What follows belongs to an exercise in optimizing a design on an open flow for a short achievable clock period and few clock cycles; a production flow would make more cautious choices. The RTL was checked by simulation tests, not by an equivalence proof against the original design. Some runs may be left out. An edit can pass the tests and still lose a function that they never use. The flow treats the clock pin as an ideal source, which a real chip does not have. Power figures rest on the tool's default switching activity, not on a simulated workload.

==> run_1/power_grid.png <==
Scale bar: 100 microns. Pins as bars on the die edge. Tap cells in gray.
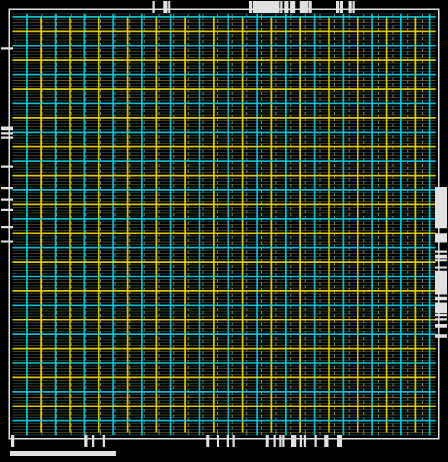
==> run_1/placement_by_type.png <==
Scale bar: 100 microns.
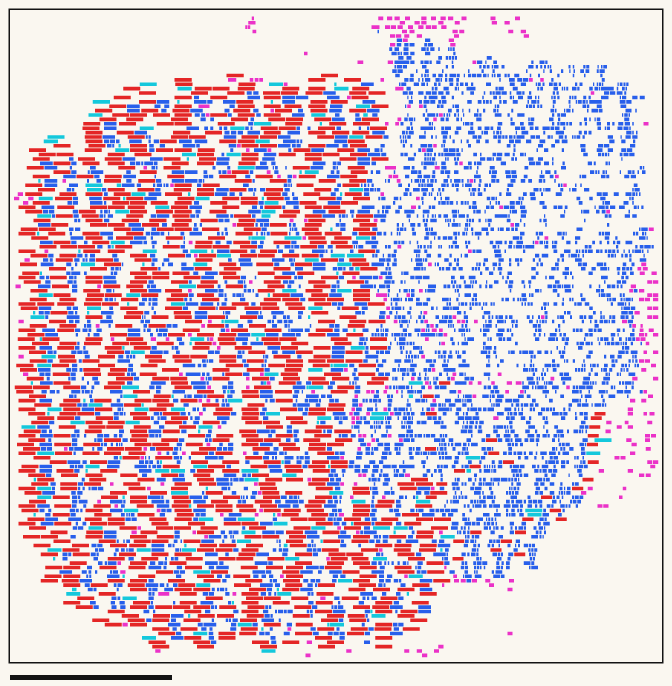
==> run_1/clk_routes.png <==
Scale bar: 100 microns.
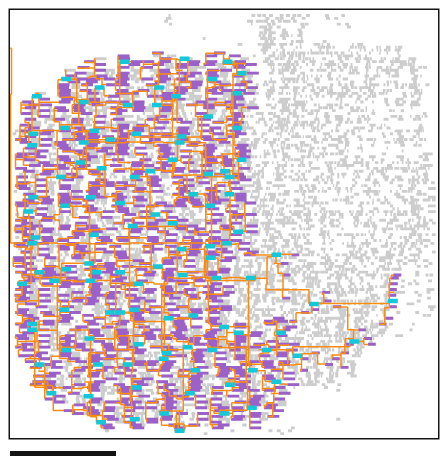
$ cat flow/run.sh
#!/bin/bash
# synth_recipe.tcl (not shown) runs the flow's synth.tcl, then flattens the netlist and writes it again
# the make line also repeats each setting of config.mk as NAME=value (left out here)
make -C /OpenROAD-flow-scripts/flow DESIGN_CONFIG=/design/flow/config.mk WORK_HOME=/design/flow/orfs CLKGATE_MAP_FILE= SYNTH_SCRIPT=/design/flow/synth_recipe.tcl finish
$ cat flow/config.mk
export PLATFORM = sky130hd
export DESIGN_NAME = ad100_cpu
export DESIGN_NICKNAME = ad100_cpu
export VERILOG_FILES = /design/flow/design.v
export SDC_FILE = /design/flow/constraint.sdc
export NUM_CORES = 4
export LEC_CHECK = 0
export CAP_MARGIN = 20
export CORE_MARGIN = 2
export CORE_UTILIZATION = 40
export SLEW_MARGIN = 20
$ cat flow/constraint.sdc
create_clock -name core_clock -period 20.0 [get_ports {clk}]
set_input_delay 4.0000 -clock core_clock [delete_from_list [all_inputs] [get_ports {clk}]]
set_output_delay 4.0000 -clock core_clock [all_outputs]
set_load 0.01 [all_outputs]
$ cat flow/design.v
module alu
(
  input [4:0] opcode1,  
  input [2:0] opcode2,  
  input       opcode3,  
  input [31:0] operand1,
  input [31:0] operand2,
  output reg [31:0] result
);
always @*
  casez (opcode1)
    5'b01101:    result = operand1;
    5'b00101:  result = operand1 + operand2;
    5'b11011:    result = operand1 + operand2;
    5'b11001:   result = operand1 + operand2;
    5'b0?000:    result = operand1 + operand2;
    5'b11000: result = operand1 + operand2;
    5'b0?100:
      case (opcode2)
        3'b000:  result = (opcode3 == 1'b0 || opcode1 == 5'b00100) ? (operand1 + operand2) : (operand1 - operand2);
        3'b010:  result = ($signed(operand1) < $signed(operand2));
        3'b011: result = (operand1 < operand2);
        3'b100:  result = (operand1 ^ operand2);
        3'b110:   result = (operand1 | operand2);
        3'b111:  result = (operand1 & operand2);
        3'b001:   result = (operand1 << operand2[4:0]);
        3'b101:   if (opcode3 == 1'b0)
                  result = operand1 >> operand2[4:0];
               else
                  result = $signed(operand1) >>> operand2[4:0];
      endcase
    default: result = 32'bx;
  endcase
endmodule
module program_counter
(
  input clk,
  input rst,
  input  [29:0] jump_dest,
  input         jump,
  output [29:0] pc
);
reg [29:0] counter;
always @(posedge clk)
  if (rst)
    counter <= {28'hFF00000, 2'b00};  
  else if (jump)
    counter <= jump_dest;
  else
    counter <= counter + 1;
assign pc = counter;
endmodule
module register_file
(
  input clk,
  input [4:0] read_select_1,
  output reg [31:0] read_1,
  input [4:0] read_select_2,
  output reg [31:0] read_2,
  input [4:0] write_select,  
  input [31:0] write
);
reg [31:0] registers [31:1];
always @(posedge clk)
  if (write_select != 0)
    registers[write_select] <= write;
always @*
  if (read_select_1 == 0)
    read_1 = 0;
  else
    read_1 = registers[read_select_1];
always @*
  if (read_select_2 == 0)
    read_2 = 0;
  else
    read_2 = registers[read_select_2];
endmodule
module ad100_cpu
(
  input clk,
  input rst,  
  output     [29:0] addr_1,  
  input      [31:0] read_1,
  output     [29:0] addr_2,  
  input      [31:0] read_2,
  output reg [31:0] write_2,
  output reg        write_enable_1, write_enable_2, write_enable_3, write_enable_4
);
wire [29:0] program_counter;
assign addr_1 = program_counter;
wire [31:0] alu_result;
assign addr_2 = alu_result[31:2];
wire [31:0] instruction = read_1;
wire [4:0] opcode1 = instruction[6:2];
wire [2:0] opcode2 = instruction[14:12];
wire       opcode3 = instruction[30];
wire [4:0] dest_reg  = instruction[11:7];
wire [4:0] src_reg_1 = instruction[19:15];
wire [4:0] src_reg_2 = instruction[24:20];
wire [19:0] immed1 = instruction[31:12];  
wire [11:0] immed2 = instruction[31:20];  
wire [11:0] immed3 = {instruction[31:25], instruction[11:7]};  
wire [18:0] jal_immed = {immed1[19], immed1[7:0], immed1[8], immed1[18:10]};
wire [10:0] b_immed = {instruction[31], instruction[7], instruction[30:25], instruction[11:9]};
wire [31:0] reg1;  
wire [31:0] reg2;  
reg jump;
always @*
  case (opcode1)
    5'b11011: jump = 1;  
    5'b11001: jump = 1;  
    5'b11000:  
      case (opcode2)
        3'b000:    jump = (reg1 == reg2);
        3'b001:    jump = (reg1 != reg2);
        3'b100:    jump = ($signed(reg1) <  $signed(reg2));
        3'b101:    jump = ($signed(reg1) >= $signed(reg2));
        3'b110:   jump = (reg1 <  reg2);
        3'b111:   jump = (reg1 >= reg2);
        default: jump = 0;
      endcase
    default: jump = 0;
  endcase
function [29:0] drop_bottom_2_bits(input [31:0] val32);
  drop_bottom_2_bits = val32[31:2];
endfunction
reg [29:0] jump_dest;
always @*
  case (opcode1)
    5'b11011:  
      jump_dest = program_counter + {{11{jal_immed[18]}}, jal_immed};
    5'b11001:  
      jump_dest = drop_bottom_2_bits(reg1 + {{20{immed2[11]}}, immed2});
    5'b11000:  
      jump_dest = program_counter + {{19{b_immed[10]}}, b_immed};
    default:
      jump_dest = 0;
  endcase
always @* begin
  write_enable_1 = 0;
  write_enable_2 = 0;
  write_enable_3 = 0;
  write_enable_4 = 0;
  write_2 = reg2;
  if (opcode1 == 5'b01000)  
    case (opcode2)
      3'b000:  
        case (alu_result[1:0])
          2'b00: write_enable_1 = 1;
          2'b01: write_enable_2 = 1;
          2'b10: write_enable_3 = 1;
          2'b11: write_enable_4 = 1;
        endcase
      3'b001:  
        case (alu_result[1])
          1'b0: begin write_enable_1 = 1; write_enable_2 = 1; end
          1'b1: begin write_enable_3 = 1; write_enable_4 = 1; end
        endcase
      3'b010: begin  
        write_enable_1 = 1;
        write_enable_2 = 1;
        write_enable_3 = 1;
        write_enable_4 = 1;
      end
    endcase
end
reg [4:0] write_reg;
always @*
  case (opcode1)
    5'b01101: write_reg = dest_reg;  
    5'b00101: write_reg = dest_reg;  
    5'b11011: write_reg = dest_reg;  
    5'b11001: write_reg = dest_reg;  
    5'b00000: write_reg = dest_reg;  
    5'b00100: write_reg = dest_reg;  
    5'b01100: write_reg = dest_reg;  
    default:  write_reg = 0;
  endcase
reg [31:0] write_reg_val;
always @*
  case (opcode1)
    5'b00000:  
      case (opcode2)
        3'b000:
          case (alu_result[1:0])
            2'b00: write_reg_val = {{24{read_2[7]}},  read_2[7:0]};
            2'b01: write_reg_val = {{24{read_2[15]}}, read_2[15:8]};
            2'b10: write_reg_val = {{24{read_2[23]}}, read_2[23:16]};
            2'b11: write_reg_val = {{24{read_2[31]}}, read_2[31:24]};
          endcase
        3'b001:
          case (alu_result[1])
            1'b0: write_reg_val = {{16{read_2[15]}}, read_2[15:0]};
            1'b1: write_reg_val = {{16{read_2[31]}}, read_2[31:16]};
          endcase
        3'b100:
          case (alu_result[1:0])
            2'b00: write_reg_val = {24'b0, read_2[7:0]};
            2'b01: write_reg_val = {24'b0, read_2[15:8]};
            2'b10: write_reg_val = {24'b0, read_2[23:16]};
            2'b11: write_reg_val = {24'b0, read_2[31:24]};
          endcase
        3'b101:
          case (alu_result[1])
            1'b0: write_reg_val = {16'b0, read_2[15:0]};
            1'b1: write_reg_val = {16'b0, read_2[31:16]};
          endcase
        3'b010:     write_reg_val = read_2;  
        default: write_reg_val = 0;
      endcase
    default: write_reg_val = alu_result;
  endcase
reg [31:0] operand1;
reg [31:0] operand2;
always @* begin
  operand1 = 0;
  operand2 = 0;
  case (opcode1)
    5'b01101:  
      operand1 = {immed1, 12'b0};
    5'b00101: begin  
      operand1 = {immed1, 12'b0};
      operand2 = {program_counter, 2'b00};
    end
    5'b11011: begin  
      operand1 = 4;
      operand2 = {program_counter, 2'b00};
    end
    5'b11001: begin  
      operand1 = 4;
      operand2 = {program_counter, 2'b00};
    end
    5'b00000: begin  
      operand1 = reg1;
      operand2 = {{20{immed2[11]}}, immed2};
    end
    5'b01000: begin  
      operand1 = reg1;
      operand2 = {{20{immed3[11]}}, immed3};
    end
    5'b00100: begin  
      operand1 = reg1;
      operand2 = {{20{immed2[11]}}, immed2};
    end
    5'b01100: begin  
      operand1 = reg1;
      operand2 = reg2;
    end
  endcase
end
register_file regfile(
  .clk(clk),
  .read_select_1(src_reg_1),
  .read_1(reg1),
  .read_select_2(src_reg_2),
  .read_2(reg2),
  .write_select(write_reg),
  .write(write_reg_val));
program_counter prog_cnt(
  .clk(clk),
  .rst(rst),
  .jump_dest(jump_dest),
  .jump(jump),
  .pc(program_counter));
alu alu(
  .opcode1(opcode1),
  .opcode2(opcode2),
  .opcode3(opcode3),
  .operand1(operand1),
  .operand2(operand2),
  .result(alu_result));
endmodule
==> run_results.csv, run 1 <==
group,metric,value,unit
status,status,"finished clean",
logic_synthesis,synth_cells,5300,
power_and_ir_drop,leakage,25.7,nW
routing,wire_per_inst,36.5,microns
critical_path,worstSetupEndpointType,"output pin",
critical_path,startpoint,"read_1[20]",
critical_path,crit_cells,23,
critical_path,r2r_cells,21,
logic_synthesis,synth-edff-count,992,
logic_synthesis,synth_flop_cell,"edfxtp_1",
global_routing,grt_max_degree,93,
timing,slew_headroom,12.5,%
floorplanning,num_io_pins,162,
critical_path,critPathMostFrequentCell,"buf_4",
floorplanning,start_util,40.3,%
floorplanning,num_rows,146,
layout,n_fill_cell,14400,
min_path,min_to,"prog_cnt.counter[29]",
critical_path,cp_cell_sequence,"buf_8 > buf_4 > mux4_2 > a22oi_1 > o211ai_1 > buf_4 > a221oi_4 > buf_4 > buf_4 > ha_1 > inv_1 > a21oi_1 > o21ai_0 > and4b_1 > o2111a_1 > o31ai_1 > o21ai_0 > a221oi_1 > nor2b_1 > xor2_1 > a21oi_1 > o31ai_1 > clkdlybuf4s50_1",
routing,ant_nets,0,
layout,final_area,71800,sq um
layout,final_common_cell,"edfxtp_1",
routing,drtIter0Drc,7356,
timing,finalCritPeriodShare,84.2,%
critical_path,cp.arrival,12.84,ns
logic_synthesis,synth_area_leaders,"edfxtp_1, mux4_2, mux2i_1, ha_1, a21oi_1",
critical_path,slowest_delay,0.99,ns
clock_network,cts_hold_buf,0,
global_routing,grt_pass1_vias,48700,
power_and_ir_drop,p_int,3.91,mW
placement,gp_congestion,1.02,
clock_network,cts_buffer_depth,3,
layout,nets,5630,
min_path,hold_path.class,"flip-flop to flip-flop",
routing,viasPerCell,6.82,
routing,dr.pass1.iters,7,
timing,maxSlewViolCount,0,
critical_path,crit_slowest_cell,"o31ai_1",
min_path,hold_depth,2,
timing,fin_crit,16.84,ns
Testbench counts for the RTL of run 1, summed over its fixed seeds: cycles 83,414.
Notes on power_grid.png above:
- VDD: yellow
- VSS: cyan
- tap cells: 2,072
- met1 rails: 147
chip height: 404 microns
Core Area: 159,000 sq um
die width: 404 microns
worst vdd ir: 0.0925 mV

Notes on placement_by_type.png above:
- sequential cells: red (cells 1,022)
- combinational and other logic: blue (cells 3,879)
- clock drivers and dummy loads: cyan (cells 205)
- remaining buffers and delay cells: magenta (cells 361)

Notes on clk_routes.png above:
- flip-flops: purple (count 1,022)
- clock wires: orange (length 12,400 microns)
- clock drivers: cyan (count 108)
- routed clock nets: 109
Clock power frac: 38.0%
worst skew pair latency: 0.76 ns

run 1: area by class of cell:
class                      instances  area (sq um)  share of cell area [%]
timing repair buffer             361          3140                    4.37
clock buffer                     133          2800                    3.90
inverter                         156           586                   0.816
tap                             2072          2590                    3.61
multi-input combinational       3723         31400                    43.7
clock inverter                    72           875                    1.22
sequential                      1022         30400                    42.3
antenna                            2          5.00                 0.00697
run 1: power by group through the flow:
stage               Sequential, mW  Clock [mW]  Combinational (mW)
floorplan                     2.42           0               0.591
global placement              2.43           0               0.981
detailed placement            2.43           0               0.983
CTS                           2.38        2.10               0.988
global route                  2.38        2.18                1.06
finish                        2.38        2.08                1.02
run 1: worst reg2reg max path, delay by kind of cell (launching register included):
family | cells | cell delay [ns]
AOI/OAI and AO/OA | 12 | 3.99
adders and majority gates | 1 | 0.49
buffers and inverters | 2 | 0.54
DFF | 1 | 0.38
muxes | 1 | 0.48
and+or+nand+nor | 5 | 1.91
run 1: flip-flops by register name (all words and copies together) (netlist names):
signal             flops
regfile.registers    992
prog_cnt.counter      30
run 1: metrics by stage:
step	utilization [%]	hold slack, ns	power (mW)	setup slack [ns]
final	45.3	0.666	5.48	3.16
after global routing	45.3	0.712	5.62	2.97
after CTS	45.3	0.675	5.47	3.56
after detailed placement	42.9	0.657	3.41	3.60
after global placement	42.9	0.642	3.41	3.61
after floorplan	-	0.617	3.01	5.96
run 1: metal layers:
| layer | track usage, % | wire length (microns) | vias to the layer above | part of all wire (%) |
|---|---|---|---|---|
| met5 | 0 | 27 | - | 0.0098 |
| met2 | 49.6 | 120000 | 3437 | 44 |
| li1 | - | - | 21300 | - |
| met4 | 19.7 | 19300 | 4 | 7.0 |
| met1 | 43.0 | 105000 | 25900 | 38 |
| met3 | 7.67 | 30900 | 799 | 11 |
run 1: kinds of logic (layout without fill, tap and decap cells):
kind of cell | count (synthesis) | in the layout | share of synthesized area, %
compound gates | 1559 | 1559 | 16.6
flops | 1022 | 1022 | 47.6
simple gates | 982 | 982 | 7.38
mux | 855 | 855 | 18.7
buf+inv | 555 | 722 | 4.11
fa+ha+maj | 192 | 192 | 3.80
xor+xnor | 135 | 135 | 1.85
other cells | 0 | 2 | 0
--- run 2 (changed files replaced; the others as in run 1) ---
==> flow/design.v <==
module alu
(
  input  [9:0]  op,         
  input  [31:0] operand1,
  input  [31:0] operand2,
  input  [4:0]  shift,      
  output [31:0] sum,        
  output        equal,      
  output        less_s,     
  output        less_u,     
  output [31:0] result
);
assign sum = operand1 + operand2;
wire [32:0] diff = {1'b0, operand1} - {1'b0, operand2};
assign equal  = operand1 == operand2;
assign less_u = diff[32];
assign less_s = (operand1[31] != operand2[31]) ? operand1[31] : diff[32];
wire [31:0] shift_left  = operand1 << shift;
wire [31:0] shift_right = {{32{op[9] & operand1[31]}}, operand1} >> shift;
assign result =
    ({32{op[0]}}  & sum)
  | ({32{op[1]}}  & diff[31:0])
  | ({32{op[2]}}  & {31'b0, less_s})
  | ({32{op[3]}} & {31'b0, less_u})
  | ({32{op[4]}}  & (operand1 ^ operand2))
  | ({32{op[5]}}   & (operand1 | operand2))
  | ({32{op[6]}}  & (operand1 & operand2))
  | ({32{op[7]}}  & shift_left)
  | ({32{op[8] | op[9]}} & shift_right);
endmodule
module program_counter
#(parameter ENTRIES = 8)
(
  input clk,
  input rst,
  input  [29:0] jump_dest,
  input         jump,
  output [29:0] pc,
  output                predicted,
  output [ENTRIES-1:0]  predicted_entry,   
  output [29:0]         predicted_dest,
  input                 insert,            
  input  [29:0]         insert_pc,
  input  [29:0]         insert_dest,
  input  [ENTRIES-1:0]  invalidate         
);
reg [29:0] counter;
reg [ENTRIES-1:0] valid;
reg [29:0]        tag  [0:ENTRIES-1];
reg [29:0]        dest [0:ENTRIES-1];
reg [ENTRIES-1:0] next_entry;  
genvar k;
generate
  for (k = 0; k < ENTRIES; k = k + 1) begin : e
    assign predicted_entry[k] = valid[k] && tag[k] == counter;
  end
endgenerate
reg [29:0] dest_sel;
integer i;
always @* begin
  dest_sel = 0;
  for (i = 0; i < ENTRIES; i = i + 1)
    dest_sel = dest_sel | ({30{predicted_entry[i]}} & dest[i]);
end
assign predicted      = |predicted_entry;
assign predicted_dest = dest_sel;
always @(posedge clk)
  if (rst)
    counter <= {28'hFF00000, 2'b00};  
  else if (jump)
    counter <= jump_dest;
  else if (predicted)
    counter <= predicted_dest;
  else
    counter <= counter + 1;
always @(posedge clk)
  if (rst) begin
    valid      <= 0;
    next_entry <= 1;
  end else begin
    valid <= (valid & ~invalidate) | ({ENTRIES{insert}} & next_entry);
    if (insert)
      next_entry <= {next_entry[ENTRIES-2:0], next_entry[ENTRIES-1]};
  end
always @(posedge clk)
  for (i = 0; i < ENTRIES; i = i + 1)
    if (insert && next_entry[i]) begin
      tag[i]  <= insert_pc;
      dest[i] <= insert_dest;
    end
assign pc = counter;
endmodule
module register_file
(
  input clk,
  input [4:0] read_select_1,
  output [127:0] read_1,  
  input [4:0] read_select_2,
  output [127:0] read_2,
  input        write_enable,
  input [4:0]  write_select,  
  input [31:0] write
);
wire [31:0] regs [0:31];
assign regs[0] = 32'b0;
genvar i, b;
generate
  for (i = 1; i < 32; i = i + 1) begin : r
    reg [31:0] q;
    always @(posedge clk)
      if (write_enable && write_select == i)
        q <= write;
    assign regs[i] = q;
  end
  for (b = 0; b < 4; b = b + 1) begin : bank
    reg [31:0] out_1, out_2;
    integer k;
    always @* begin
      out_1 = 0;
      out_2 = 0;
      for (k = 8*b; k < 8*b + 8; k = k + 1) begin
        out_1 = out_1 | ({32{read_select_1 == k}} & regs[k]);
        out_2 = out_2 | ({32{read_select_2 == k}} & regs[k]);
      end
    end
    assign read_1[32*b +: 32] = out_1;
    assign read_2[32*b +: 32] = out_2;
  end
endgenerate
endmodule
module ad100_cpu
(
  input clk,
  input rst,  
  output     [29:0] addr_1,  
  input      [31:0] read_1,
  output     [29:0] addr_2,  
  input      [31:0] read_2,
  output reg [31:0] write_2,
  output reg        write_enable_1, write_enable_2, write_enable_3, write_enable_4
);
wire [29:0] program_counter;
assign addr_1 = program_counter;
wire [31:0] instruction = read_1;
wire [4:0] opcode1 = instruction[6:2];
wire [2:0] opcode2 = instruction[14:12];
wire       opcode3 = instruction[30];
wire [4:0] dest_reg  = instruction[11:7];
wire [4:0] src_reg_1 = instruction[19:15];
wire [4:0] src_reg_2 = instruction[24:20];
wire [31:0] immed_u = {instruction[31:12], 12'b0};                              
wire [31:0] immed_i = {{20{instruction[31]}}, instruction[31:20]};              
wire [31:0] immed_s = {{20{instruction[31]}}, instruction[31:25], instruction[11:7]};  
wire [29:0] jal_immed = {{11{instruction[31]}}, instruction[31], instruction[19:12], instruction[20], instruction[30:22]};
wire [29:0] b_immed   = {{19{instruction[31]}}, instruction[31], instruction[7], instruction[30:25], instruction[11:9]};
wire is_lui    = opcode1 == 5'b01101;
wire is_auipc  = opcode1 == 5'b00101;
wire is_jal    = opcode1 == 5'b11011;
wire is_jalr   = opcode1 == 5'b11001;
wire is_branch = opcode1 == 5'b11000;
wire is_load   = opcode1 == 5'b00000;
wire is_store  = opcode1 == 5'b01000;
wire is_opimm  = opcode1 == 5'b00100;
wire is_op     = opcode1 == 5'b01100;
wire uses_src_1 = is_jalr | is_branch | is_load | is_store | is_opimm | is_op;
wire uses_src_2 = is_branch | is_store | is_op;
wire writes_reg = (is_lui | is_auipc | is_jal | is_jalr | is_opimm | is_op) && dest_reg != 0;
wire loads_reg  = is_load && dest_reg != 0;
wire is_shift   = (is_op || is_opimm) && opcode2[1:0] == 2'b01;
reg [9:0] alu_op;
always @* begin
  alu_op = 0;
  if (is_op || is_opimm)
    case (opcode2)
      3'b000: if (is_op && opcode3) alu_op[1] = 1; else alu_op[0] = 1;  
      3'b010: alu_op[2] = 1;  
      3'b011: alu_op[3] = 1;  
      3'b100: alu_op[4] = 1;  
      3'b110: alu_op[5] = 1;  
      3'b111: alu_op[6] = 1;  
      3'b001: alu_op[7] = 1;  
      3'b101: if (opcode3) alu_op[9] = 1; else alu_op[8] = 1;  
    endcase
  else if (is_lui || is_auipc)
    alu_op[0] = 1;  
end
wire        use_immed = !(is_op || is_branch);
wire [31:0] immed = (is_lui || is_auipc) ? immed_u : is_store ? immed_s : immed_i;
wire [127:0] bank1;  
wire [127:0] bank2;  
reg        ex_valid;
reg [29:0] ex_pc;
reg [29:0] ex_link;         
reg [4:0]  ex_dest_reg;
reg        ex_writes_reg;   
reg        ex_loads_reg;
reg        ex_store;
reg        ex_jal, ex_jalr, ex_branch;
reg [2:0]  ex_funct3;
reg [9:0]  ex_alu_op;
reg [29:0] ex_jump_offset;
reg [127:0] ex_bank1, ex_bank2;
reg [31:0] ex_immed;
reg [6:0]  ex_src1;
reg [6:0]  ex_src2;
reg [6:0]  ex_srcs;         
reg [5:0]  ex_srcd;         
reg        ex_replay;       
reg        ex_predicted;    
reg [7:0]  ex_predicted_entry;
reg [29:0] ex_predicted_dest;
reg        mem_load;        
reg        wb_result;       
reg [4:0]  mem_dest_reg;
reg [2:0]  mem_load_type;
reg [1:0]  mem_byte;
reg [29:0] mem_addr;
reg [31:0] last_result;     
reg [31:0] last_write;      
wire ex_execute    = ex_valid && !ex_replay;
wire ex_writes_now = ex_execute && ex_writes_reg;
wire ex_loads_now  = ex_execute && ex_loads_reg;
wire rf_write      = wb_result || mem_load;
wire fwd_ex1 = ex_writes_now && src_reg_1 == ex_dest_reg;
wire fwd_rf1 = !fwd_ex1 && rf_write && src_reg_1 == mem_dest_reg;
wire fwd_ex2 = ex_writes_now && src_reg_2 == ex_dest_reg;
wire fwd_rf2 = !fwd_ex2 && rf_write && src_reg_2 == mem_dest_reg;
wire [3:0] bank_sel1 = 4'b1 << src_reg_1[4:3];
wire [3:0] bank_sel2 = 4'b1 << src_reg_2[4:3];
wire        redirect;
wire [29:0] redirect_dest;
wire        predicted;
wire [7:0]  predicted_entry;
wire [29:0] predicted_dest;
always @(posedge clk) begin
  ex_valid       <= !rst && !redirect;
  ex_pc          <= program_counter;
  ex_link        <= program_counter + 1;
  ex_dest_reg    <= dest_reg;
  ex_writes_reg  <= writes_reg;
  ex_loads_reg   <= loads_reg;
  ex_store       <= is_store;
  ex_jal         <= is_jal;
  ex_jalr        <= is_jalr;
  ex_branch      <= is_branch;
  ex_funct3      <= opcode2;
  ex_alu_op      <= alu_op;
  ex_jump_offset <= is_jal ? jal_immed : b_immed;
  ex_bank1       <= bank1;
  ex_bank2       <= bank2;
  ex_immed       <= immed;
  ex_predicted       <= predicted;
  ex_predicted_entry <= predicted_entry;
  ex_predicted_dest  <= predicted_dest;
  ex_src1[3:0] <= {4{uses_src_1 && !fwd_ex1 && !fwd_rf1}} & bank_sel1;
  ex_src1[4]   <= uses_src_1 && fwd_ex1;
  ex_src1[5]   <= uses_src_1 && fwd_rf1;
  ex_src1[6]   <= is_auipc;
  ex_src2[3:0] <= {4{!use_immed && !fwd_ex2 && !fwd_rf2}} & bank_sel2;
  ex_src2[4]   <= !use_immed && fwd_ex2;
  ex_src2[5]   <= !use_immed && fwd_rf2;
  ex_src2[6]   <= use_immed;
  ex_srcs[3:0] <= {4{is_shift && !use_immed && !fwd_ex2 && !fwd_rf2}} & bank_sel2;
  ex_srcs[4]   <= is_shift && !use_immed && fwd_ex2;
  ex_srcs[5]   <= is_shift && !use_immed && fwd_rf2;
  ex_srcs[6]   <= is_shift && use_immed;
  ex_srcd[3:0] <= {4{!fwd_ex2 && !fwd_rf2}} & bank_sel2;
  ex_srcd[4]   <= fwd_ex2;
  ex_srcd[5]   <= fwd_rf2;
  ex_replay <= ex_loads_now &&
    ((uses_src_1 && src_reg_1 == ex_dest_reg) || (uses_src_2 && src_reg_2 == ex_dest_reg));
end
wire        btb_insert;
wire [29:0] btb_insert_dest;
wire [7:0]  btb_invalidate;
program_counter #(.ENTRIES(8)) prog_cnt(
  .clk(clk),
  .rst(rst),
  .jump_dest(redirect_dest),
  .jump(redirect),
  .pc(program_counter),
  .predicted(predicted),
  .predicted_entry(predicted_entry),
  .predicted_dest(predicted_dest),
  .insert(btb_insert),
  .insert_pc(ex_pc),
  .insert_dest(btb_insert_dest),
  .invalidate(btb_invalidate));
wire [31:0] operand1 =
    ({32{ex_src1[0]}} & ex_bank1[31:0])
  | ({32{ex_src1[1]}} & ex_bank1[63:32])
  | ({32{ex_src1[2]}} & ex_bank1[95:64])
  | ({32{ex_src1[3]}} & ex_bank1[127:96])
  | ({32{ex_src1[4]}} & last_result)
  | ({32{ex_src1[5]}} & last_write)
  | ({32{ex_src1[6]}} & {ex_pc, 2'b00});
wire [31:0] operand2 =
    ({32{ex_src2[0]}} & ex_bank2[31:0])
  | ({32{ex_src2[1]}} & ex_bank2[63:32])
  | ({32{ex_src2[2]}} & ex_bank2[95:64])
  | ({32{ex_src2[3]}} & ex_bank2[127:96])
  | ({32{ex_src2[4]}} & last_result)
  | ({32{ex_src2[5]}} & last_write)
  | ({32{ex_src2[6]}} & ex_immed);
wire [4:0] shift =
    ({5{ex_srcs[0]}} & ex_bank2[4:0])
  | ({5{ex_srcs[1]}} & ex_bank2[36:32])
  | ({5{ex_srcs[2]}} & ex_bank2[68:64])
  | ({5{ex_srcs[3]}} & ex_bank2[100:96])
  | ({5{ex_srcs[4]}} & last_result[4:0])
  | ({5{ex_srcs[5]}} & last_write[4:0])
  | ({5{ex_srcs[6]}} & ex_immed[4:0]);
wire [31:0] store_data =
    ({32{ex_srcd[0]}} & ex_bank2[31:0])
  | ({32{ex_srcd[1]}} & ex_bank2[63:32])
  | ({32{ex_srcd[2]}} & ex_bank2[95:64])
  | ({32{ex_srcd[3]}} & ex_bank2[127:96])
  | ({32{ex_srcd[4]}} & last_result)
  | ({32{ex_srcd[5]}} & last_write);
wire [31:0] sum;
wire        equal, less_s, less_u;
wire [31:0] alu_result;
alu alu(
  .op(ex_alu_op),
  .operand1(operand1),
  .operand2(operand2),
  .shift(shift),
  .sum(sum),
  .equal(equal),
  .less_s(less_s),
  .less_u(less_u),
  .result(alu_result));
reg branch_taken;
always @*
  case (ex_funct3)
    3'b000:    branch_taken = equal;
    3'b001:    branch_taken = !equal;
    3'b100:    branch_taken = less_s;
    3'b101:    branch_taken = !less_s;
    3'b110:   branch_taken = less_u;
    3'b111:   branch_taken = !less_u;
    default: branch_taken = 0;
  endcase
wire static_jump = ex_jal || (ex_branch && branch_taken);
wire [29:0] pc_jump_dest = ex_pc + ex_jump_offset;
wire predicted_right = ex_predicted && ex_predicted_dest == pc_jump_dest;
wire mispredict = ex_jalr || (static_jump ? !predicted_right : ex_predicted);
assign redirect      = ex_valid && (ex_replay || mispredict);
assign redirect_dest = ex_replay ? ex_pc
                     : ex_jalr ? sum[31:2]
                     : static_jump ? pc_jump_dest
                     : ex_link;
assign btb_insert      = ex_execute && static_jump && !predicted_right;
assign btb_insert_dest = pc_jump_dest;
assign btb_invalidate  = {8{ex_execute && ex_predicted && !(static_jump && predicted_right)}} & ex_predicted_entry;
wire [31:0] write_reg_val =
    alu_result
  | ({32{ex_jal || ex_jalr}}  & {ex_link, 2'b00});
always @(posedge clk)
  last_result <= write_reg_val;
always @(posedge clk) begin
  mem_addr      <= sum[31:2];
  mem_byte      <= sum[1:0];
  mem_load_type <= ex_funct3;
  mem_dest_reg  <= ex_dest_reg;
  write_2       <= store_data;
  if (rst) begin
    mem_load       <= 0;
    wb_result      <= 0;
    write_enable_1 <= 0;
    write_enable_2 <= 0;
    write_enable_3 <= 0;
    write_enable_4 <= 0;
  end else begin
    mem_load       <= ex_loads_now;
    wb_result      <= ex_writes_now;
    write_enable_1 <= 0;
    write_enable_2 <= 0;
    write_enable_3 <= 0;
    write_enable_4 <= 0;
    if (ex_execute && ex_store)
      case (ex_funct3)
        3'b000:  
          case (sum[1:0])
            2'b00: write_enable_1 <= 1;
            2'b01: write_enable_2 <= 1;
            2'b10: write_enable_3 <= 1;
            2'b11: write_enable_4 <= 1;
          endcase
        3'b001:  
          case (sum[1])
            1'b0: begin write_enable_1 <= 1; write_enable_2 <= 1; end
            1'b1: begin write_enable_3 <= 1; write_enable_4 <= 1; end
          endcase
        3'b010: begin  
          write_enable_1 <= 1;
          write_enable_2 <= 1;
          write_enable_3 <= 1;
          write_enable_4 <= 1;
        end
      endcase
  end
end
assign addr_2 = mem_addr;
reg [31:0] load_val;
always @*
  case (mem_load_type)
    3'b000:
      case (mem_byte)
        2'b00: load_val = {{24{read_2[7]}},  read_2[7:0]};
        2'b01: load_val = {{24{read_2[15]}}, read_2[15:8]};
        2'b10: load_val = {{24{read_2[23]}}, read_2[23:16]};
        2'b11: load_val = {{24{read_2[31]}}, read_2[31:24]};
      endcase
    3'b001:
      case (mem_byte[1])
        1'b0: load_val = {{16{read_2[15]}}, read_2[15:0]};
        1'b1: load_val = {{16{read_2[31]}}, read_2[31:16]};
      endcase
    3'b100:
      case (mem_byte)
        2'b00: load_val = {24'b0, read_2[7:0]};
        2'b01: load_val = {24'b0, read_2[15:8]};
        2'b10: load_val = {24'b0, read_2[23:16]};
        2'b11: load_val = {24'b0, read_2[31:24]};
      endcase
    3'b101:
      case (mem_byte[1])
        1'b0: load_val = {16'b0, read_2[15:0]};
        1'b1: load_val = {16'b0, read_2[31:16]};
      endcase
    3'b010:     load_val = read_2;  
    default: load_val = 0;
  endcase
wire [31:0] write_val = mem_load ? load_val : last_result;
always @(posedge clk)
  last_write <= write_val;
register_file regfile(
  .clk(clk),
  .read_select_1(src_reg_1),
  .read_1(bank1),
  .read_select_2(src_reg_2),
  .read_2(bank2),
  .write_enable(rf_write),
  .write_select(mem_dest_reg),
  .write(write_val));
endmodule
==> flow/config.mk <==
export PLATFORM = sky130hd
export DESIGN_NAME = ad100_cpu
export DESIGN_NICKNAME = ad100_cpu
export VERILOG_FILES = /design/flow/design.v
export SDC_FILE = /design/flow/constraint.sdc
export NUM_CORES = 4
export LEC_CHECK = 0
export CAP_MARGIN = 70
export CORE_MARGIN = 2
export CORE_UTILIZATION = 40
export SLEW_MARGIN = 70
==> run_2/placement.png <==
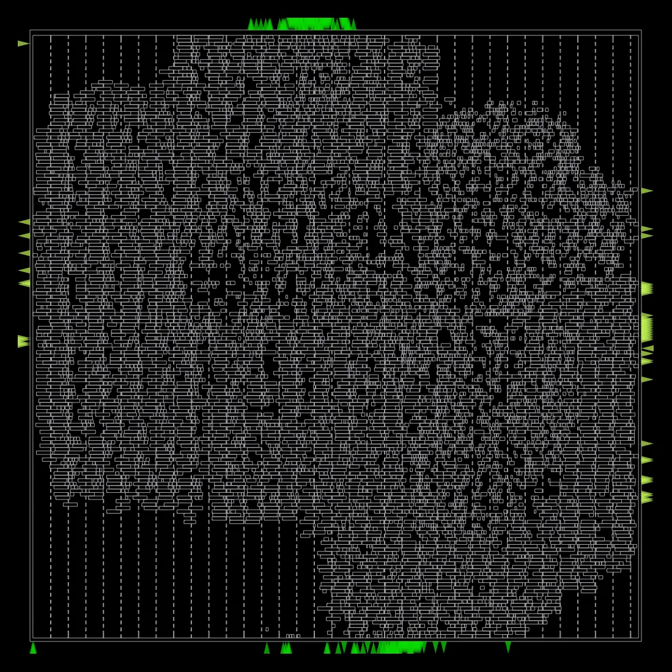
fill count: 19,800
Core Area: 225,000 sq um
Non-Filler Instances: 10,800
post-layout util: 47.9%

==> run_2/placement_by_type.png <==
Scale bar: 100 microns.
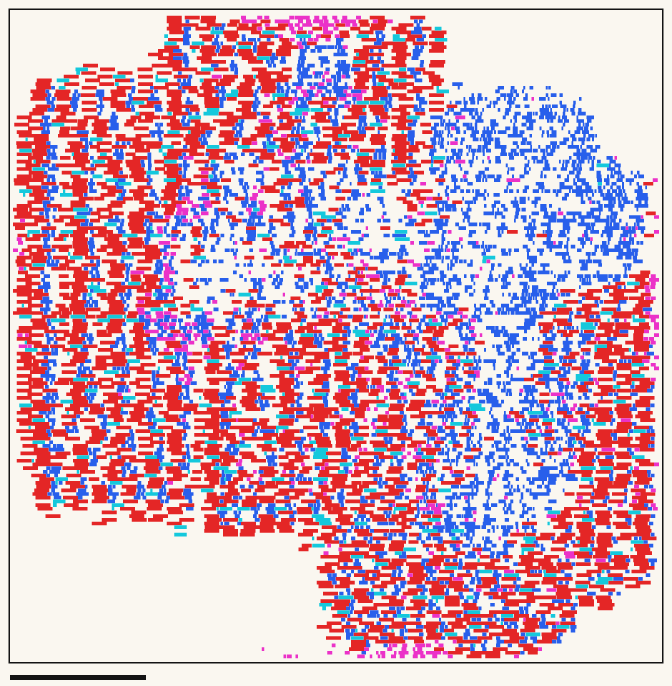
- sequential cells: red (cells 2,118)
- remaining buffers and delay cells: magenta (cells 570)
- combinational and other logic: blue (cells 4,640)
- clock drivers and dummy loads: cyan (cells 408)
register share of the cell area: 53.1%
design area: 108,000 sq um

==> run 2 against run 1 <==
Effect of this change: power grew 76%; sequential power rose by 100%; final cell count rose by 43%; count of clock-buffer cells in the layout increased by 154; final area up 50%; highest routed layer unchanged.
==> run_results.csv, run 2 <==
group,metric,value,unit
status,status,"finished clean",
timing,setup_tns,0,ns
power_and_ir_drop,power.density,89.3,nW/um^2
critical_path,cp.arrival,7.16,ns
routing,dr.pass1.iters,12,
timing,slew_headroom,63.7,%
routing,drc,0,
power_and_ir_drop,pwr-share-clk,42.6,%
layout,area_growth,18.7,%
clock_network,htreeDepth,4,
min_path,hold_path.class,"flip-flop to flip-flop",
layout,final_cell_mix,"edfxtp_1, a22oi_1, dfxtp_1",
critical_path,crit_slowest_cell,"ha_2",
global_routing,grt_overflow,0,
timing,maxSlewViolCount,0,
power_and_ir_drop,power.total,9.62,mW
logic_synthesis,synth_cell_types,94,
global_routing,antenna_found_initial,53,
power_and_ir_drop,irDropWorstVdd,0.108,mV
power_and_ir_drop,leakage,36.5,nW
clock_network,cts_tree,"done",
layout,drive_gt1_share,16.1,%
placement,gp_congestion,1.02,
critical_path,worst-path-buf-inv,9,
clock_network,cts_resized,0,
job,drv_cap,0,
timing,final-setup-viol-count,0,
timing,finalCritPeriodShare,32.8,%
critical_path,worstSetupEndpointType,"flip-flop",
logic_synthesis,synth_top_area_share,48.7,%
placement,placedInstanceArea,99700,sq um
logic_synthesis,synth_most_common_cell,"edfxtp_1",
critical_path,critPathMostFrequentCell,"buf_6",
critical_path,cp.required,20.59,ns
placement,placedCellCount,10300,
placement,numPortBuffers,159,
global_routing,grt_first_pass_wirelength,543,mm
floorplanning,dieHeight,480,microns
critical_path,crit_path_start_kind,"flip-flop",
routing,ant_nets,0,
global_routing,grt_pass1_vias,66300,
logic_synthesis,syn_area,90700,sq um
critical_path,crit_family,"buffers and inverters",
timing,finalHoldViolations,0,
power_and_ir_drop,switchingPower,2.35,mW
logic_synthesis,yosysWarnings,5,
critical_path,critPathMaxFanout,34,
timing,fin_worst_skew,0.0908,ns
floorplanning,num_rows,174,
logic_synthesis,syn_area_per_cell,12.5,sq um
critical_path,cp_cell_sequence,"buf_6 > a222oi_1 > clkdlybuf4s50_1 > buf_2 > nand3_1 > ha_2 > inv_1 > a21oi_1 > o31ai_4 > o311ai_2 > o211ai_1 > buf_2 > a21o_1 > nand3_2 > buf_6 > and2_1 > nand3_1 > inv_6 > buf_6 > buf_12",
timing,fin_crit,6.57,ns
timing,rsz0062_at_grt,"no",
power_and_ir_drop,seqPwrFrac,50.5,%
logic_synthesis,synth_area_leaders,"edfxtp_1, dfxtp_1, a22oi_1, xor2_1, nand3_1",
clock_network,clk_latency,0.93,ns
global_routing,grt_max_degree,62,
clock_network,cts_hold_buf,0,
power_and_ir_drop,p_int,7.27,mW
routing,drtIter0Drc,12900,
clock_network,clkTransAtPathRegs,0.06,ns
clock_network,cts_buffers,214,
logic_synthesis,ys_ff_latch,2118,
timing,tightest_slew,0.545,ns
logic_synthesis,yosys-top-cells-count,"edfxtp_1, a22oi_1, dfxtp_1",
floorplanning,die_area,231000,sq um
logic_synthesis,synth_cells,7276,
logic_synthesis,synth-edff-count,1472,
logic_synthesis,synth_area_leader_cell,"edfxtp_1",
clock_network,root_buffer,"clkbuf_16",
critical_path,slowest_delay,0.73,ns
logic_synthesis,seq_area_frac_synth,63.0,%
floorplanning,fp.dieW,480,microns
power_and_ir_drop,comb_power_share,6.9,%
layout,largest_reg_flops,992,
logic_synthesis,postSynth.asyncResetShare,0,%
layout,nets,7739,
floorplanning,num_io_pins,162,
timing,max_clock_freq,0.152,GHz
power_and_ir_drop,netSwitchingFraction,24.4,%
routing,viasPerCell,6.68,
clock_network,cts_buffer_depth,3,
clock_network,post-cts-setup-buffers,0,
layout,final_common_cell,"edfxtp_1",
floorplanning,start_util,40.3,%
clock_network,cts_num_sinks,2118,
logic_synthesis,synth_nets,7471,
placement,dp_hpwl,264,mm
logic_synthesis,synth_flop_cell,"edfxtp_1",
critical_path,criticalPathCategory,"flip-flop to flip-flop",
Testbench counts for the RTL of run 2, summed over its fixed seeds: cycles 92,608.
==> run_2/wires.png <==
Scale bar: 100 microns.
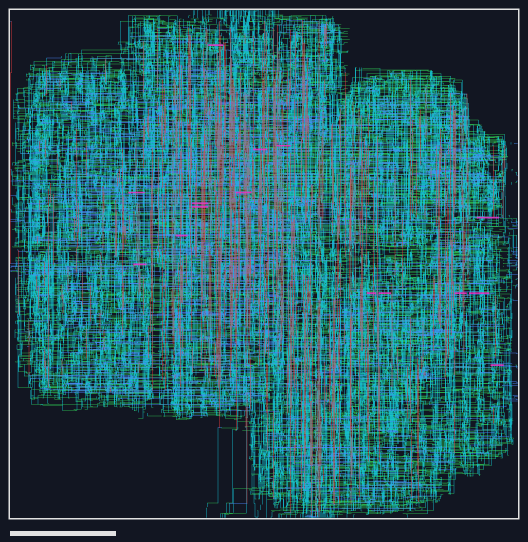
- metal 5: magenta (wire length 187 microns)
- metal 3: blue (wire length 48.9 mm)
- metal 4: red (wire length 28.7 mm)
- metal 1: green (wire length 150 mm)
- metal 2: cyan (wire length 173 mm)
Tot GR Track Use: 33.6%
Avg WL per Cell: 37.3 microns
DR vias: 71,800
Routed WL: 401 mm

-- run 2: changes by cell type in the layout (fill, tap and decap cells not counted), moves of 126 or more --
cell / previous run / this run
mux2i_1: 531 / 111
edfxtp_1: 992 / 1472
nand4_1: 35 / 170
mux4_2: 258 / 1
a22oi_1: 91 / 1055
buf_6: 2 / 128
a21oi_1: 377 / 239
nand3_1: 83 / 289
a222oi_1: 2 / 132
xor2_1: 47 / 191
dfxtp_1: 30 / 597
-- run 2: power by group through the flow --
stage,Combinational [mW],Sequential (mW),Clock [mW]
detailed placement,0.626,4.94,0
global route,0.682,4.85,4.30
finish,0.663,4.85,4.10
floorplan,0.292,4.88,0
global placement,0.586,4.94,0
CTS,0.629,4.85,4.12
-- run 2: logic make-up (layout without fill, tap and decap cells) --
family                   count (synthesis)  in the layout  synth area share, %
adder cells (fa/ha/maj)                129            129                 1.80
XOR/XNOR                               376            376                 3.75
AO/OA/AOI/OAI                         2262           2262                 18.4
multiplexers                           152            152                 1.75
buffers and inverters                  689           1149                 2.95
AND/OR/NAND/NOR                       1550           1550                 8.33
other                                    0             23                    0
flip-flops                            2118           2118                 63.0
-- run 2: per-layer routing --
metal,track usage [%],vias to the layer above,routed length [microns]
li1,-,29400,-
met1,44.2,36000,150000
met2,49.8,5446,173000
met3,8.84,981,48900
met4,19.9,30,28700
met5,0,-,187
-- run 2: stage by stage --
stage	worst slack, ns	util, %	hold slack (ns)
after global routing	13.44	47.8	0.401
after floorplan	13.03	-	0.372
after global placement	11.63	43.1	0.363
final	13.43	47.9	0.385
after detailed placement	13.28	44.3	0.364
after CTS	13.38	47.5	0.382
-- run 2: area by class of cell --
cell class              count  area (sq um)
diodes                     23          57.6
clock buffers             287          5900
clock inverters           121          1340
fillers                 19800        117000
inverters                 171           661
multi-input cells        4469         33200
flip-flops and latches   2118         57200
well taps                2992          3740
repair buffers            570          5570
-- run 2: worst paths after layout --
path / cells after the start / end / slack [ns] / startpoint
max: 20 / prog_cnt.dest[7][8] / 13.43 / ex_src2[0]
min: 1 / ex_link[0] / 0.39 / prog_cnt.counter[0]
max reg2reg: 20 / prog_cnt.dest[7][8] / 13.43 / ex_src2[0]
min reg2reg: 1 / ex_link[0] / 0.39 / prog_cnt.counter[0]
==> run 2 -> run 3 <==
--- a/flow/design.v
+++ b/flow/design.v
@@ -34,7 +34,7 @@
   input clk,
   input rst,
-  input  [29:0] jump_dest,
-  input         jump,
+  input  [29:0] next_pc,       
   output [29:0] pc,
+  output [29:0] fetch_next,    
   output                predicted,
   output [ENTRIES-1:0]  predicted_entry,   
@@ -65,27 +65,35 @@
 assign predicted      = |predicted_entry;
 assign predicted_dest = dest_sel;
+assign fetch_next = predicted ? predicted_dest : counter + 1;
 always @(posedge clk)
   if (rst)
     counter <= {28'hFF00000, 2'b00};  
-  else if (jump)
-    counter <= jump_dest;
-  else if (predicted)
-    counter <= predicted_dest;
   else
-    counter <= counter + 1;
+    counter <= next_pc;
+reg               insert_q;
+reg [29:0]        insert_pc_q, insert_dest_q;
+reg [ENTRIES-1:0] invalidate_q;
+always @(posedge clk) begin
+  insert_pc_q   <= insert_pc;
+  insert_dest_q <= insert_dest;
+end
 always @(posedge clk)
   if (rst) begin
-    valid      <= 0;
-    next_entry <= 1;
+    insert_q     <= 0;
+    invalidate_q <= 0;
+    valid        <= 0;
+    next_entry   <= 1;
   end else begin
-    valid <= (valid & ~invalidate) | ({ENTRIES{insert}} & next_entry);
-    if (insert)
+    insert_q     <= insert;
+    invalidate_q <= invalidate;
+    valid <= (valid & ~invalidate_q) | ({ENTRIES{insert_q}} & next_entry);
+    if (insert_q)
       next_entry <= {next_entry[ENTRIES-2:0], next_entry[ENTRIES-1]};
   end
 always @(posedge clk)
   for (i = 0; i < ENTRIES; i = i + 1)
-    if (insert && next_entry[i]) begin
-      tag[i]  <= insert_pc;
-      dest[i] <= insert_dest;
+    if (insert_q && next_entry[i]) begin
+      tag[i]  <= insert_pc_q;
+      dest[i] <= insert_dest_q;
     end
 assign pc = counter;
@@ -229,5 +237,6 @@
 wire [3:0] bank_sel2 = 4'b1 << src_reg_2[4:3];
 wire        redirect;
-wire [29:0] redirect_dest;
+reg  [29:0] next_pc;
+wire [29:0] fetch_next;
 wire        predicted;
 wire [7:0]  predicted_entry;
@@ -277,6 +286,6 @@
   .clk(clk),
   .rst(rst),
-  .jump_dest(redirect_dest),
-  .jump(redirect),
+  .next_pc(next_pc),
+  .fetch_next(fetch_next),
   .pc(program_counter),
   .predicted(predicted),
@@ -346,9 +355,20 @@
 wire predicted_right = ex_predicted && ex_predicted_dest == pc_jump_dest;
 wire mispredict = ex_jalr || (static_jump ? !predicted_right : ex_predicted);
-assign redirect      = ex_valid && (ex_replay || mispredict);
-assign redirect_dest = ex_replay ? ex_pc
-                     : ex_jalr ? sum[31:2]
-                     : static_jump ? pc_jump_dest
-                     : ex_link;
+assign redirect = ex_valid && (ex_replay || mispredict);
+wire [29:0] next_if_taken = predicted_right ? fetch_next : pc_jump_dest;
+wire [29:0] next_if_not   = ex_predicted ? ex_link : fetch_next;
+always @*
+  if (!ex_valid)
+    next_pc = fetch_next;
+  else if (ex_replay)
+    next_pc = ex_pc;
+  else if (ex_jalr)
+    next_pc = sum[31:2];
+  else if (ex_jal)
+    next_pc = next_if_taken;
+  else if (ex_branch)
+    next_pc = branch_taken ? next_if_taken : next_if_not;
+  else
+    next_pc = next_if_not;
 assign btb_insert      = ex_execute && static_jump && !predicted_right;
 assign btb_insert_dest = pc_jump_dest;
==> run_3/clk_routes.png <==
Scale bar: 100 microns.
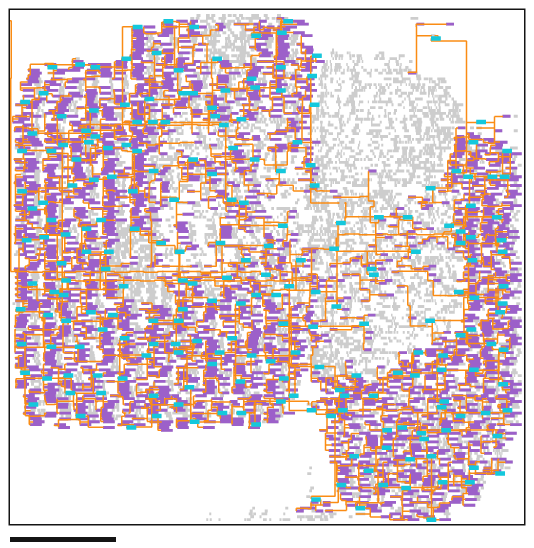
- clock drivers: cyan (count 225)
- clock wires: orange (length 25.2 mm)
- flip-flops: purple (count 2,187)
- routed clock nets: 226
Clk power: 4.30 mW
Clock Skew: 0.101 ns
Clock power frac: 41.9%
worst skew pair latency: 0.94 ns

==> run_3/wires.png <==
Scale bar: 100 microns.
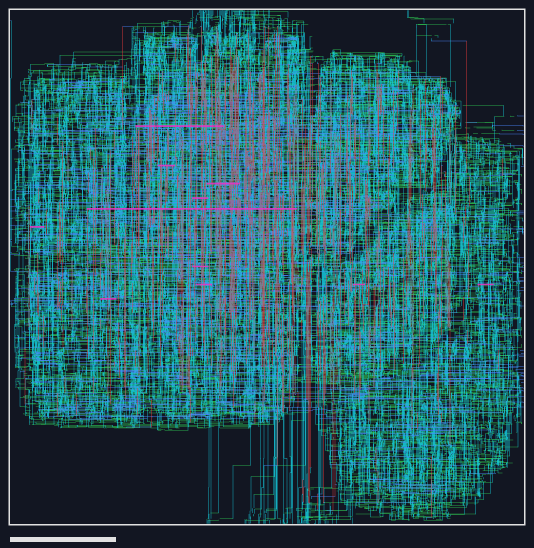
- metal 4: red (wire length 30.9 mm)
- metal 2: cyan (wire length 174 mm)
- metal 3: blue (wire length 51.4 mm)
- metal 1: green (wire length 145 mm)
- metal 5: magenta (wire length 415 microns)

==> run 3 against run 2 <==
Effect of this change: combinational power is 26% higher; area after synthesis is 2.1% higher; sequential power is 5.8% higher; final cell count is 1.9% higher; sequential cell count is 69 higher; global-route usage is 0.68 points lower.
==> run_results.csv, run 3 <==
group,metric,value,unit
status,status,"finished clean",
critical_path,worst-path-buf-inv,8,
timing,finalCritPeriodShare,32.6,%
clock_network,cts_resized,0,
critical_path,crit_path_start_kind,"flip-flop",
clock_network,cts_num_sinks,2187,
floorplanning,core_area,230000,sq um
global_routing,gr-usage-all-layers,32.9,%
layout,largest_reg_flops,992,
routing,wirelength,402,mm
layout,nets,7900,
placement,dp_slack,13.31,ns
timing,whs,0.399,ns
logic_synthesis,synth-compound-area-share,18.5,%
critical_path,crit_cells,21,
layout,area_growth,18.7,%
layout,final_common_cell,"edfxtp_1",
min_path,hold_path.class,"flip-flop to flip-flop",
global_routing,grt_pass1_vias,68000,
logic_synthesis,synth_cell_types,92,
timing,final-setup-viol-count,0,
clock_network,clkTransAtPathRegs,0.06,ns
clock_network,cts_buffer_depth,3,
logic_synthesis,synth_nets,7662,
floorplanning,num_rows,176,
logic_synthesis,synth_area_leaders,"edfxtp_1, dfxtp_1, a22oi_1, xnor2_1, clkbuf_1",
logic_synthesis,synth_xor_area_share,3.81,%
logic_synthesis,yosys-top-cells-count,"edfxtp_1, a22oi_1, dfxtp_1",
placement,dp_hpwl,265,mm
critical_path,r2r_start,"ex_src2[3]",
routing,wire_per_inst,36.7,microns
critical_path,r2r_end,"prog_cnt.counter[22]",
power_and_ir_drop,leakage,37.6,nW
timing,max_clock_freq,0.153,GHz
layout,final_cell_mix,"edfxtp_1, a22oi_1, dfxtp_1",
logic_synthesis,syn_area_per_cell,12.4,sq um
floorplanning,num_io_pins,162,
critical_path,crit_family,"buffers and inverters",
timing,rsz0062_at_grt,"no",
min_path,min_to,"mem_dest_reg[1]",
placement,numPortBuffers,159,
timing,slew_headroom,63.9,%
logic_synthesis,postSynth.asyncResetShare,0,%
power_and_ir_drop,power.density,93.3,nW/um^2
placement,gp_congestion,1.01,
floorplanning,start_util,40.3,%
power_and_ir_drop,irDropWorstVdd,0.0898,mV
timing,fin_crit,6.52,ns
global_routing,grt_overflow,0,
routing,dr.pass1.iters,12,
logic_synthesis,synth_top_family_by_area,"compound AO/OA/AOI/OAI gates",
logic_synthesis,synth_cells,7467,
floorplanning,fp.dieW,485,microns
logic_synthesis,synth_mux_area_share,1.15,%
timing,setup_slack,13.48,ns
logic_synthesis,synth_flop_cell,"edfxtp_1",
clock_network,htreeDepth,4,
logic_synthesis,synthSimpleGateAreaFrac,8.65,%
logic_synthesis,yosysWarnings,5,
layout,final_area,110000,sq um
routing,drtIter0Drc,12400,
Testbench counts for the RTL of run 3, summed over its fixed seeds: cycles 92,608.
==> run_3/power_grid.png <==
Scale bar: 100 microns. Pins as bars on the die edge. Tap cells in gray.
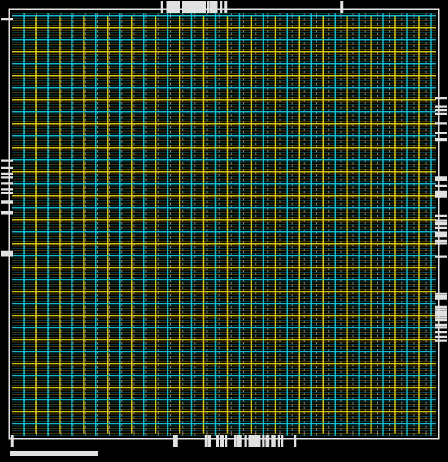
- VDD: yellow
- VSS: cyan
- rows: 176
- met4 straps: 35
- signal pins: 162

[run 3: cell types whose count changed after synthesis, moves of 16 or more]
cell	change
xnor2_1	+126
xor2_1	-125
nand2_1	+72
dfxtp_1	+69
nand4_1	+34
mux2i_1	-31
clkbuf_1	+30
a22oi_1	-24
nor3_1	-23
nor4_1	-21
o21ai_0	-16
[run 3: final cells by class]
class / instances / area (sq um) / share of cell area (%)
clock inverters: 117 / 1270 / 1.15
multi-input cells: 4553 / 33500 / 30.5
clock buffers: 315 / 6420 / 5.84
diodes: 23 / 57.6 / 0.0523
well taps: 3026 / 3790 / 3.44
repair buffers: 556 / 5590 / 5.08
inverters: 182 / 704 / 0.641
flip-flops and latches: 2187 / 58700 / 53.3
[run 3: power by group]
| group | total, mW | switching [mW] | internal [mW] |
|---|---|---|---|
| Combinational | 0.837 | 0.560 | 0.277 |
| Sequential | 5.13 | 0.176 | 4.95 |
| Clock | 4.30 | 1.86 | 2.44 |
[run 3: how the worst max path moves through the flow]
stage / start / end / slack, ns
floorplan: read_2[23] / regfile.r[10].q[21] / 13.03
global placement: read_2[23] / regfile.r[16].q[27] / 12.91
detailed placement: read_2[23] / regfile.r[30].q[26] / 13.31
CTS: prog_cnt.counter[15] / addr_1[15] / 13.66
global route: ex_src2[3] / prog_cnt.counter[22] / 13.29
finish: ex_src2[3] / prog_cnt.counter[22] / 13.48
[run 3: cells by family after synthesis]
group	count (synthesis)
adders and majority gates	129
and+or+nand+nor	1642
DFF	2187
AOI/OAI and AO/OA	2297
muxes	103
buffers and inverters	727
xor gates and xnor gates	382
[run 3: metal layers]
metal,share of wire (%),track usage (%)
met4,7.7,20.6
met3,13,9.96
met2,43,49.2
met1,36,41.6
met5,0.10,0.837
[run 3: metrics by stage]
stage | cells | total power, mW
after floorplan | 7467 | 5.50
after global placement | 10400 | 5.95
after detailed placement | 10500 | 6.01
after CTS | 10900 | 10.2
after global routing | 10900 | 10.5
final | 11000 | 10.3
==> run 3 -> run 4 <==
--- a/flow/design.v
+++ b/flow/design.v
@@ -149,5 +149,6 @@
 );
 wire [29:0] program_counter;
-assign addr_1 = program_counter;
+reg  [29:0] fetch_address;
+assign addr_1 = fetch_address;
 wire [31:0] instruction = read_1;
 wire [4:0] opcode1 = instruction[6:2];
@@ -371,4 +372,20 @@
   else
     next_pc = next_if_not;
+wire next_fetch    = !ex_valid;
+wire next_replay   = ex_valid && ex_replay;
+wire next_jalr     = ex_valid && !ex_replay && ex_jalr;
+wire next_taken    = ex_valid && !ex_replay && !ex_jalr && (ex_jal || (ex_branch && branch_taken));
+wire next_not      = ex_valid && !ex_replay && !ex_jalr && !(ex_jal || (ex_branch && branch_taken));
+wire [29:0] next_fetch_address =
+    ({30{next_fetch}}  & fetch_next)
+  | ({30{next_replay}} & ex_pc)
+  | ({30{next_jalr}}   & sum[31:2])
+  | ({30{next_taken}}  & next_if_taken)
+  | ({30{next_not}}    & next_if_not);
+always @(posedge clk)
+  if (rst)
+    fetch_address <= {28'hFF00000, 2'b00};  
+  else
+    fetch_address <= next_fetch_address;
 assign btb_insert      = ex_execute && static_jump && !predicted_right;
 assign btb_insert_dest = pc_jump_dest;
==> run_4/placement.png <==
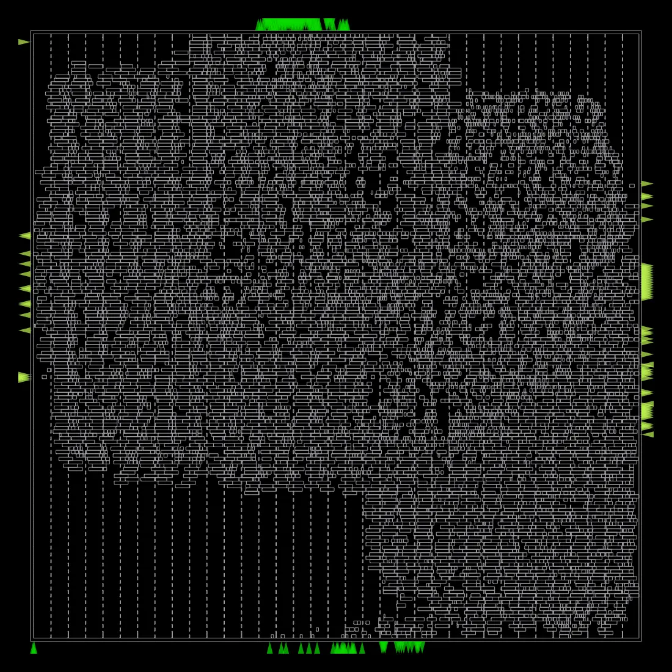
register share of the cell area: 53.6%
Core Area: 232,000 sq um

==> run_4/wires.png <==
Scale bar: 100 microns.
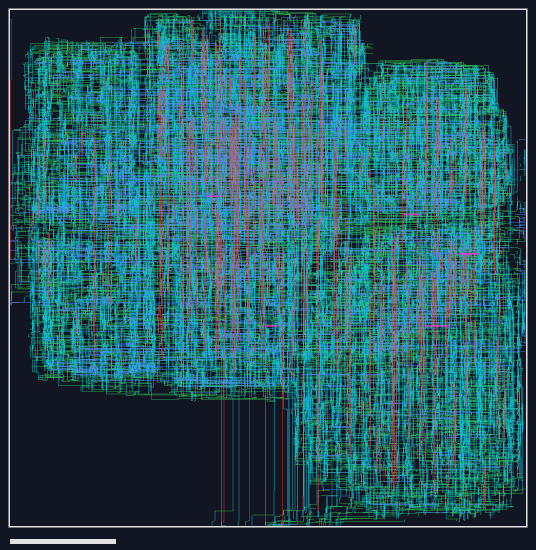
- metal 4: red (wire length 29.0 mm)
- metal 5: magenta (wire length 74.5 microns)
- metal 1: green (wire length 150 mm)
- metal 2: cyan (wire length 171 mm)
- metal 3: blue (wire length 52.4 mm)
Routed WL: 402 mm
DR vias: 72,900

==> run 4 against run 3 <==
Effect of this change: sequential share of layout area up 0.26 points; still clean on timing, DRC and antenna; first-iteration DRC count up 4.2%; final cell count up 0.35%; hold slack worse by 0.031 ns; critical endpoint is now fetch_address[16]; critical path type unchanged.
==> run_results.csv, run 4 <==
group,metric,value,unit
status,status,"finished clean",
critical_path,cp.required,20.68,ns
timing,whs,0.368,ns
logic_synthesis,synth_flop_cell,"edfxtp_1",
timing,setup_tns,0,ns
logic_synthesis,yosys-top-cells-count,"edfxtp_1, a22oi_1, dfxtp_1",
critical_path,cp.arrival,6.91,ns
timing,fin_crit,6.22,ns
routing,dr.pass1.iters,10,
logic_synthesis,synth_top_area_share,47.4,%
routing,wire_per_inst,36.6,microns
floorplanning,start_util,40.1,%
layout,fin_util,47.6,%
critical_path,crit_slowest_cell,"or3_2",
logic_synthesis,yosysWarnings,5,
clock_network,cts_tree,"done",
power_and_ir_drop,pwr-share-clk,42.1,%
logic_synthesis,synth-edff-count,1472,
logic_synthesis,syn_area_per_cell,12.4,sq um
power_and_ir_drop,p_int,7.72,mW
logic_synthesis,synth_cell_types,94,
layout,drive_gt1_share,16.2,%
timing,final-setup-viol-count,0,
power_and_ir_drop,leakage,37.4,nW
critical_path,criticalPathCategory,"flip-flop to flip-flop",
logic_synthesis,synth_area_leaders,"edfxtp_1, dfxtp_1, a22oi_1, xnor2_1, clkbuf_1",
floorplanning,fp.dieW,487,microns
logic_synthesis,synth_cells,7520,
clock_network,clk_latency,0.94,ns
min_path,hold_start,"prog_cnt.counter[17]",
power_and_ir_drop,power.density,93.0,nW/um^2
global_routing,grt_max_degree,62,
power_and_ir_drop,switchingPower,2.56,mW
logic_synthesis,seq_area_frac_synth,63.4,%
critical_path,critPathMaxFanout,25,
clock_network,htreeDepth,4,
layout,area_growth,18.6,%
routing,drc,0,
timing,slew_headroom,64.9,%
timing,maxSlewViolCount,0,
min_path,hold_path.class,"flip-flop to flip-flop",
logic_synthesis,synth_area_leader_cell,"edfxtp_1",
routing,drtIter0Drc,13000,
placement,numPortBuffers,159,
power_and_ir_drop,power.total,10.3,mW
power_and_ir_drop,netSwitchingFraction,24.9,%
critical_path,startpoint,"ex_src1[6]",
timing,setup_slack,13.78,ns
clock_network,root_buffer,"clkbuf_16",
logic_synthesis,syn_area,93300,sq um
timing,tightest_slew,0.525,ns
clock_network,cts_buffers,222,
clock_network,clkTransAtPathRegs,0.06,ns
global_routing,grt_pass1_vias,67600,
clock_network,cts_resized,0,
global_routing,grt_first_pass_wirelength,545,mm
global_routing,antenna_found_initial,42,
critical_path,critPathMostFrequentCell,"nor4_2",
global_routing,gr-usage-all-layers,32.8,%
layout,final_common_cell,"edfxtp_1",
logic_synthesis,synth_most_common_cell,"edfxtp_1",
floorplanning,die_area,237000,sq um
power_and_ir_drop,seqPwrFrac,50.3,%
timing,max_clock_freq,0.161,GHz
global_routing,grt_overflow,0,
logic_synthesis,postSynth.asyncResetShare,0,%
timing,finalCritPeriodShare,31.1,%
routing,viasPerCell,6.63,
clock_network,cts_hold_buf,0,
job,drv_cap,0,
critical_path,slowest_delay,0.66,ns
layout,final_cell_mix,"edfxtp_1, a22oi_1, dfxtp_1",
placement,dp_slack,13.22,ns
placement,gp_congestion,1.02,
critical_path,crit_path_start_kind,"flip-flop",
timing,fin_worst_skew,0.128,ns
clock_network,cts_buffer_depth,3,
power_and_ir_drop,comb_power_share,7.7,%
layout,nets,7915,
layout,largest_reg_flops,992,
placement,dp_hpwl,266,mm
floorplanning,num_io_pins,162,
critical_path,cp_cell_sequence,"buf_4 > a222oi_1 > buf_1 > nand3_2 > ha_1 > or2_2 > nor4_2 > and4_1 > nand4_1 > xnor2_1 > o41ai_2 > clkdlybuf4s15_2 > nor4_2 > or3_2 > nor2_4 > nand2_1 > a31oi_1",
critical_path,r2r_start,"ex_src1[6]",
floorplanning,dieHeight,487,microns
clock_network,post-cts-setup-buffers,0,
timing,finalHoldViolations,0,
clock_network,cts_num_sinks,2217,
critical_path,worstSetupEndpointType,"flip-flop",
logic_synthesis,synth_nets,7715,
routing,ant_nets,0,
timing,rsz0062_at_grt,"no",
logic_synthesis,ys_ff_latch,2217,
power_and_ir_drop,irDropWorstVdd,0.0835,mV
Testbench counts for the RTL of run 4, summed over its fixed seeds: cycles 92,608.
==> run_4/placement_by_type.png <==
Scale bar: 100 microns.
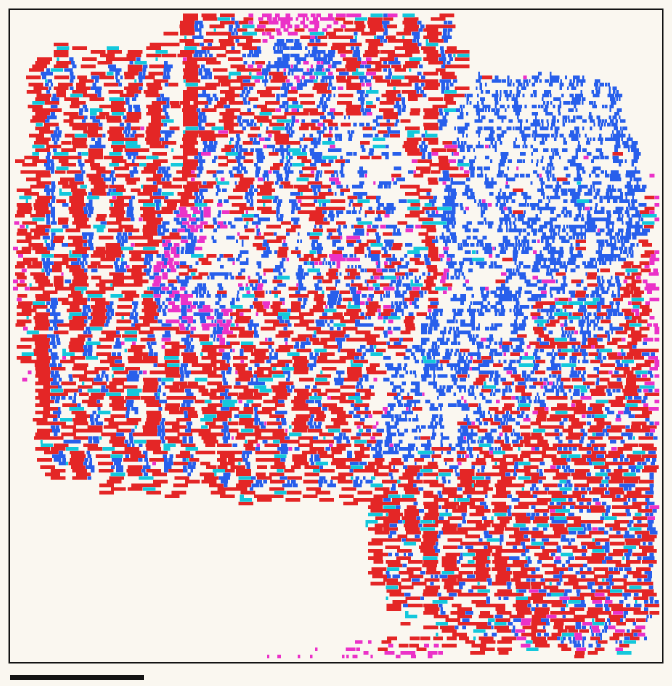
- remaining buffers and delay cells: magenta (cells 515)
- sequential cells: red (cells 2,217)
- combinational and other logic: blue (cells 4,764)
- clock drivers and dummy loads: cyan (cells 423)
design area: 111,000 sq um
# rows: 177

[run 4: cell types whose count changed after synthesis, moves of 20 or more]
cell,delta
dfxtp_1,+30
o21ai_0,+24
a21oi_1,+59
nor2_1,-30
xnor2_1,-31
o211ai_1,-20
nand2_1,-45
nand4_1,-29
inv_1,+33
a222oi_1,+31
a21boi_0,+21
xor2_1,+31
a22oi_1,-27
[run 4: layout make-up]
type                       instances  area (sq um)
fill                           20300        122000
tap                             3043          3810
timing repair buffer             515          5210
clock inverter                   102          1370
multi-input combinational       4550         33700
sequential                      2217         59300
inverter                         214           803
antenna                           35          87.6
clock buffer                     321          6370
[run 4: cells by family after synthesis]
kind of cell | Yosys count | share of synthesized area (%)
buffers and inverters | 753 | 3.07
adders and majority gates | 129 | 1.75
AOI/OAI and AO/OA | 2388 | 18.8
xor gates and xnor gates | 377 | 3.66
DFF | 2217 | 63.4
and+or+nand+nor | 1546 | 8.10
muxes | 110 | 1.22
[run 4: layer usage]
| layer | vias up | part of all wire, % | track usage, % |
|---|---|---|---|
| li1 | 30000 | - | - |
| met1 | 36400 | 37 | 42.6 |
| met2 | 5477 | 43 | 48.1 |
| met3 | 965 | 13 | 10.1 |
| met4 | 10 | 7.2 | 19.2 |
| met5 | - | 0.018 | 0 |
[run 4: worst paths after layout]
check,to,slack (ns),cells past startpoint
hold reg to reg,ex_pc[17],0.37,0
setup reg to reg,fetch_address[16],13.78,17
hold / removal,ex_pc[17],0.37,0
setup / recovery,fetch_address[16],13.78,17
[run 4: worst max-delay path, delay by kind of cell, from the launching register on]
kind,cells,cell delay (ns)
and+or+nand+nor,9,2.91
AOI/OAI and AO/OA,3,1.08
buffers and inverters,3,0.82
adders and majority gates,1,0.59
DFF,1,0.37
xor gates and xnor gates,1,0.19
[run 4: power by group through the flow]
stage | Sequential, mW | Clock, mW | Combinational [mW]
detailed placement | 5.25 | 0 | 0.750
finish | 5.17 | 4.32 | 0.789
global placement | 5.25 | 0 | 0.702
floorplan | 5.15 | 0 | 0.369
CTS | 5.15 | 4.35 | 0.754
global route | 5.16 | 4.54 | 0.812
[run 4: stage by stage]
stage | area (sq um) | std cells
floorplan | 93300 | 7520
global placement | 99200 | 10400
detailed placement | 102000 | 10500
CTS | 110000 | 11000
global route | 111000 | 11000
finish | 111000 | 11000
==> run 4 -> run 5 <==
--- a/flow/design.v
+++ b/flow/design.v
@@ -217,5 +217,5 @@
 reg        ex_replay;       
 reg        ex_predicted;    
-reg [7:0]  ex_predicted_entry;
+reg [3:0]  ex_predicted_entry;
 reg [29:0] ex_predicted_dest;
 reg        mem_load;        
@@ -241,5 +241,5 @@
 wire [29:0] fetch_next;
 wire        predicted;
-wire [7:0]  predicted_entry;
+wire [3:0]  predicted_entry;
 wire [29:0] predicted_dest;
 always @(posedge clk) begin
@@ -283,6 +283,6 @@
 wire        btb_insert;
 wire [29:0] btb_insert_dest;
-wire [7:0]  btb_invalidate;
-program_counter #(.ENTRIES(8)) prog_cnt(
+wire [3:0]  btb_invalidate;
+program_counter #(.ENTRIES(4)) prog_cnt(
   .clk(clk),
   .rst(rst),
@@ -390,5 +390,5 @@
 assign btb_insert      = ex_execute && static_jump && !predicted_right;
 assign btb_insert_dest = pc_jump_dest;
-assign btb_invalidate  = {8{ex_execute && ex_predicted && !(static_jump && predicted_right)}} & ex_predicted_entry;
+assign btb_invalidate  = {4{ex_execute && ex_predicted && !(static_jump && predicted_right)}} & ex_predicted_entry;
 wire [31:0] write_reg_val =
     alu_result
--- a/flow/config.mk
+++ b/flow/config.mk
@@ -8,4 +8,5 @@
 export CAP_MARGIN = 70
 export CORE_MARGIN = 2
-export CORE_UTILIZATION = 40
+export CORE_UTILIZATION = 45
+export PLACE_DENSITY = 0.7
 export SLEW_MARGIN = 70
==> run_5/wires.png <==
Scale bar: 100 microns.
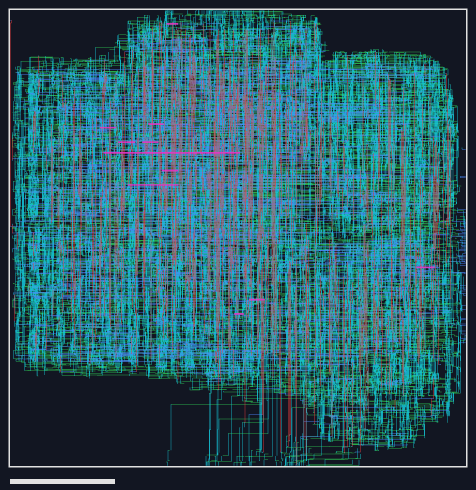
- metal 3: blue (wire length 52.0 mm)
- metal 2: cyan (wire length 150 mm)
- metal 5: magenta (wire length 289 microns)
- metal 1: green (wire length 123 mm)
- metal 4: red (wire length 33.5 mm)
DR vias: 67,400
Tot GR Track Use: 37.2%
Avg WL per Cell: 37.1 microns
Routed WL: 359 mm

==> run_5/clock_tree.png <==
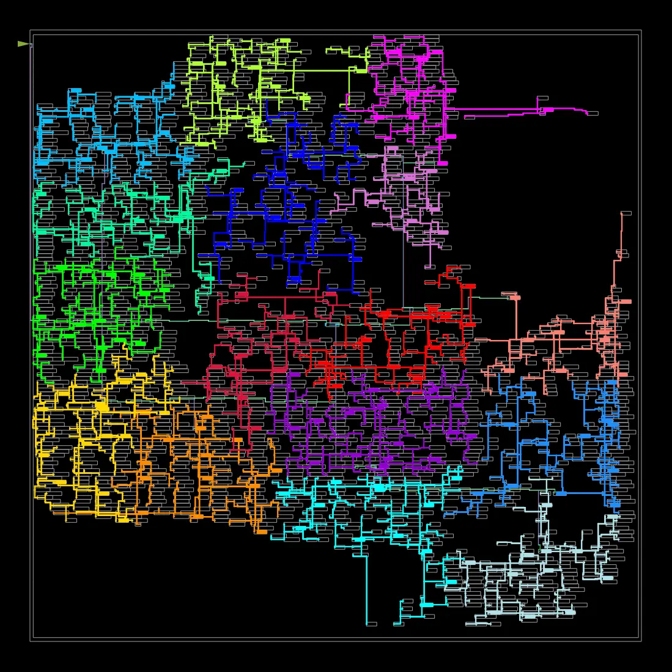
Root Driver: clkbuf_16
Num Clock Sinks: 1,961
CTS H-tree depth: 4
CTS Buf Count: 195

==> run 5 against run 4 <==
Effect of this change: clock skew fell by 0.040 ns; first-iteration DRC count rose by 1.4%; count of clock-buffer cells in the layout fell by 50; hold slack improved by 0.023 ns; non-clock buffer count fell by 12; area after synthesis fell by 11%; final cell count fell by 12%; final area fell by 12%; synthesized cell count fell by 9.3%; critical path type unchanged; largest cell class unchanged; highest routed layer unchanged.
==> run_results.csv, run 5 <==
group,metric,value,unit
timing,final-setup-viol-count,0,
clock_network,cts_hold_buf,0,
timing,rsz0062_at_grt,"no",
routing,dr.pass1.iters,14,
routing,viasPerCell,6.98,
clock_network,cts_tree,"done",
timing,finalHoldViolations,0,
job,drv_cap,0,
critical_path,critPathMaxFanout,28,
layout,area_growth,18.0,%
power_and_ir_drop,leakage,33.8,nW
layout,top_register,"regfile.r.q",
critical_path,startpoint,"ex_src1[3]",
logic_synthesis,ys_ff_latch,1961,
power_and_ir_drop,power.total,8.97,mW
critical_path,r2r_cells,22,
global_routing,grt_overflow,0,
layout,final_cell_mix,"edfxtp_1, a22oi_1, dfxtp_1",
layout,largest_reg_flops,992,
timing,tightest_slew,0.586,ns
logic_synthesis,syn_area,82900,sq um
placement,numPortBuffers,159,
global_routing,grt_pass1_vias,62500,
timing,whs,0.391,ns
global_routing,grt_max_degree,60,
critical_path,cp.required,20.72,ns
clock_network,post-cts-setup-buffers,0,
floorplanning,num_rows,157,
timing,slew_headroom,61.0,%
placement,dp_hpwl,238,mm
layout,nets,7191,
layout,fin_util,53.4,%
placement,placedInstanceArea,90400,sq um
floorplanning,start_util,45.3,%
logic_synthesis,postSynth.asyncResetShare,0,%
routing,ant_nets,0,
routing,drtIter0Drc,13200,
logic_synthesis,synth_area_leader_cell,"edfxtp_1",
status,status,"finished clean",
critical_path,r2r_slack,13.30,ns
timing,maxSlewViolCount,0,
critical_path,criticalPathCategory,"flip-flop to flip-flop",
logic_synthesis,synth_area_leaders,"edfxtp_1, dfxtp_1, a22oi_1, clkbuf_1, a222oi_1",
min_path,hold_path.class,"flip-flop to flip-flop",
power_and_ir_drop,power.density,91.7,nW/um^2
logic_synthesis,syn_area_per_cell,12.1,sq um
timing,fin_crit,6.71,ns
Testbench counts for the RTL of run 5, summed over its fixed seeds: cycles 92,608.
==> run_5/power_grid.png <==
Scale bar: 100 microns. Pins as bars on the die edge. Tap cells in gray.
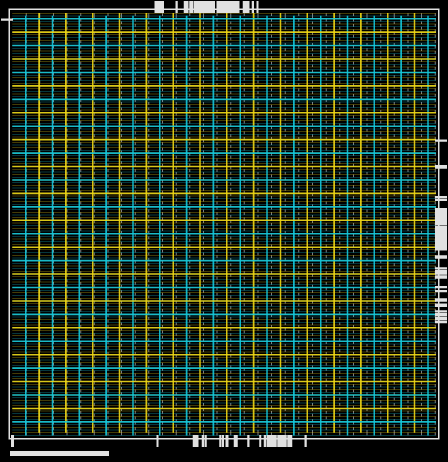
- VDD: yellow
- VSS: cyan
- signal pins: 162
- met1 rails: 158
- rows: 157
- tap cells: 2,464
- met4 straps: 31
Core Area: 183,000 sq um
chip height: 433 microns

run 5: changes by cell type after synthesis, sizes merged, moves of 30 or more:
cell and change:
edfxtp -240, a21oi -49, xnor2 -96, nor2 +30
inv -52, o21ai -34, nand3 -66
run 5: cell families after synthesis:
family          count (synthesis)  synth area share, %
flops                        1961                 62.3
simple gates                 1473                 8.54
xor+xnor                      276                 3.03
mux                           111                 1.38
compound gates               2185                 19.7
buf+inv                       687                 3.16
fa+ha+maj                     129                 1.97
run 5: per-layer routing:
metal	vias up	wire, microns	GRT usage [%]
met5	-	288	0.546
met4	22	33500	26.7
met3	1274	52000	13.8
met2	5876	150000	54.0
met1	33000	123000	45.3
li1	27200	-	-
run 5: layout make-up:
class	count	area, sq um
inverters	161	622
diodes	22	55.1
clock inverters	101	1100
well taps	2464	3080
multi-input cells	4174	30600
fillers	15300	85300
flip-flops and latches	1961	51700
repair buffers	503	5020
clock buffers	271	5550
run 5: critical path, stage by stage (launching register included):
cell and delay, ns:
dfxtp_2 0.44, buf_4 0.27, buf_16 0.19, a222oi_1 0.31, clkdlybuf4s50_1 0.59, buf_2 0.17, buf_2 0.16, and3_2 0.34
inv_1 0.19, ha_1 0.30, nor2b_1 0.17, a2111oi_1 0.39, a221oi_1 0.16, o211ai_1 0.38, buf_2 0.26, a31oi_1 0.09
or3_1 0.51, nor2_2 0.33, or3_1 0.16, buf_4 0.33, nor2_2 0.05, buf_4 0.25, a311o_1 0.47
run 5: power by group:
group / internal, mW / switching, mW / leakage, nW
clock network: 2.12 / 1.64 / 3.24
registers: 4.39 / 0.142 / 17.3
logic: 0.224 / 0.454 / 13.2
run 5: how the worst min path moves through the flow:
stage,from,end,cells past startpoint
after global routing,ex_dest_reg[2],mem_dest_reg[2],0
after CTS,ex_dest_reg[2],mem_dest_reg[2],0
final,ex_dest_reg[2],mem_dest_reg[2],0
after detailed placement,ex_dest_reg[2],mem_dest_reg[2],0
after global placement,ex_dest_reg[2],mem_dest_reg[2],0
after floorplan,prog_cnt.counter[11],ex_pc[11],0
==> run 5 -> run 6 <==
--- a/flow/config.mk
+++ b/flow/config.mk
@@ -6,7 +6,6 @@
 export NUM_CORES = 4
 export LEC_CHECK = 0
-export CAP_MARGIN = 70
+export CAP_MARGIN = 50
 export CORE_MARGIN = 2
-export CORE_UTILIZATION = 45
-export PLACE_DENSITY = 0.7
-export SLEW_MARGIN = 70
+export CORE_UTILIZATION = 40
+export SLEW_MARGIN = 50
==> run_6/placement_by_type.png <==
Scale bar: 100 microns.
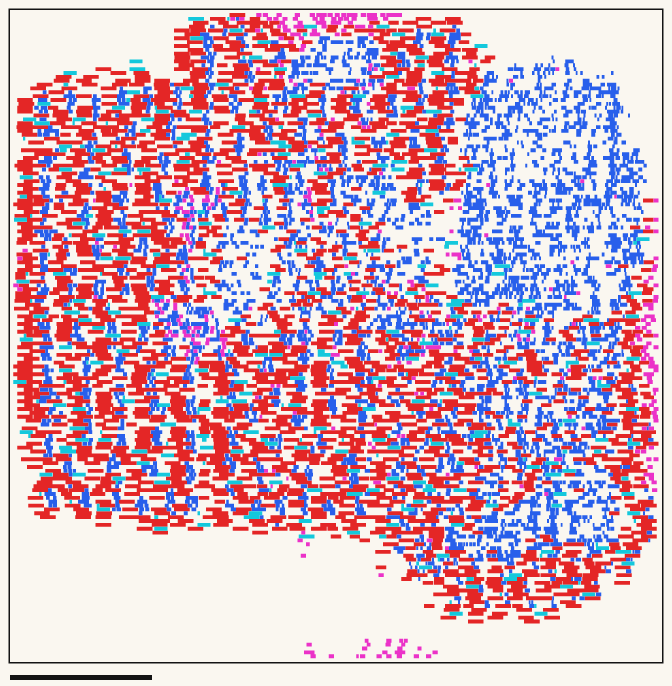
- combinational and other logic: blue (cells 4,335)
- clock drivers and dummy loads: cyan (cells 374)
- remaining buffers and delay cells: magenta (cells 406)
- sequential cells: red (cells 1,961)
register share of the cell area: 54.1%
post-layout util: 46.2%

==> run_6/wires.png <==
Scale bar: 100 microns.
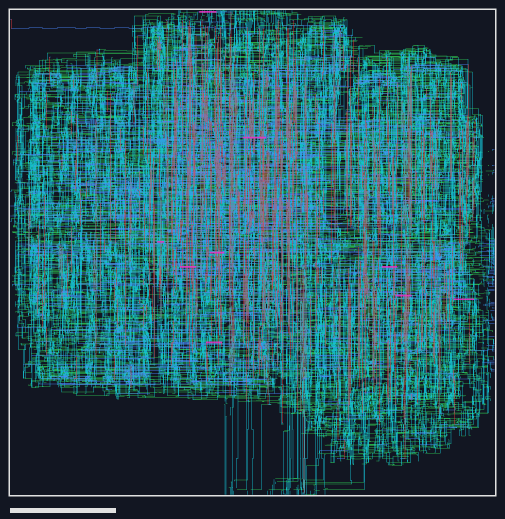
- metal 5: magenta (wire length 123 microns)
- metal 1: green (wire length 131 mm)
- metal 2: cyan (wire length 156 mm)
- metal 3: blue (wire length 47.4 mm)
- metal 4: red (wire length 27.8 mm)

==> run 6 against run 5 <==
Effect of this change: combinational power is 7.5% lower; critical path type unchanged; first-iteration DRC count shrank 7.2%; critical endpoint unchanged; setup slack lost 0.19 ns.
==> run_results.csv, run 6 <==
group,metric,value,unit
status,status,"finished clean",
timing,fin_worst_skew,0.0750,ns
floorplanning,start_util,40.1,%
clock_network,cts_buffers,196,
layout,largest_reg_flops,992,
routing,wire_per_inst,37.0,microns
critical_path,r2r_slack,13.11,ns
critical_path,critPathMostFrequentCell,"buf_4",
power_and_ir_drop,power.density,94.6,nW/um^2
timing,maxSlewViolCount,0,
routing,ant_nets,0,
min_path,hold_depth,0,
critical_path,worst-path-buf-inv,3,
timing,setup_slack,13.11,ns
logic_synthesis,synth_top_area_share,44.6,%
timing,finalHoldViolations,0,
layout,largestRegisters,"regfile.r.q: 992 flops, ex_bank1: 128 flops, ex_bank2: 128 flops",
clock_network,root_buffer,"clkbuf_16",
routing,wirelength,362,mm
clock_network,cts_num_sinks,1961,
routing,drc,0,
floorplanning,die_area,211000,sq um
logic_synthesis,yosysWarnings,5,
routing,drtIter0Drc,12200,
logic_synthesis,syn_area,82900,sq um
placement,dp_slack,13.18,ns
critical_path,cp.required,20.72,ns
power_and_ir_drop,leakage,32.9,nW
critical_path,r2r_end,"fetch_address[4]",
routing,dr.pass1.iters,12,
layout,top_register,"regfile.r.q",
global_routing,grt_pass1_vias,61000,
global_routing,antenna_found_initial,31,
global_routing,gr-usage-all-layers,33.2,%
logic_synthesis,synth_area_leaders,"edfxtp_1, dfxtp_1, a22oi_1, clkbuf_1, a222oi_1",
routing,vias,65700,
power_and_ir_drop,irDropWorstVdd,0.0904,mV
min_path,hold_start,"ex_dest_reg[2]",
logic_synthesis,synth_cells,6822,
power_and_ir_drop,p_int,6.81,mW
global_routing,grt_first_pass_wirelength,491,mm
logic_synthesis,synth_area_leader_cell,"edfxtp_1",
routing,wl_met1,131,mm
timing,final-setup-viol-count,0,
logic_synthesis,synth_flop_cell,"edfxtp_1",
timing,slew_headroom,42.8,%
routing,top_layer,"met5",
timing,max_clock_freq,0.145,GHz
placement,dp_hpwl,239,mm
clock_network,htreeDepth,4,
logic_synthesis,seq_area_frac_synth,62.3,%
logic_synthesis,ys_ff_latch,1961,
power_and_ir_drop,netSwitchingFraction,24.5,%
critical_path,cp_cell_sequence,"buf_4 > a222oi_1 > and3_1 > inv_1 > ha_1 > nor4_1 > o311a_1 > o311ai_2 > a31o_1 > and4_1 > or3_1 > nor2_2 > nor3_2 > buf_4 > nand2b_1 > nor3_1 > a311o_1",
critical_path,slowest_delay,0.73,ns
critical_path,critPathMaxFanout,22,
logic_synthesis,synth-edff-count,1232,
critical_path,criticalPathCategory,"flip-flop to flip-flop",
critical_path,worstSetupEndpointType,"flip-flop",
placement,numPortBuffers,159,
min_path,hold_path.class,"flip-flop to flip-flop",
job,drv_cap,0,
layout,area_growth,15.0,%
power_and_ir_drop,switchingPower,2.21,mW
logic_synthesis,postSynth.asyncResetShare,0,%
power_and_ir_drop,power.total,9.02,mW
logic_synthesis,yosys-top-cells-count,"edfxtp_1, a22oi_1, dfxtp_1",
timing,finalCritPeriodShare,34.5,%
layout,drive_gt1_share,11.3,%
clock_network,post-cts-setup-buffers,0,
timing,tightest_slew,0.855,ns
placement,gp_congestion,1.00,
power_and_ir_drop,pwr-share-clk,42.8,%
critical_path,crit_slowest_cell,"a222oi_1",
critical_path,crit_path_start_kind,"flip-flop",
floorplanning,dieHeight,459,microns
logic_synthesis,synth_cell_types,98,
logic_synthesis,synth_nets,7017,
layout,final_common_cell,"edfxtp_1",
timing,rsz0062_at_grt,"no",
routing,met3_length,47.4,mm
critical_path,r2r_start,"ex_src1[3]",
floorplanning,num_io_pins,162,
timing,fin_crit,6.89,ns
clock_network,clk_latency,0.88,ns
floorplanning,fp.dieW,459,microns
timing,setup_tns,0,ns
global_routing,grt_overflow,0,
clock_network,cts_hold_buf,0,
power_and_ir_drop,seqPwrFrac,50.3,%
critical_path,cp.arrival,7.61,ns
==> run_6/placement.png <==
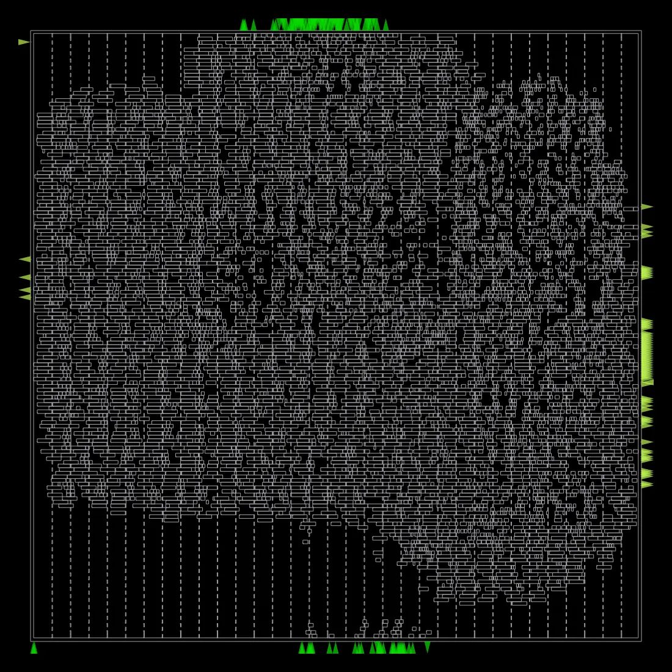
fill count: 18,400
# rows: 167
Core Area: 206,000 sq um
seq_cells: 1,961
Non-Filler Instances: 9,801

-- run 6: changes by cell type in the layout (fill, tap and decap cells not counted), moves of 17 or more --
cell	delta
buf_1	-22
buf_2	-37
buf_4	+127
buf_6	-118
buf_8	-24
dfxtp_1	+84
dfxtp_2	-74
nand3_1	+27
nand3_2	-26
o21ai_0	+17
xnor2_1	+20
xnor2_2	-20
-- run 6: stage by stage --
| step | hold slack [ns] | instance area [sq um] | util [%] |
|---|---|---|---|
| 6_report | 0.399 | 95300 | 46.2 |
| 5_1_grt | 0.416 | 95300 | 46.2 |
| 4_1_cts | 0.399 | 95200 | 46.1 |
| 3_5_place_dp | 0.387 | 88400 | 42.8 |
| 3_3_place_gp | 0.379 | 88100 | 42.7 |
| 2_1_floorplan | 0.329 | 82900 | - |
-- run 6: logic make-up (layout without fill, tap and decap cells) --
group	after synthesis	in the layout	share of synthesized area, %
fa+ha+maj	129	129	1.97
simple gates	1473	1473	8.54
mux	111	111	1.38
buf+inv	687	941	3.16
xor+xnor	276	276	3.03
compound gates	2185	2185	19.7
flops	1961	1961	62.3
other cells	0	21	0
-- run 6: area by class of cell --
class	count	area, sq um
Antenna cell	21	52.6
Tap cell	2704	3380
Clock inverter	103	1320
Clock buffer	271	5460
Timing Repair Buffer	406	3430
Multi-Input combinational cell	4174	29500
Fill cell	18400	111000
Sequential cell	1961	51600
Inverter	161	609
-- run 6: power groups by stage --
stage / registers [mW] / clock network (mW) / logic [mW]
detailed placement: 4.61 / 0 / 0.601
floorplan: 4.52 / 0 / 0.315
global route: 4.53 / 4.04 / 0.646
finish: 4.53 / 3.86 / 0.627
CTS: 4.52 / 3.88 / 0.604
global placement: 4.60 / 0 / 0.595
-- run 6: per-layer routing --
metal  track usage (%)  vias to the layer above
met5                 0                        -
met4              20.1                       18
met3              10.8                     1028
met2              49.6                     5089
met1              41.8                    32600
li1                  -                    27000
-- run 6: worst max-delay path by stage --
stage / end / cells after the start / from
after floorplan: regfile.r[10].q[21] / 6 / read_2[23]
after global placement: ex_bank2[29] / 6 / read_1[22]
after detailed placement: regfile.r[10].q[21] / 8 / read_2[31]
after CTS: fetch_address[4] / 16 / ex_src1[3]
after global routing: fetch_address[4] / 17 / ex_src1[3]
final: fetch_address[4] / 17 / ex_src1[3]
==> run 6 -> run 7 <==
==> flow/flow/run.sh (new file) <==
#!/bin/bash
# Own layout flow: the standard flow, with ORFS's delay cells
# (clkdlybuf4s*, dlygate*, dlymetal*) kept out of the physical steps, so that
# port buffers and wire repeaters are plain buffers (buffer_ports picks its
# cell itself, so it is named).
# Synthesis runs unchanged first; the don't-use list is extended only after.
set -euo pipefail
bash standard.sh synth > synth.log 2>&1
DELAY_CELLS=""
for c in clkdlybuf4s15_1 clkdlybuf4s15_2 clkdlybuf4s18_1 clkdlybuf4s18_2 \
         clkdlybuf4s25_1 clkdlybuf4s25_2 clkdlybuf4s50_1 clkdlybuf4s50_2 \
         dlygate4sd1_1 dlygate4sd2_1 dlygate4sd3_1 \
         dlymetal6s2s_1 dlymetal6s4s_1 dlymetal6s6s_1; do
  DELAY_CELLS="$DELAY_CELLS sky130_fd_sc_hd__$c"
done
export DONT_USE_CELLS="$DELAY_CELLS"
export BUFFER_PORTS_ARGS="-buffer_cell sky130_fd_sc_hd__buf_4"
bash standard.sh finish > layout.log 2>&1
==> flow/standard.sh (new file) <==
#!/bin/bash
# synth_recipe.tcl (not shown) runs the flow's synth.tcl, then flattens the netlist and writes it again
# the make line also repeats each setting of config.mk as NAME=value (left out here)
make -C /OpenROAD-flow-scripts/flow DESIGN_CONFIG=/design/flow/config.mk WORK_HOME=/design/flow/orfs CLKGATE_MAP_FILE= SYNTH_SCRIPT=/design/flow/synth_recipe.tcl "${@:-finish}"
--- a/flow/config.mk
+++ b/flow/config.mk
@@ -6,6 +6,6 @@
 export NUM_CORES = 4
 export LEC_CHECK = 0
-export CAP_MARGIN = 50
+export CAP_MARGIN = 70
 export CORE_MARGIN = 2
 export CORE_UTILIZATION = 40
-export SLEW_MARGIN = 50
+export SLEW_MARGIN = 70
removed: flow/run.sh
==> run_7/power_grid.png <==
Scale bar: 100 microns. Pins as bars on the die edge. Tap cells in gray.
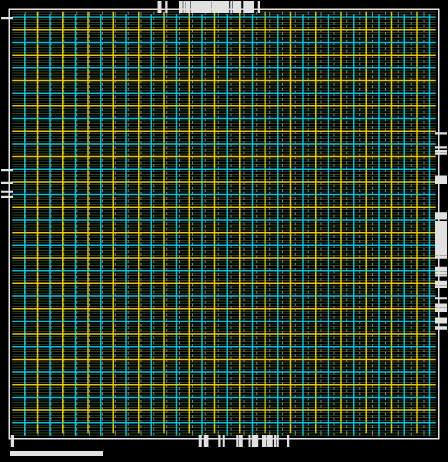
- VDD: yellow
- VSS: cyan
- rows: 167
- met1 rails: 168
- tap cells: 2,704
worst vdd ir: 0.0947 mV
chip height: 459 microns
die width: 459 microns

==> run_7/placement.png <==
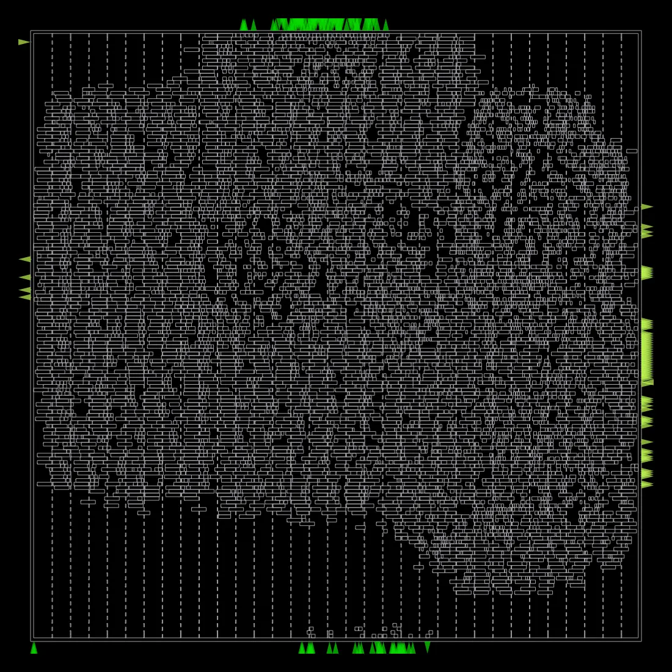
n_taps: 2,704
register share of the cell area: 53.3%
Non-Filler Instances: 9,846
fill count: 18,200
post-layout util: 47.0%

==> run 7 against run 6 <==
Effect of this change: still clean; sequential power about the same; final cell count increased by 0.46%; final area increased by 1.8%; fmax increased by 8.1%; clock power decreased by 1%; clock skew increased by 0.010 ns; critical path type unchanged; largest power group unchanged.
==> run_results.csv, run 7 <==
group,metric,value,unit
status,status,"finished clean",
clock_network,post-cts-setup-buffers,0,
min_path,min_to,"mem_dest_reg[2]",
global_routing,grt_max_degree,65,
timing,rsz0062_at_grt,"no",
logic_synthesis,synth_most_common_cell,"edfxtp_1",
layout,drive_gt1_share,17.1,%
timing,finalCritPeriodShare,31.9,%
critical_path,criticalPathCategory,"flip-flop to flip-flop",
clock_network,htreeDepth,4,
critical_path,critPathMaxFanout,32,
floorplanning,core_area,206000,sq um
placement,placedInstanceArea,89900,sq um
timing,fin_crit,6.38,ns
timing,final-setup-viol-count,0,
logic_synthesis,synth_top_area_share,44.6,%
power_and_ir_drop,switchingPower,2.22,mW
floorplanning,num_io_pins,162,
layout,final_area,97000,sq um
clock_network,cts_buffers,196,
logic_synthesis,synth_flop_cell,"edfxtp_1",
routing,dr.pass1.iters,17,
logic_synthesis,synth_cells,6822,
routing,ant_nets,0,
layout,final_common_cell,"edfxtp_1",
logic_synthesis,ys_ff_latch,1961,
timing,tightest_slew,0.508,ns
layout,nets,7144,
logic_synthesis,syn_area,82900,sq um
timing,slew_headroom,66.1,%
critical_path,cp.required,20.80,ns
timing,whs,0.395,ns
logic_synthesis,seq_area_frac_synth,62.3,%
power_and_ir_drop,comb_power_share,7.2,%
routing,viasPerCell,6.71,
clock_network,cts_num_sinks,1961,
timing,max_clock_freq,0.157,GHz
critical_path,r2r_slack,13.62,ns
power_and_ir_drop,seqPwrFrac,50.5,%
logic_synthesis,synth-edff-count,1232,
global_routing,grt_first_pass_wirelength,487,mm
routing,drtIter0Drc,11300,
clock_network,cts_buffer_depth,3,
power_and_ir_drop,p_int,6.78,mW
critical_path,cp.arrival,7.18,ns
clock_network,cts_hold_buf,0,
placement,numPortBuffers,159,
global_routing,gr-usage-all-layers,32.9,%
power_and_ir_drop,netSwitchingFraction,24.6,%
layout,area_growth,17.1,%
power_and_ir_drop,power.density,92.7,nW/um^2
clock_network,root_buffer,"clkbuf_16",
logic_synthesis,synth_area_leader_cell,"edfxtp_1",
logic_synthesis,synth_nets,7017,
routing,wire_per_inst,36.5,microns
min_path,hold_start,"ex_dest_reg[2]",
critical_path,r2r_start,"ex_src1[0]",
clock_network,cts_tree,"done",
critical_path,crit_path_start_kind,"flip-flop",
min_path,hold_depth,0,
global_routing,top_usage_layer,"met2",
critical_path,r2r_cells,22,
min_path,hold_path.class,"flip-flop to flip-flop",
global_routing,met3_usage,12.1,%
critical_path,worstSetupEndpointType,"flip-flop",
timing,setup_tns,0,ns
logic_synthesis,postSynth.asyncResetShare,0,%
global_routing,grt_use_met1,40.7,%
timing,maxSlewViolCount,0,
logic_synthesis,synth_cell_types,98,
routing,wirelength,359,mm
logic_synthesis,yosys-top-cells-count,"edfxtp_1, a22oi_1, dfxtp_1",
logic_synthesis,synth_area_leaders,"edfxtp_1, dfxtp_1, a22oi_1, clkbuf_1, a222oi_1",
floorplanning,start_util,40.1,%
layout,ff_latch_area,51700,sq um
floorplanning,die_area,211000,sq um
timing,setup_slack,13.62,ns
global_routing,grt_use_met2,48.4,%
power_and_ir_drop,power.total,8.99,mW
global_routing,grt_pass1_vias,61100,
logic_synthesis,yosysWarnings,5,
layout,final_cell_mix,"edfxtp_1, a22oi_1, dfxtp_1",
timing,finalHoldViolations,0,
placement,dp_hpwl,237,mm
floorplanning,num_rows,167,
job,drv_cap,0,
critical_path,r2r_end,"last_result[30]",
layout,largestRegisters,"regfile.r.q: 992 flops, ex_bank1: 128 flops, ex_bank2: 128 flops",
layout,multi_input_area,30400,sq um
placement,dp_slack,13.72,ns
placement,placedCellCount,9448,
global_routing,antenna_found_initial,38,
==> run_7/clk_routes.png <==
Scale bar: 100 microns.
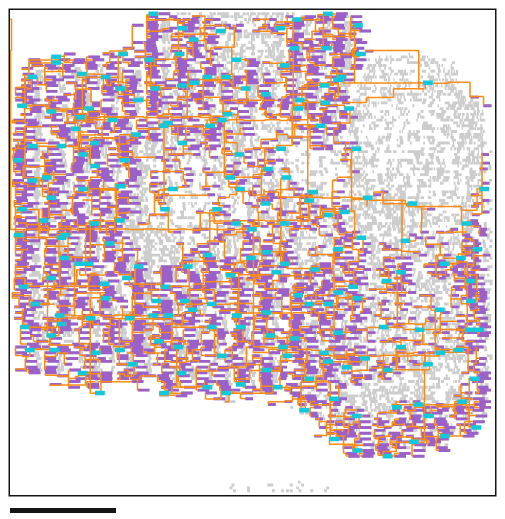
- clock drivers: cyan (count 196)
- clock wires: orange (length 22.7 mm)
- flip-flops: purple (count 1,961)
- routed clock nets: 197
- flops lie: widely spread
Clock power frac: 42.4%
Clock Skew: 0.0851 ns
Clk power: 3.81 mW
worst skew pair latency: 0.89 ns

==> run 7: cell counts after synthesis <==
Identical to the previous run, type by type.
==> run 7: metal layers <==
metal / share of wire (%) / vias up
met4: 7.8 / 20
met3: 14 / 1097
met1: 36 / 32800
met2: 43 / 5060
met5: 0.093 / -
li1: - / 27100
==> run 7: how the worst max path moves through the flow <==
stage / startpoint / end / slack, ns / cells past startpoint
2_1_floorplan: read_2[23] / regfile.r[10].q[21] / 13.03 / 6
6_report: ex_src1[0] / last_result[30] / 13.62 / 22
5_1_grt: ex_src1[0] / last_result[30] / 13.56 / 22
4_1_cts: ex_src1[0] / last_result[30] / 13.69 / 21
3_3_place_gp: ex_src1[3] / last_result[30] / 13.00 / 16
3_5_place_dp: ex_src1[0] / last_result[30] / 13.72 / 21
==> run 7: final cells by class <==
type / instances / area share [%]
timing repair buffer: 455 / 4.27
multi-input combinational: 4174 / 31.4
sequential: 1961 / 53.3
tap: 2704 / 3.49
inverter: 161 / 0.641
clock buffer: 278 / 5.70
antenna: 20 / 0.0516
clock inverter: 93 / 1.18
==> run 7: kinds of logic (layout without fill, tap and decap cells) <==
group,after synthesis,count (layout),synth area share (%)
xor+xnor,276,276,3.03
mux,111,111,1.38
flops,1961,1961,62.3
buf+inv,687,987,3.16
simple gates,1473,1473,8.54
fa+ha+maj,129,129,1.97
other cells,0,20,0
compound gates,2185,2185,19.7
==> run 7: power by group through the flow <==
stage          sequential, mW  combinational, mW  clock (mW)
4_1_cts                  4.52              0.615        3.84
2_1_floorplan            4.52              0.315           0
5_1_grt                  4.53              0.667        3.99
6_report                 4.54              0.645        3.81
3_3_place_gp             4.61              0.578           0
3_5_place_dp             4.61              0.613           0
==> run 7: critical path: stages, from the launching register on <==
cell and delay [ns]:
dfxtp_1 0.31, buf_6 0.23, a222oi_1 0.35, clkdlybuf4s50_1 0.59, buf_2 0.16, buf_2 0.15
and3_2 0.40, inv_1 0.22, ha_2 0.47, and3_1 0.28, nand2_1 0.08, a21oi_1 0.04
a22oi_1 0.19, clkbuf_2 0.19, a31oi_2 0.20, a211o_1 0.43, a311o_1 0.51, o311ai_2 0.41
o21ai_1 0.16, mux2_1 0.34, o211ai_1 0.09, buf_1 0.24, buf_2 0.22
==> run 7 -> run 8 <==
==> flow/flow/run.sh (replaced) <==
#!/bin/bash
# Own layout flow: the standard flow (standard.sh), with ORFS's delay
# cells (clkdlybuf4s*, dlygate*, dlymetal*) kept out of the physical steps,
# so that port buffers and wire repeaters are plain buffers:
#  - they are on the don't-use list of the steps after synthesis,
#  - buffer_ports is told to use buf_4 (it picks its cell itself),
#  - after the resize and CTS steps, any delay cell repair inserted anyway
#    is replaced by a plain buffer (swap_delay*.tcl).
# Synthesis runs unchanged first.
set -euo pipefail
HERE=$(pwd)
bash standard.sh synth > synth.log 2>&1
DELAY_CELLS=""
for c in clkdlybuf4s15_1 clkdlybuf4s15_2 clkdlybuf4s18_1 clkdlybuf4s18_2 \
         clkdlybuf4s25_1 clkdlybuf4s25_2 clkdlybuf4s50_1 clkdlybuf4s50_2 \
         dlygate4sd1_1 dlygate4sd2_1 dlygate4sd3_1 \
         dlymetal6s2s_1 dlymetal6s4s_1 dlymetal6s6s_1; do
  DELAY_CELLS="$DELAY_CELLS sky130_fd_sc_hd__$c"
done
export DONT_USE_CELLS="$DELAY_CELLS"
export BUFFER_PORTS_ARGS="-buffer_cell sky130_fd_sc_hd__buf_4"
export POST_RESIZE_TCL="$HERE/flow/swap_delay.tcl"
export POST_CTS_TCL="$HERE/flow/swap_delay_dp.tcl"
bash standard.sh finish > layout.log 2>&1
==> flow/flow/swap_delay.tcl (new file) <==
# Replace any delay cell that repair left in the design by a plain buffer of
# similar drive (the don't-use list does not reach every buffering step).
set swapped 0
foreach inst [[ord::get_db_block] getInsts] {
  set m [[$inst getMaster] getName]
  if {[regexp {^sky130_fd_sc_hd__(clkdlybuf4s[0-9]+|dlygate4sd[0-9]|dlymetal6s[0-9]s)_([0-9]+)$} $m -> kind size]} {
    set new [expr {$size >= 2 ? "sky130_fd_sc_hd__buf_4" : "sky130_fd_sc_hd__buf_2"}]
    replace_cell [$inst getName] $new
    incr swapped
  }
}
puts "swap_delay: replaced $swapped delay cells"
==> flow/flow/swap_delay_dp.tcl (new file) <==
# As swap_delay.tcl, for a step that has already legalized the placement:
# legalize again if anything changed.
source [file join [file dirname [info script]] swap_delay.tcl]
if {$swapped > 0} {
  detailed_placement
  check_placement -verbose
}
--- a/flow/config.mk
+++ b/flow/config.mk
@@ -8,4 +8,4 @@
 export CAP_MARGIN = 70
 export CORE_MARGIN = 2
-export CORE_UTILIZATION = 40
+export CORE_UTILIZATION = 45
 export SLEW_MARGIN = 70
==> run_8/wires.png <==
Scale bar: 100 microns.
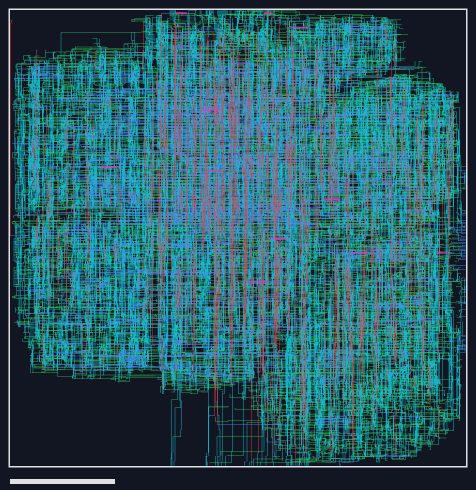
- metal 3: blue (wire length 50.6 mm)
- metal 2: cyan (wire length 151 mm)
- metal 5: magenta (wire length 134 microns)
- metal 4: red (wire length 29.9 mm)
- metal 1: green (wire length 125 mm)

==> run_8/clk_routes.png <==
Scale bar: 100 microns.
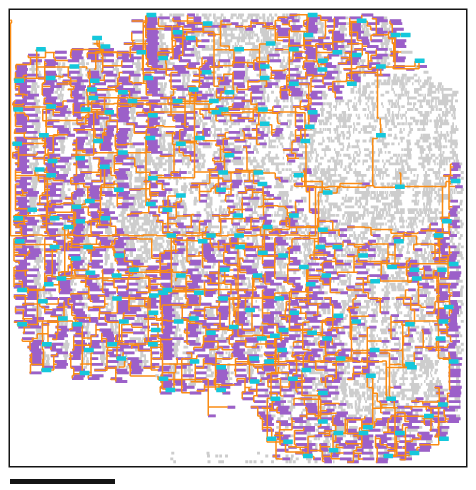
- clock drivers: cyan (count 200)
- clock wires: orange (length 22.3 mm)
- flip-flops: purple (count 1,961)
- routed clock nets: 201
- flops lie: widely spread
worst skew pair latency: 0.90 ns
Clk power: 3.93 mW

==> run 8 against run 7 <==
Effect of this change: critical endpoint is now fetch_address[5]; highest routed layer unchanged; critical path depth shrank 2; core utilization is 6.3 points higher; largest cell class unchanged; power rose by 1.4%; count of clock-buffer cells in the layout is 7 lower; non-clock buffer count rose by 42; via count is 0.91% higher; fmax fell by 1.6%; sequential share of layout area shrank 0.36 points; hold slack lost 0.037 ns; sequential power is essentially flat; combinational power grew 3%.
==> run_results.csv, run 8 <==
group,metric,value,unit
routing,vias,66700,
routing,wirelength,357,mm
critical_path,crit_family,"simple AND/OR/NAND/NOR gates",
floorplanning,start_util,45.3,%
global_routing,grt_use_met1,46.1,%
timing,max_clock_freq,0.154,GHz
min_path,hold_start,"ex_pc[4]",
timing,rsz0062_at_grt,"no",
critical_path,r2r_start,"ex_src1[0]",
timing,tightest_slew,0.501,ns
logic_synthesis,synth_area_leaders,"edfxtp_1, dfxtp_1, a22oi_1, clkbuf_1, a222oi_1",
critical_path,critPathMostFrequentCell,"buf_4",
layout,largest_reg_flops,992,
layout,fin_util,53.4,%
logic_synthesis,synth_nets,7017,
layout,final_common_cell,"edfxtp_1",
logic_synthesis,syn_area_per_cell,12.1,sq um
global_routing,top_usage_layer,"met2",
global_routing,grt_overflow,0,
logic_synthesis,synth_cell_types,98,
timing,maxSlewViolCount,0,
critical_path,worstSetupEndpointType,"flip-flop",
timing,setup_tns,0,ns
logic_synthesis,synth-edff-count,1232,
layout,n_fill_cell,15300,
logic_synthesis,syn_area,82900,sq um
power_and_ir_drop,leakage,34.1,nW
routing,drtIter0Drc,12200,
critical_path,crit_slowest_cell,"a222oi_1",
clock_network,clkTransAtPathRegs,0.06,ns
critical_path,cp.required,20.72,ns
power_and_ir_drop,power.density,93.4,nW/um^2
critical_path,r2r_slack,13.52,ns
layout,area_growth,17.9,%
logic_synthesis,synth_flop_cell,"edfxtp_1",
global_routing,grt_first_pass_wirelength,485,mm
layout,drive_gt1_share,17.8,%
critical_path,cp.arrival,7.20,ns
logic_synthesis,synth_cells,6822,
global_routing,antenna_found_initial,43,
layout,nets,7190,
status,status,"finished clean",
floorplanning,num_rows,157,
layout,top_register,"regfile.r.q",
timing,fin_crit,6.48,ns
routing,wire_per_inst,37.0,microns
floorplanning,core_area,183000,sq um
critical_path,slowest_delay,0.54,ns
layout,multi_input_area,30700,sq um
logic_synthesis,seq_area_frac_synth,62.3,%
min_path,hold_path.class,"flip-flop to flip-flop",
layout,ff_latch_area,51700,sq um
logic_synthesis,ys_ff_latch,1961,
clock_network,cts_tree,"done",
routing,dr.pass1.iters,11,
logic_synthesis,synth_top_area_share,44.6,%
global_routing,grt_max_degree,65,
global_routing,met3_usage,13.2,%
timing,finalHoldViolations,0,
job,drv_cap,0,
global_routing,grt_use_met2,53.8,%
clock_network,cts_num_sinks,1961,
floorplanning,num_io_pins,162,
timing,final-setup-viol-count,0,
logic_synthesis,synth_most_common_cell,"edfxtp_1",
floorplanning,die_area,188000,sq um
critical_path,cp_cell_sequence,"buf_4 > a222oi_1 > buf_2 > and3_2 > inv_1 > ha_1 > nor4_2 > buf_1 > buf_1 > nand3_1 > or2_1 > a31o_1 > and4_1 > or3_1 > nor2_2 > or3_1 > buf_4 > nor2_4 > buf_4 > a311o_1",
routing,drc,0,
power_and_ir_drop,power.total,9.12,mW
global_routing,grt_pass1_vias,61300,
timing,fin_worst_skew,0.0890,ns
logic_synthesis,postSynth.asyncResetShare,0,%
critical_path,worst-path-buf-inv,7,
critical_path,critPathMaxFanout,21,
global_routing,gr-usage-all-layers,37.0,%
placement,numPortBuffers,159,
routing,ant_nets,0,
logic_synthesis,yosys-top-cells-count,"edfxtp_1, a22oi_1, dfxtp_1",
critical_path,criticalPathCategory,"flip-flop to flip-flop",
layout,largestRegisters,"regfile.r.q: 992 flops, ex_bank1: 128 flops, ex_bank2: 128 flops",
routing,viasPerCell,6.90,
logic_synthesis,synth_area_leader_cell,"edfxtp_1",
logic_synthesis,yosysWarnings,5,
critical_path,crit_path_start_kind,"flip-flop",
critical_path,startpoint,"ex_src1[0]",
placement,dp_hpwl,236,mm
placement,gp_congestion,1.08,
timing,finalCritPeriodShare,32.4,%
layout,final_cell_mix,"edfxtp_1, a22oi_1, dfxtp_1",
timing,slew_headroom,66.3,%
==> run_8/power_grid.png <==
Scale bar: 100 microns. Pins as bars on the die edge. Tap cells in gray.
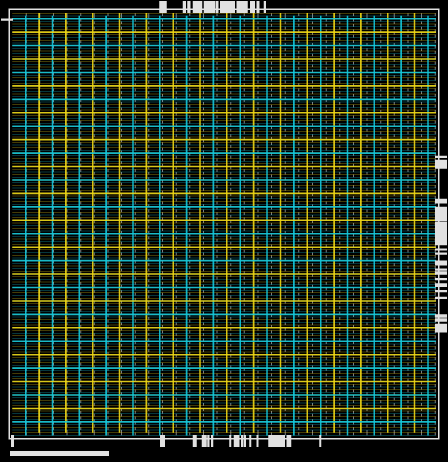
- VDD: yellow
- VSS: cyan
- met4 straps: 31
- signal pins: 162
- met5 straps: 31
die width: 433 microns
worst vdd ir: 0.0935 mV
chip height: 433 microns

## run 8: cell counts after synthesis
No cell type changed its count.
## run 8: where the power goes
| group | internal, mW | switching [mW] |
|---|---|---|
| Clock | 2.26 | 1.67 |
| Sequential | 4.39 | 0.137 |
| Combinational | 0.213 | 0.450 |
| Total | 6.86 | 2.26 |
## run 8: logic make-up after synthesis
kind of cell	share of synthesized area [%]
AO/OA/AOI/OAI	19.7
adder cells (fa/ha/maj)	1.97
buffers and inverters	3.16
flip-flops	62.3
XOR/XNOR	3.03
multiplexers	1.38
AND/OR/NAND/NOR	8.54
## run 8: final timing paths
| path | cells past startpoint | endpoint |
|---|---|---|
| hold / removal | 0 | prog_cnt.insert_pc_q[4] |
| setup / recovery | 20 | fetch_address[5] |
| setup reg to reg | 20 | fetch_address[5] |
| hold reg to reg | 0 | prog_cnt.insert_pc_q[4] |
## run 8: layer usage
layer / up-vias / wire (microns)
met5: - / 134
met4: 22 / 29900
met3: 1142 / 50600
met2: 5480 / 151000
met1: 32800 / 125000
li1: 27300 / -
## run 8: final cells by class
type                    instances  share of cell area (%)
well taps                    2464                    3.16
flip-flops and latches       1961                    53.0
clock buffers                 271                    5.77
clock inverters               110                    1.39
inverters                     161                   0.629
multi-input cells            4174                    31.4
repair buffers                497                    4.64
diodes                         24                  0.0615
## run 8: metrics by stage
stage                     cell area [sq um]  hold WS [ns]  instances  setup WS [ns]
after detailed placement              90000         0.346       9237          13.72
after global routing                  97600         0.367       9645          13.59
after floorplan                       82900         0.329       6822          13.03
final                                 97700         0.358       9662          13.52
after global placement                87400         0.339       9131          12.98
==> run 8 -> run 9 <==
--- a/flow/config.mk
+++ b/flow/config.mk
@@ -8,4 +8,4 @@
 export CAP_MARGIN = 70
 export CORE_MARGIN = 2
-export CORE_UTILIZATION = 45
+export CORE_UTILIZATION = 40
 export SLEW_MARGIN = 70
==> run_9/clk_routes.png <==
Scale bar: 100 microns.
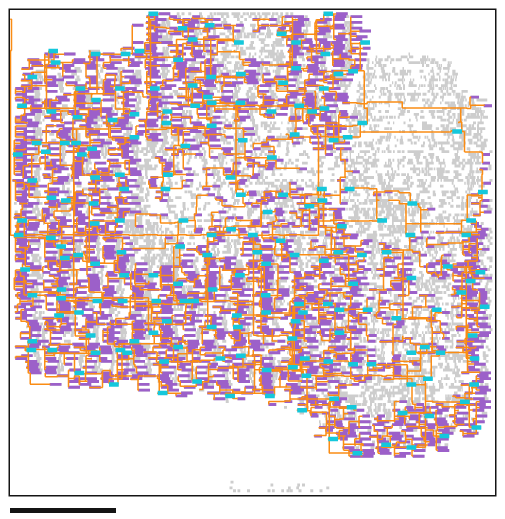
- flip-flops: purple (count 1,961)
- clock wires: orange (length 22.5 mm)
- clock drivers: cyan (count 194)
- routed clock nets: 195

==> run_9/placement_by_type.png <==
Scale bar: 100 microns.
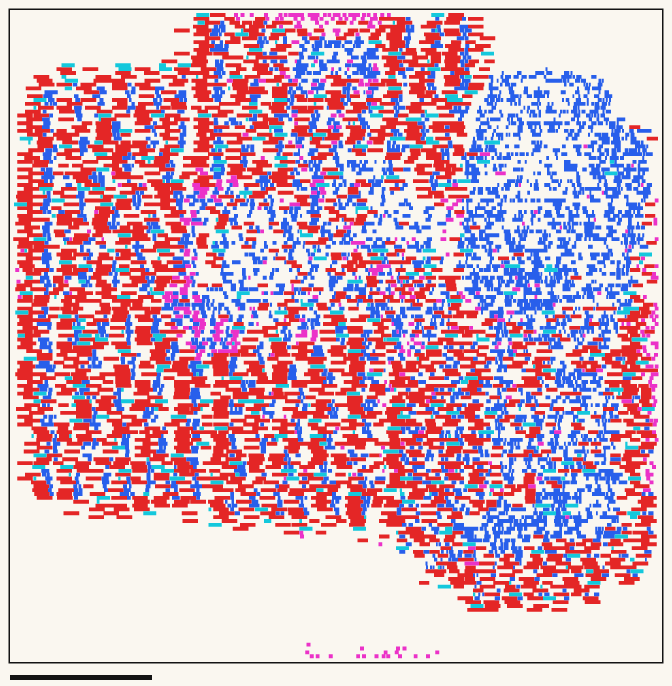
- clock drivers and dummy loads: cyan (cells 366)
- sequential cells: red (cells 1,961)
- combinational and other logic: blue (cells 4,335)
- remaining buffers and delay cells: magenta (cells 456)

==> run 9 against run 8 <==
Effect of this change: global-route usage decreased by 4.2 points; sequential share of layout area increased by 0.48 points; wire length increased by 0.35%.
==> run_results.csv, run 9 <==
group,metric,value,unit
status,status,"finished clean",
routing,dr.pass1.iters,13,
logic_synthesis,synth_area_leader_cell,"edfxtp_1",
critical_path,worstSetupEndpointType,"flip-flop",
logic_synthesis,synth_top_area_share,44.6,%
global_routing,grt_first_pass_wirelength,487,mm
clock_network,cts_tree,"done",
timing,final-setup-viol-count,0,
layout,largest_reg_flops,992,
floorplanning,dieHeight,459,microns
timing,whs,0.398,ns
placement,dp_slack,13.85,ns
logic_synthesis,ys_ff_latch,1961,
floorplanning,die_area,211000,sq um
timing,setup_tns,0,ns
floorplanning,num_io_pins,162,
clock_network,clk_latency,0.87,ns
logic_synthesis,syn_area_per_cell,12.1,sq um
timing,maxSlewViolCount,0,
timing,fin_worst_skew,0.0650,ns
clock_network,clkTransAtPathRegs,0.06,ns
placement,placedCellCount,9448,
routing,viasPerCell,6.69,
routing,drtIter0Drc,11600,
routing,ant_nets,0,
global_routing,grt_overflow,0,
logic_synthesis,syn_area,82900,sq um
timing,rsz0062_at_grt,"no",
layout,nets,7143,
timing,finalCritPeriodShare,30.4,%
layout,fin_util,46.9,%
logic_synthesis,synth-edff-count,1232,
critical_path,cp.required,20.79,ns
placement,dp_hpwl,237,mm
timing,max_clock_freq,0.165,GHz
logic_synthesis,synth_cells,6822,
job,drv_cap,0,
placement,gp_congestion,1.03,
logic_synthesis,synth_nets,7017,
floorplanning,start_util,40.1,%
layout,top_register,"regfile.r.q",
global_routing,antenna_found_initial,40,
global_routing,grt_max_degree,65,
logic_synthesis,synth_flop_cell,"edfxtp_1",
timing,setup_slack,13.93,ns
timing,tightest_slew,0.504,ns
floorplanning,num_rows,167,
layout,final_cell_mix,"edfxtp_1, a22oi_1, dfxtp_1",
logic_synthesis,yosysWarnings,5,
timing,fin_crit,6.07,ns
logic_synthesis,postSynth.asyncResetShare,0,%
power_and_ir_drop,leakage,33.6,nW
timing,finalHoldViolations,0,
floorplanning,core_area,206000,sq um
layout,final_common_cell,"edfxtp_1",
floorplanning,fp.dieW,459,microns
global_routing,grt_pass1_vias,61300,
min_path,hold_path.class,"flip-flop to flip-flop",
power_and_ir_drop,power.total,8.88,mW
placement,placedInstanceArea,89900,sq um
layout,n_fill_cell,18200,
clock_network,cts_num_sinks,1961,
layout,area_growth,16.8,%
logic_synthesis,synth_area_leaders,"edfxtp_1, dfxtp_1, a22oi_1, clkbuf_1, a222oi_1",
critical_path,critPathMaxFanout,22,
logic_synthesis,synth_most_common_cell,"edfxtp_1",
layout,largestRegisters,"regfile.r.q: 992 flops, ex_bank1: 128 flops, ex_bank2: 128 flops",
logic_synthesis,synth_cell_types,98,
critical_path,crit_path_start_kind,"flip-flop",
layout,final_area,96800,sq um
logic_synthesis,seq_area_frac_synth,62.3,%
power_and_ir_drop,irDropWorstVdd,0.0917,mV
routing,drc,0,
power_and_ir_drop,power.density,91.7,nW/um^2
placement,numPortBuffers,159,
logic_synthesis,yosys-top-cells-count,"edfxtp_1, a22oi_1, dfxtp_1",
critical_path,cp.arrival,6.87,ns
layout,layout.cells.non_filler,9842,
critical_path,criticalPathCategory,"flip-flop to flip-flop",
timing,slew_headroom,66.0,%
layout,drive_gt1_share,17.3,%
==> run_9/wires.png <==
Scale bar: 100 microns.
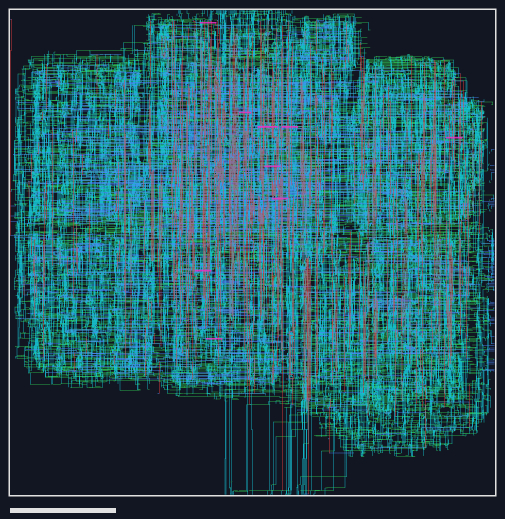
- metal 1: green (wire length 128 mm)
- metal 5: magenta (wire length 124 microns)
- metal 4: red (wire length 27.9 mm)
- metal 3: blue (wire length 48.8 mm)
- metal 2: cyan (wire length 153 mm)
DR vias: 65,800
Avg WL per Cell: 36.4 microns
Tot GR Track Use: 32.8%
Routed WL: 358 mm

[run 9: cell counts after synthesis]
Identical to the previous run, type by type.
[run 9: critical path: stages (launching register included)]
cell and delay [ns]:
dfxtp_2 0.43, buf_4 0.32, a222oi_1 0.49, and3_1 0.53
inv_1 0.24, ha_2 0.45, o21a_1 0.14, o21ai_1 0.26
a21oi_1 0.11, a22oi_1 0.20, clkbuf_2 0.19, a31oi_2 0.20
a211o_1 0.44, a311o_1 0.51, o311ai_2 0.42, o21ai_1 0.16
mux2_1 0.35, o211ai_1 0.10, buf_1 0.21, buf_2 0.23
[run 9: kinds of logic after synthesis]
group / share of synthesized area [%]
DFF: 62.3
AOI/OAI and AO/OA: 19.7
and+or+nand+nor: 8.54
xor gates and xnor gates: 3.03
muxes: 1.38
buffers and inverters: 3.16
adders and majority gates: 1.97
[run 9: per-layer routing]
layer | vias up | share of wire [%] | track usage, %
met5 | - | 0.035 | 0
met4 | 18 | 7.8 | 21.4
met3 | 1013 | 14 | 11.8
met2 | 4964 | 43 | 48.4
met1 | 32700 | 36 | 40.5
li1 | 27100 | - | -
[run 9: power by group]
part           internal [mW]  switching [mW]  total (mW)
sequential              4.39           0.143        4.54
combinational          0.207           0.437       0.645
clock                   2.09            1.61        3.70
total                   6.69            2.19        8.88
[run 9: path summary, 6_finish.rpt]
path                                        end  slack [ns]           start  cells past startpoint
worst min-delay path            mem_dest_reg[4]        0.40  ex_dest_reg[4]                      0
worst max register to register  last_result[30]       13.93      ex_src1[3]                     19
worst max-delay path            last_result[30]       13.93      ex_src1[3]                     19
worst min register to register  mem_dest_reg[4]        0.40  ex_dest_reg[4]                      0
[run 9: area by class of cell]
type	instances	area [sq um]	share of cell area (%)
multi-input cells	4174	30500	31.5
inverters	161	622	0.642
well taps	2704	3380	3.49
clock buffers	275	5520	5.70
diodes	20	50.0	0.0517
repair buffers	456	4110	4.24
clock inverters	91	938	0.969
flip-flops and latches	1961	51700	53.4
==> run 9 -> run 10 <==
--- a/flow/flow/run.sh
+++ b/flow/flow/run.sh
@@ -5,6 +5,6 @@
 #  - they are on the don't-use list of the steps after synthesis,
 #  - buffer_ports is told to use buf_4 (it picks its cell itself),
-#  - after the resize and CTS steps, any delay cell repair inserted anyway
-#    is replaced by a plain buffer (swap_delay*.tcl).
+#  - after the resize, CTS and global route steps, any delay cell repair
+#    inserted anyway is replaced by a plain buffer (swap_delay*.tcl).
 # Synthesis runs unchanged first.
 set -euo pipefail
@@ -22,3 +22,4 @@
 export POST_RESIZE_TCL="$HERE/flow/swap_delay.tcl"
 export POST_CTS_TCL="$HERE/flow/swap_delay_dp.tcl"
+export POST_GLOBAL_ROUTE_TCL="$HERE/flow/swap_delay_grt.tcl"
 bash standard.sh finish > layout.log 2>&1
==> flow/flow/swap_delay_grt.tcl (new file) <==
# After global routing (whose repair step may insert delay cells as wire
# repeaters): replace them by plain buffers, legalize, reroute the changed
# nets incrementally and write the route guides again.
set delay_insts {}
foreach inst [[ord::get_db_block] getInsts] {
  if {[regexp {^sky130_fd_sc_hd__(clkdlybuf4s[0-9]+|dlygate4sd[0-9]|dlymetal6s[0-9]s)_([0-9]+)$} \
         [[$inst getMaster] getName]]} {
    lappend delay_insts $inst
  }
}
puts "swap_delay_grt: [llength $delay_insts] delay cells"
if {[llength $delay_insts] > 0} {
  global_route -start_incremental
  source [file join [file dirname [info script]] swap_delay.tcl]
  detailed_placement
  check_placement -verbose
  global_route -end_incremental
  estimate_parasitics -global_routing
  write_guides $::env(RESULTS_DIR)/route.guide
}
==> run_10/placement.png <==
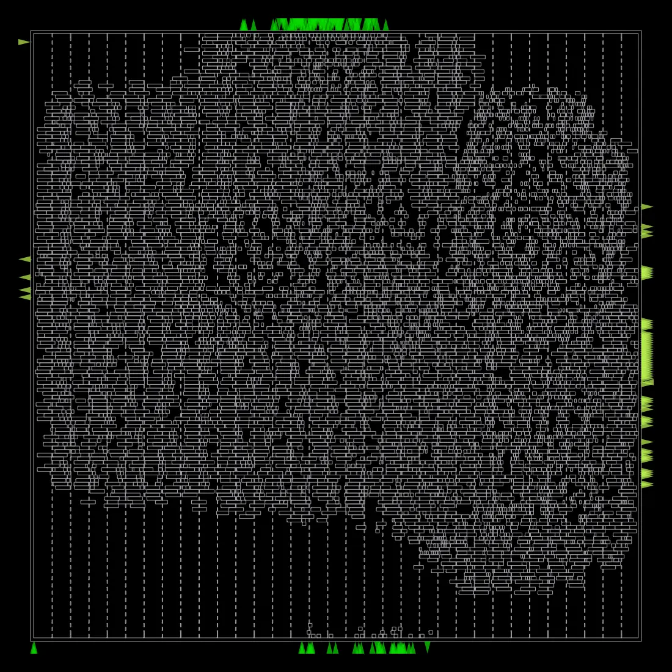
fill count: 18,200
post-layout util: 46.9%

==> run_10/wires.png <==
Scale bar: 100 microns.
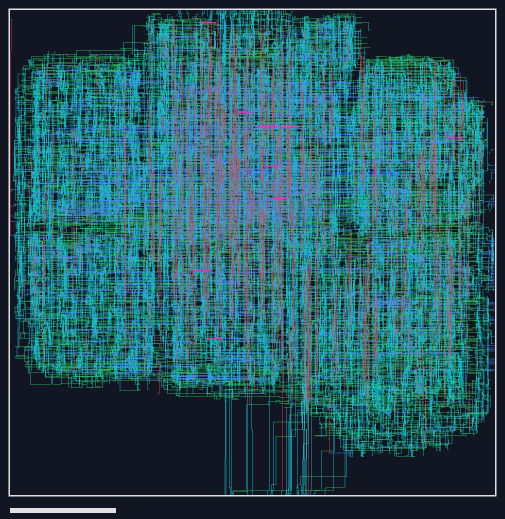
- metal 3: blue (wire length 48.7 mm)
- metal 5: magenta (wire length 124 microns)
- metal 1: green (wire length 128 mm)
- metal 2: cyan (wire length 153 mm)
- metal 4: red (wire length 28.3 mm)
DR vias: 65,900
Routed WL: 358 mm
Avg WL per Cell: 36.4 microns

==> run 10 against run 9 <==
Effect of this change: die area stayed put; count of clock-buffer cells in the layout stayed put; critical path depth stayed put; still clean on timing, DRC and antenna; register-to-register slack hardly changed; global-route usage stayed put; largest cell class unchanged.
==> run_results.csv, run 10 <==
group,metric,value,unit
routing,drc,0,
logic_synthesis,synth_cells,6822,
clock_network,cts_tree,"done",
critical_path,criticalPathCategory,"flip-flop to flip-flop",
critical_path,worstSetupEndpointType,"flip-flop",
timing,slew_headroom,63.7,%
timing,setup_tns,0,ns
logic_synthesis,synth_flop_cell,"edfxtp_1",
global_routing,grt_first_pass_wirelength,487,mm
power_and_ir_drop,comb_power_share,7.3,%
logic_synthesis,synth_nets,7017,
power_and_ir_drop,leakage,33.6,nW
layout,area_growth,16.8,%
floorplanning,fp.dieW,459,microns
min_path,hold_start,"ex_dest_reg[4]",
logic_synthesis,synth_most_common_cell,"edfxtp_1",
logic_synthesis,synth_area_leader_cell,"edfxtp_1",
logic_synthesis,yosys-top-cells-count,"edfxtp_1, a22oi_1, dfxtp_1",
global_routing,antenna_found_initial,40,
global_routing,gr-usage-all-layers,32.8,%
timing,maxSlewViolCount,0,
power_and_ir_drop,switchingPower,2.19,mW
floorplanning,dieHeight,459,microns
power_and_ir_drop,p_int,6.69,mW
routing,viasPerCell,6.69,
logic_synthesis,synth-edff-count,1232,
clock_network,cts_num_sinks,1961,
layout,largest_reg_flops,992,
floorplanning,num_rows,167,
logic_synthesis,postSynth.asyncResetShare,0,%
timing,finalHoldViolations,0,
placement,dp_hpwl,237,mm
global_routing,grt_pass1_vias,61300,
critical_path,cp.required,20.80,ns
job,drv_cap,0,
timing,final-setup-viol-count,0,
floorplanning,start_util,40.1,%
layout,final_common_cell,"edfxtp_1",
timing,fin_worst_skew,0.0626,ns
placement,gp_congestion,1.03,
status,status,"finished clean",
timing,max_clock_freq,0.165,GHz
timing,finalCritPeriodShare,30.3,%
floorplanning,core_area,206000,sq um
clock_network,clkTransAtPathRegs,0.06,ns
power_and_ir_drop,irDropWorstVdd,0.0921,mV
logic_synthesis,syn_area_per_cell,12.1,sq um
critical_path,startpoint,"ex_src1[3]",
timing,tightest_slew,0.544,ns
logic_synthesis,synth_top_area_share,44.6,%
logic_synthesis,syn_area,82900,sq um
critical_path,crit_path_start_kind,"flip-flop",
power_and_ir_drop,pwr-share-clk,41.7,%
min_path,hold_path.class,"flip-flop to flip-flop",
power_and_ir_drop,seqPwrFrac,51.1,%
layout,ff_latch_area,51700,sq um
routing,drtIter0Drc,11600,
timing,whs,0.398,ns
layout,multi_input_area,30500,sq um
layout,drive_gt1_share,17.4,%
logic_synthesis,yosysWarnings,5,
logic_synthesis,synth_cell_types,98,
routing,dr.pass1.iters,10,
layout,nets,7143,
logic_synthesis,ys_ff_latch,1961,
floorplanning,num_io_pins,162,
logic_synthesis,seq_area_frac_synth,62.3,%
layout,largestRegisters,"regfile.r.q: 992 flops, ex_bank1: 128 flops, ex_bank2: 128 flops",
critical_path,r2r_start,"ex_src1[3]",
routing,ant_nets,0,
global_routing,grt_max_degree,65,
timing,fin_crit,6.07,ns
==> run_10/clk_routes.png <==
Scale bar: 100 microns.
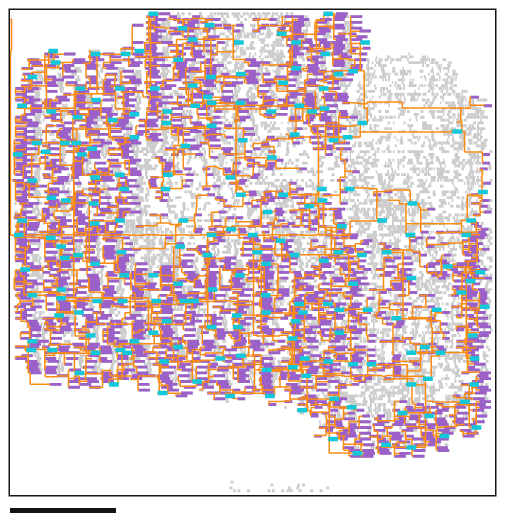
- clock wires: orange (length 22.5 mm)
- clock drivers: cyan (count 194)
- flip-flops: purple (count 1,961)
- flops lie: widely spread

-- run 10: cell type report --
| type | count | area share [%] |
|---|---|---|
| Clock inverter | 91 | 0.969 |
| Sequential cell | 1961 | 53.4 |
| Clock buffer | 275 | 5.70 |
| Antenna cell | 21 | 0.0543 |
| Multi-Input combinational cell | 4174 | 31.5 |
| Timing Repair Buffer | 456 | 4.23 |
| Tap cell | 2704 | 3.49 |
| Inverter | 161 | 0.642 |
-- run 10: per-stage QoR --
| step | instance area (sq um) | worst slack [ns] | total power, mW | utilization (%) | instances |
|---|---|---|---|---|---|
| 3_5_place_dp | 89900 | 13.85 | 5.22 | 43.5 | 9448 |
| 3_3_place_gp | 87600 | 13.00 | 5.19 | 42.4 | 9359 |
| 2_1_floorplan | 82900 | 13.03 | 4.84 | - | 6822 |
| 6_report | 96800 | 13.93 | 8.88 | 46.9 | 9843 |
-- run 10: metal layers --
metal	vias to the layer above	track usage, %	share of wire (%)
met2	5006	48.4	43
met4	18	21.4	7.9
met3	1024	11.8	14
met1	32700	40.5	36
li1	27100	-	-
met5	-	0	0.035
-- run 10: kinds of logic (layout without fill, tap and decap cells) --
kind of cell	after synthesis	after routing	share of synthesized area, %
AOI/OAI and AO/OA	2185	2185	19.7
DFF	1961	1961	62.3
and+or+nand+nor	1473	1473	8.54
buffers and inverters	687	983	3.16
xor gates and xnor gates	276	276	3.03
adders and majority gates	129	129	1.97
muxes	111	111	1.38
other	0	21	0
-- run 10: worst paths after layout --
path	to	slack (ns)	cells after the start
setup reg to reg	last_result[30]	13.93	19
hold reg to reg	mem_dest_reg[4]	0.40	0
hold / removal	mem_dest_reg[4]	0.40	0
setup / recovery	last_result[30]	13.93	19
-- run 10: power by group through the flow --
stage / registers [mW] / clock network [mW] / logic, mW
detailed placement: 4.61 / 0 / 0.613
finish: 4.54 / 3.70 / 0.644
global placement: 4.61 / 0 / 0.578
floorplan: 4.52 / 0 / 0.315
-- run 10: critical path, cell delays in order (launching register included) --
cell,delay [ns]
dfxtp_2,0.44
buf_4,0.32
a222oi_1,0.49
and3_1,0.53
inv_1,0.24
ha_2,0.45
o21a_1,0.14
o21ai_1,0.26
a21oi_1,0.11
a22oi_1,0.20
clkbuf_2,0.19
a31oi_2,0.20
a211o_1,0.44
a311o_1,0.51
o311ai_2,0.42
o21ai_1,0.16
mux2_1,0.35
o211ai_1,0.10
buf_1,0.21
buf_2,0.23

separate check: timing with driven ports:
How much do the figures lean on ideal ports? The routed layouts below were timed once more, with nothing changed but the port constraints. Step 1, drivers: a clkbuf_16 drives clk and a buf_2 each remaining input, both assumed. Step 2 also shifts input and output timing later by t, the mid clock arrival at the registers, as if the neighbouring blocks saw the same clock. Slacks: ideal ports / drivers / drivers and shift; pairs: ideal ports / drivers.
run | t (ns) | setup WS [ns] | clock arrival spread, ns | worst data-port slew with drivers (ns)
run 1 | 0.791 | 3.163 / 3.075 / 3.075 | 0.098 / 0.098 | 0.18
run 2 | 0.971 | 13.433 / 13.433 / 13.010 | 0.091 / 0.091 | 0.24
run 3 | 0.972 | 13.476 / 13.476 / 13.197 | 0.101 / 0.101 | 0.19
run 4 | 0.967 | 13.776 / 13.776 / 13.048 | 0.128 / 0.128 | 0.24
run 5 | 0.930 | 13.295 / 13.295 / 13.194 | 0.088 / 0.088 | 0.19
run 6 | 0.933 | 13.108 / 13.108 / 12.917 | 0.075 / 0.075 | 0.20
run 7 | 0.935 | 13.625 / 13.625 / 13.625 | 0.085 / 0.085 | 0.23
run 8 | 0.942 | 13.523 / 13.523 / 13.523 | 0.089 / 0.089 | 0.18
run 9 | 0.928 | 13.927 / 13.927 / 13.623 | 0.065 / 0.065 | 0.22
run 10 | 0.930 | 13.932 / 13.932 / 13.810 | 0.063 / 0.063 | 0.22
After both steps setup and hold are still met in every run listed. For run 4, which loses most, drivers alone change the setup slack by 0.000 ns; drivers and shift together by -0.728 ns.
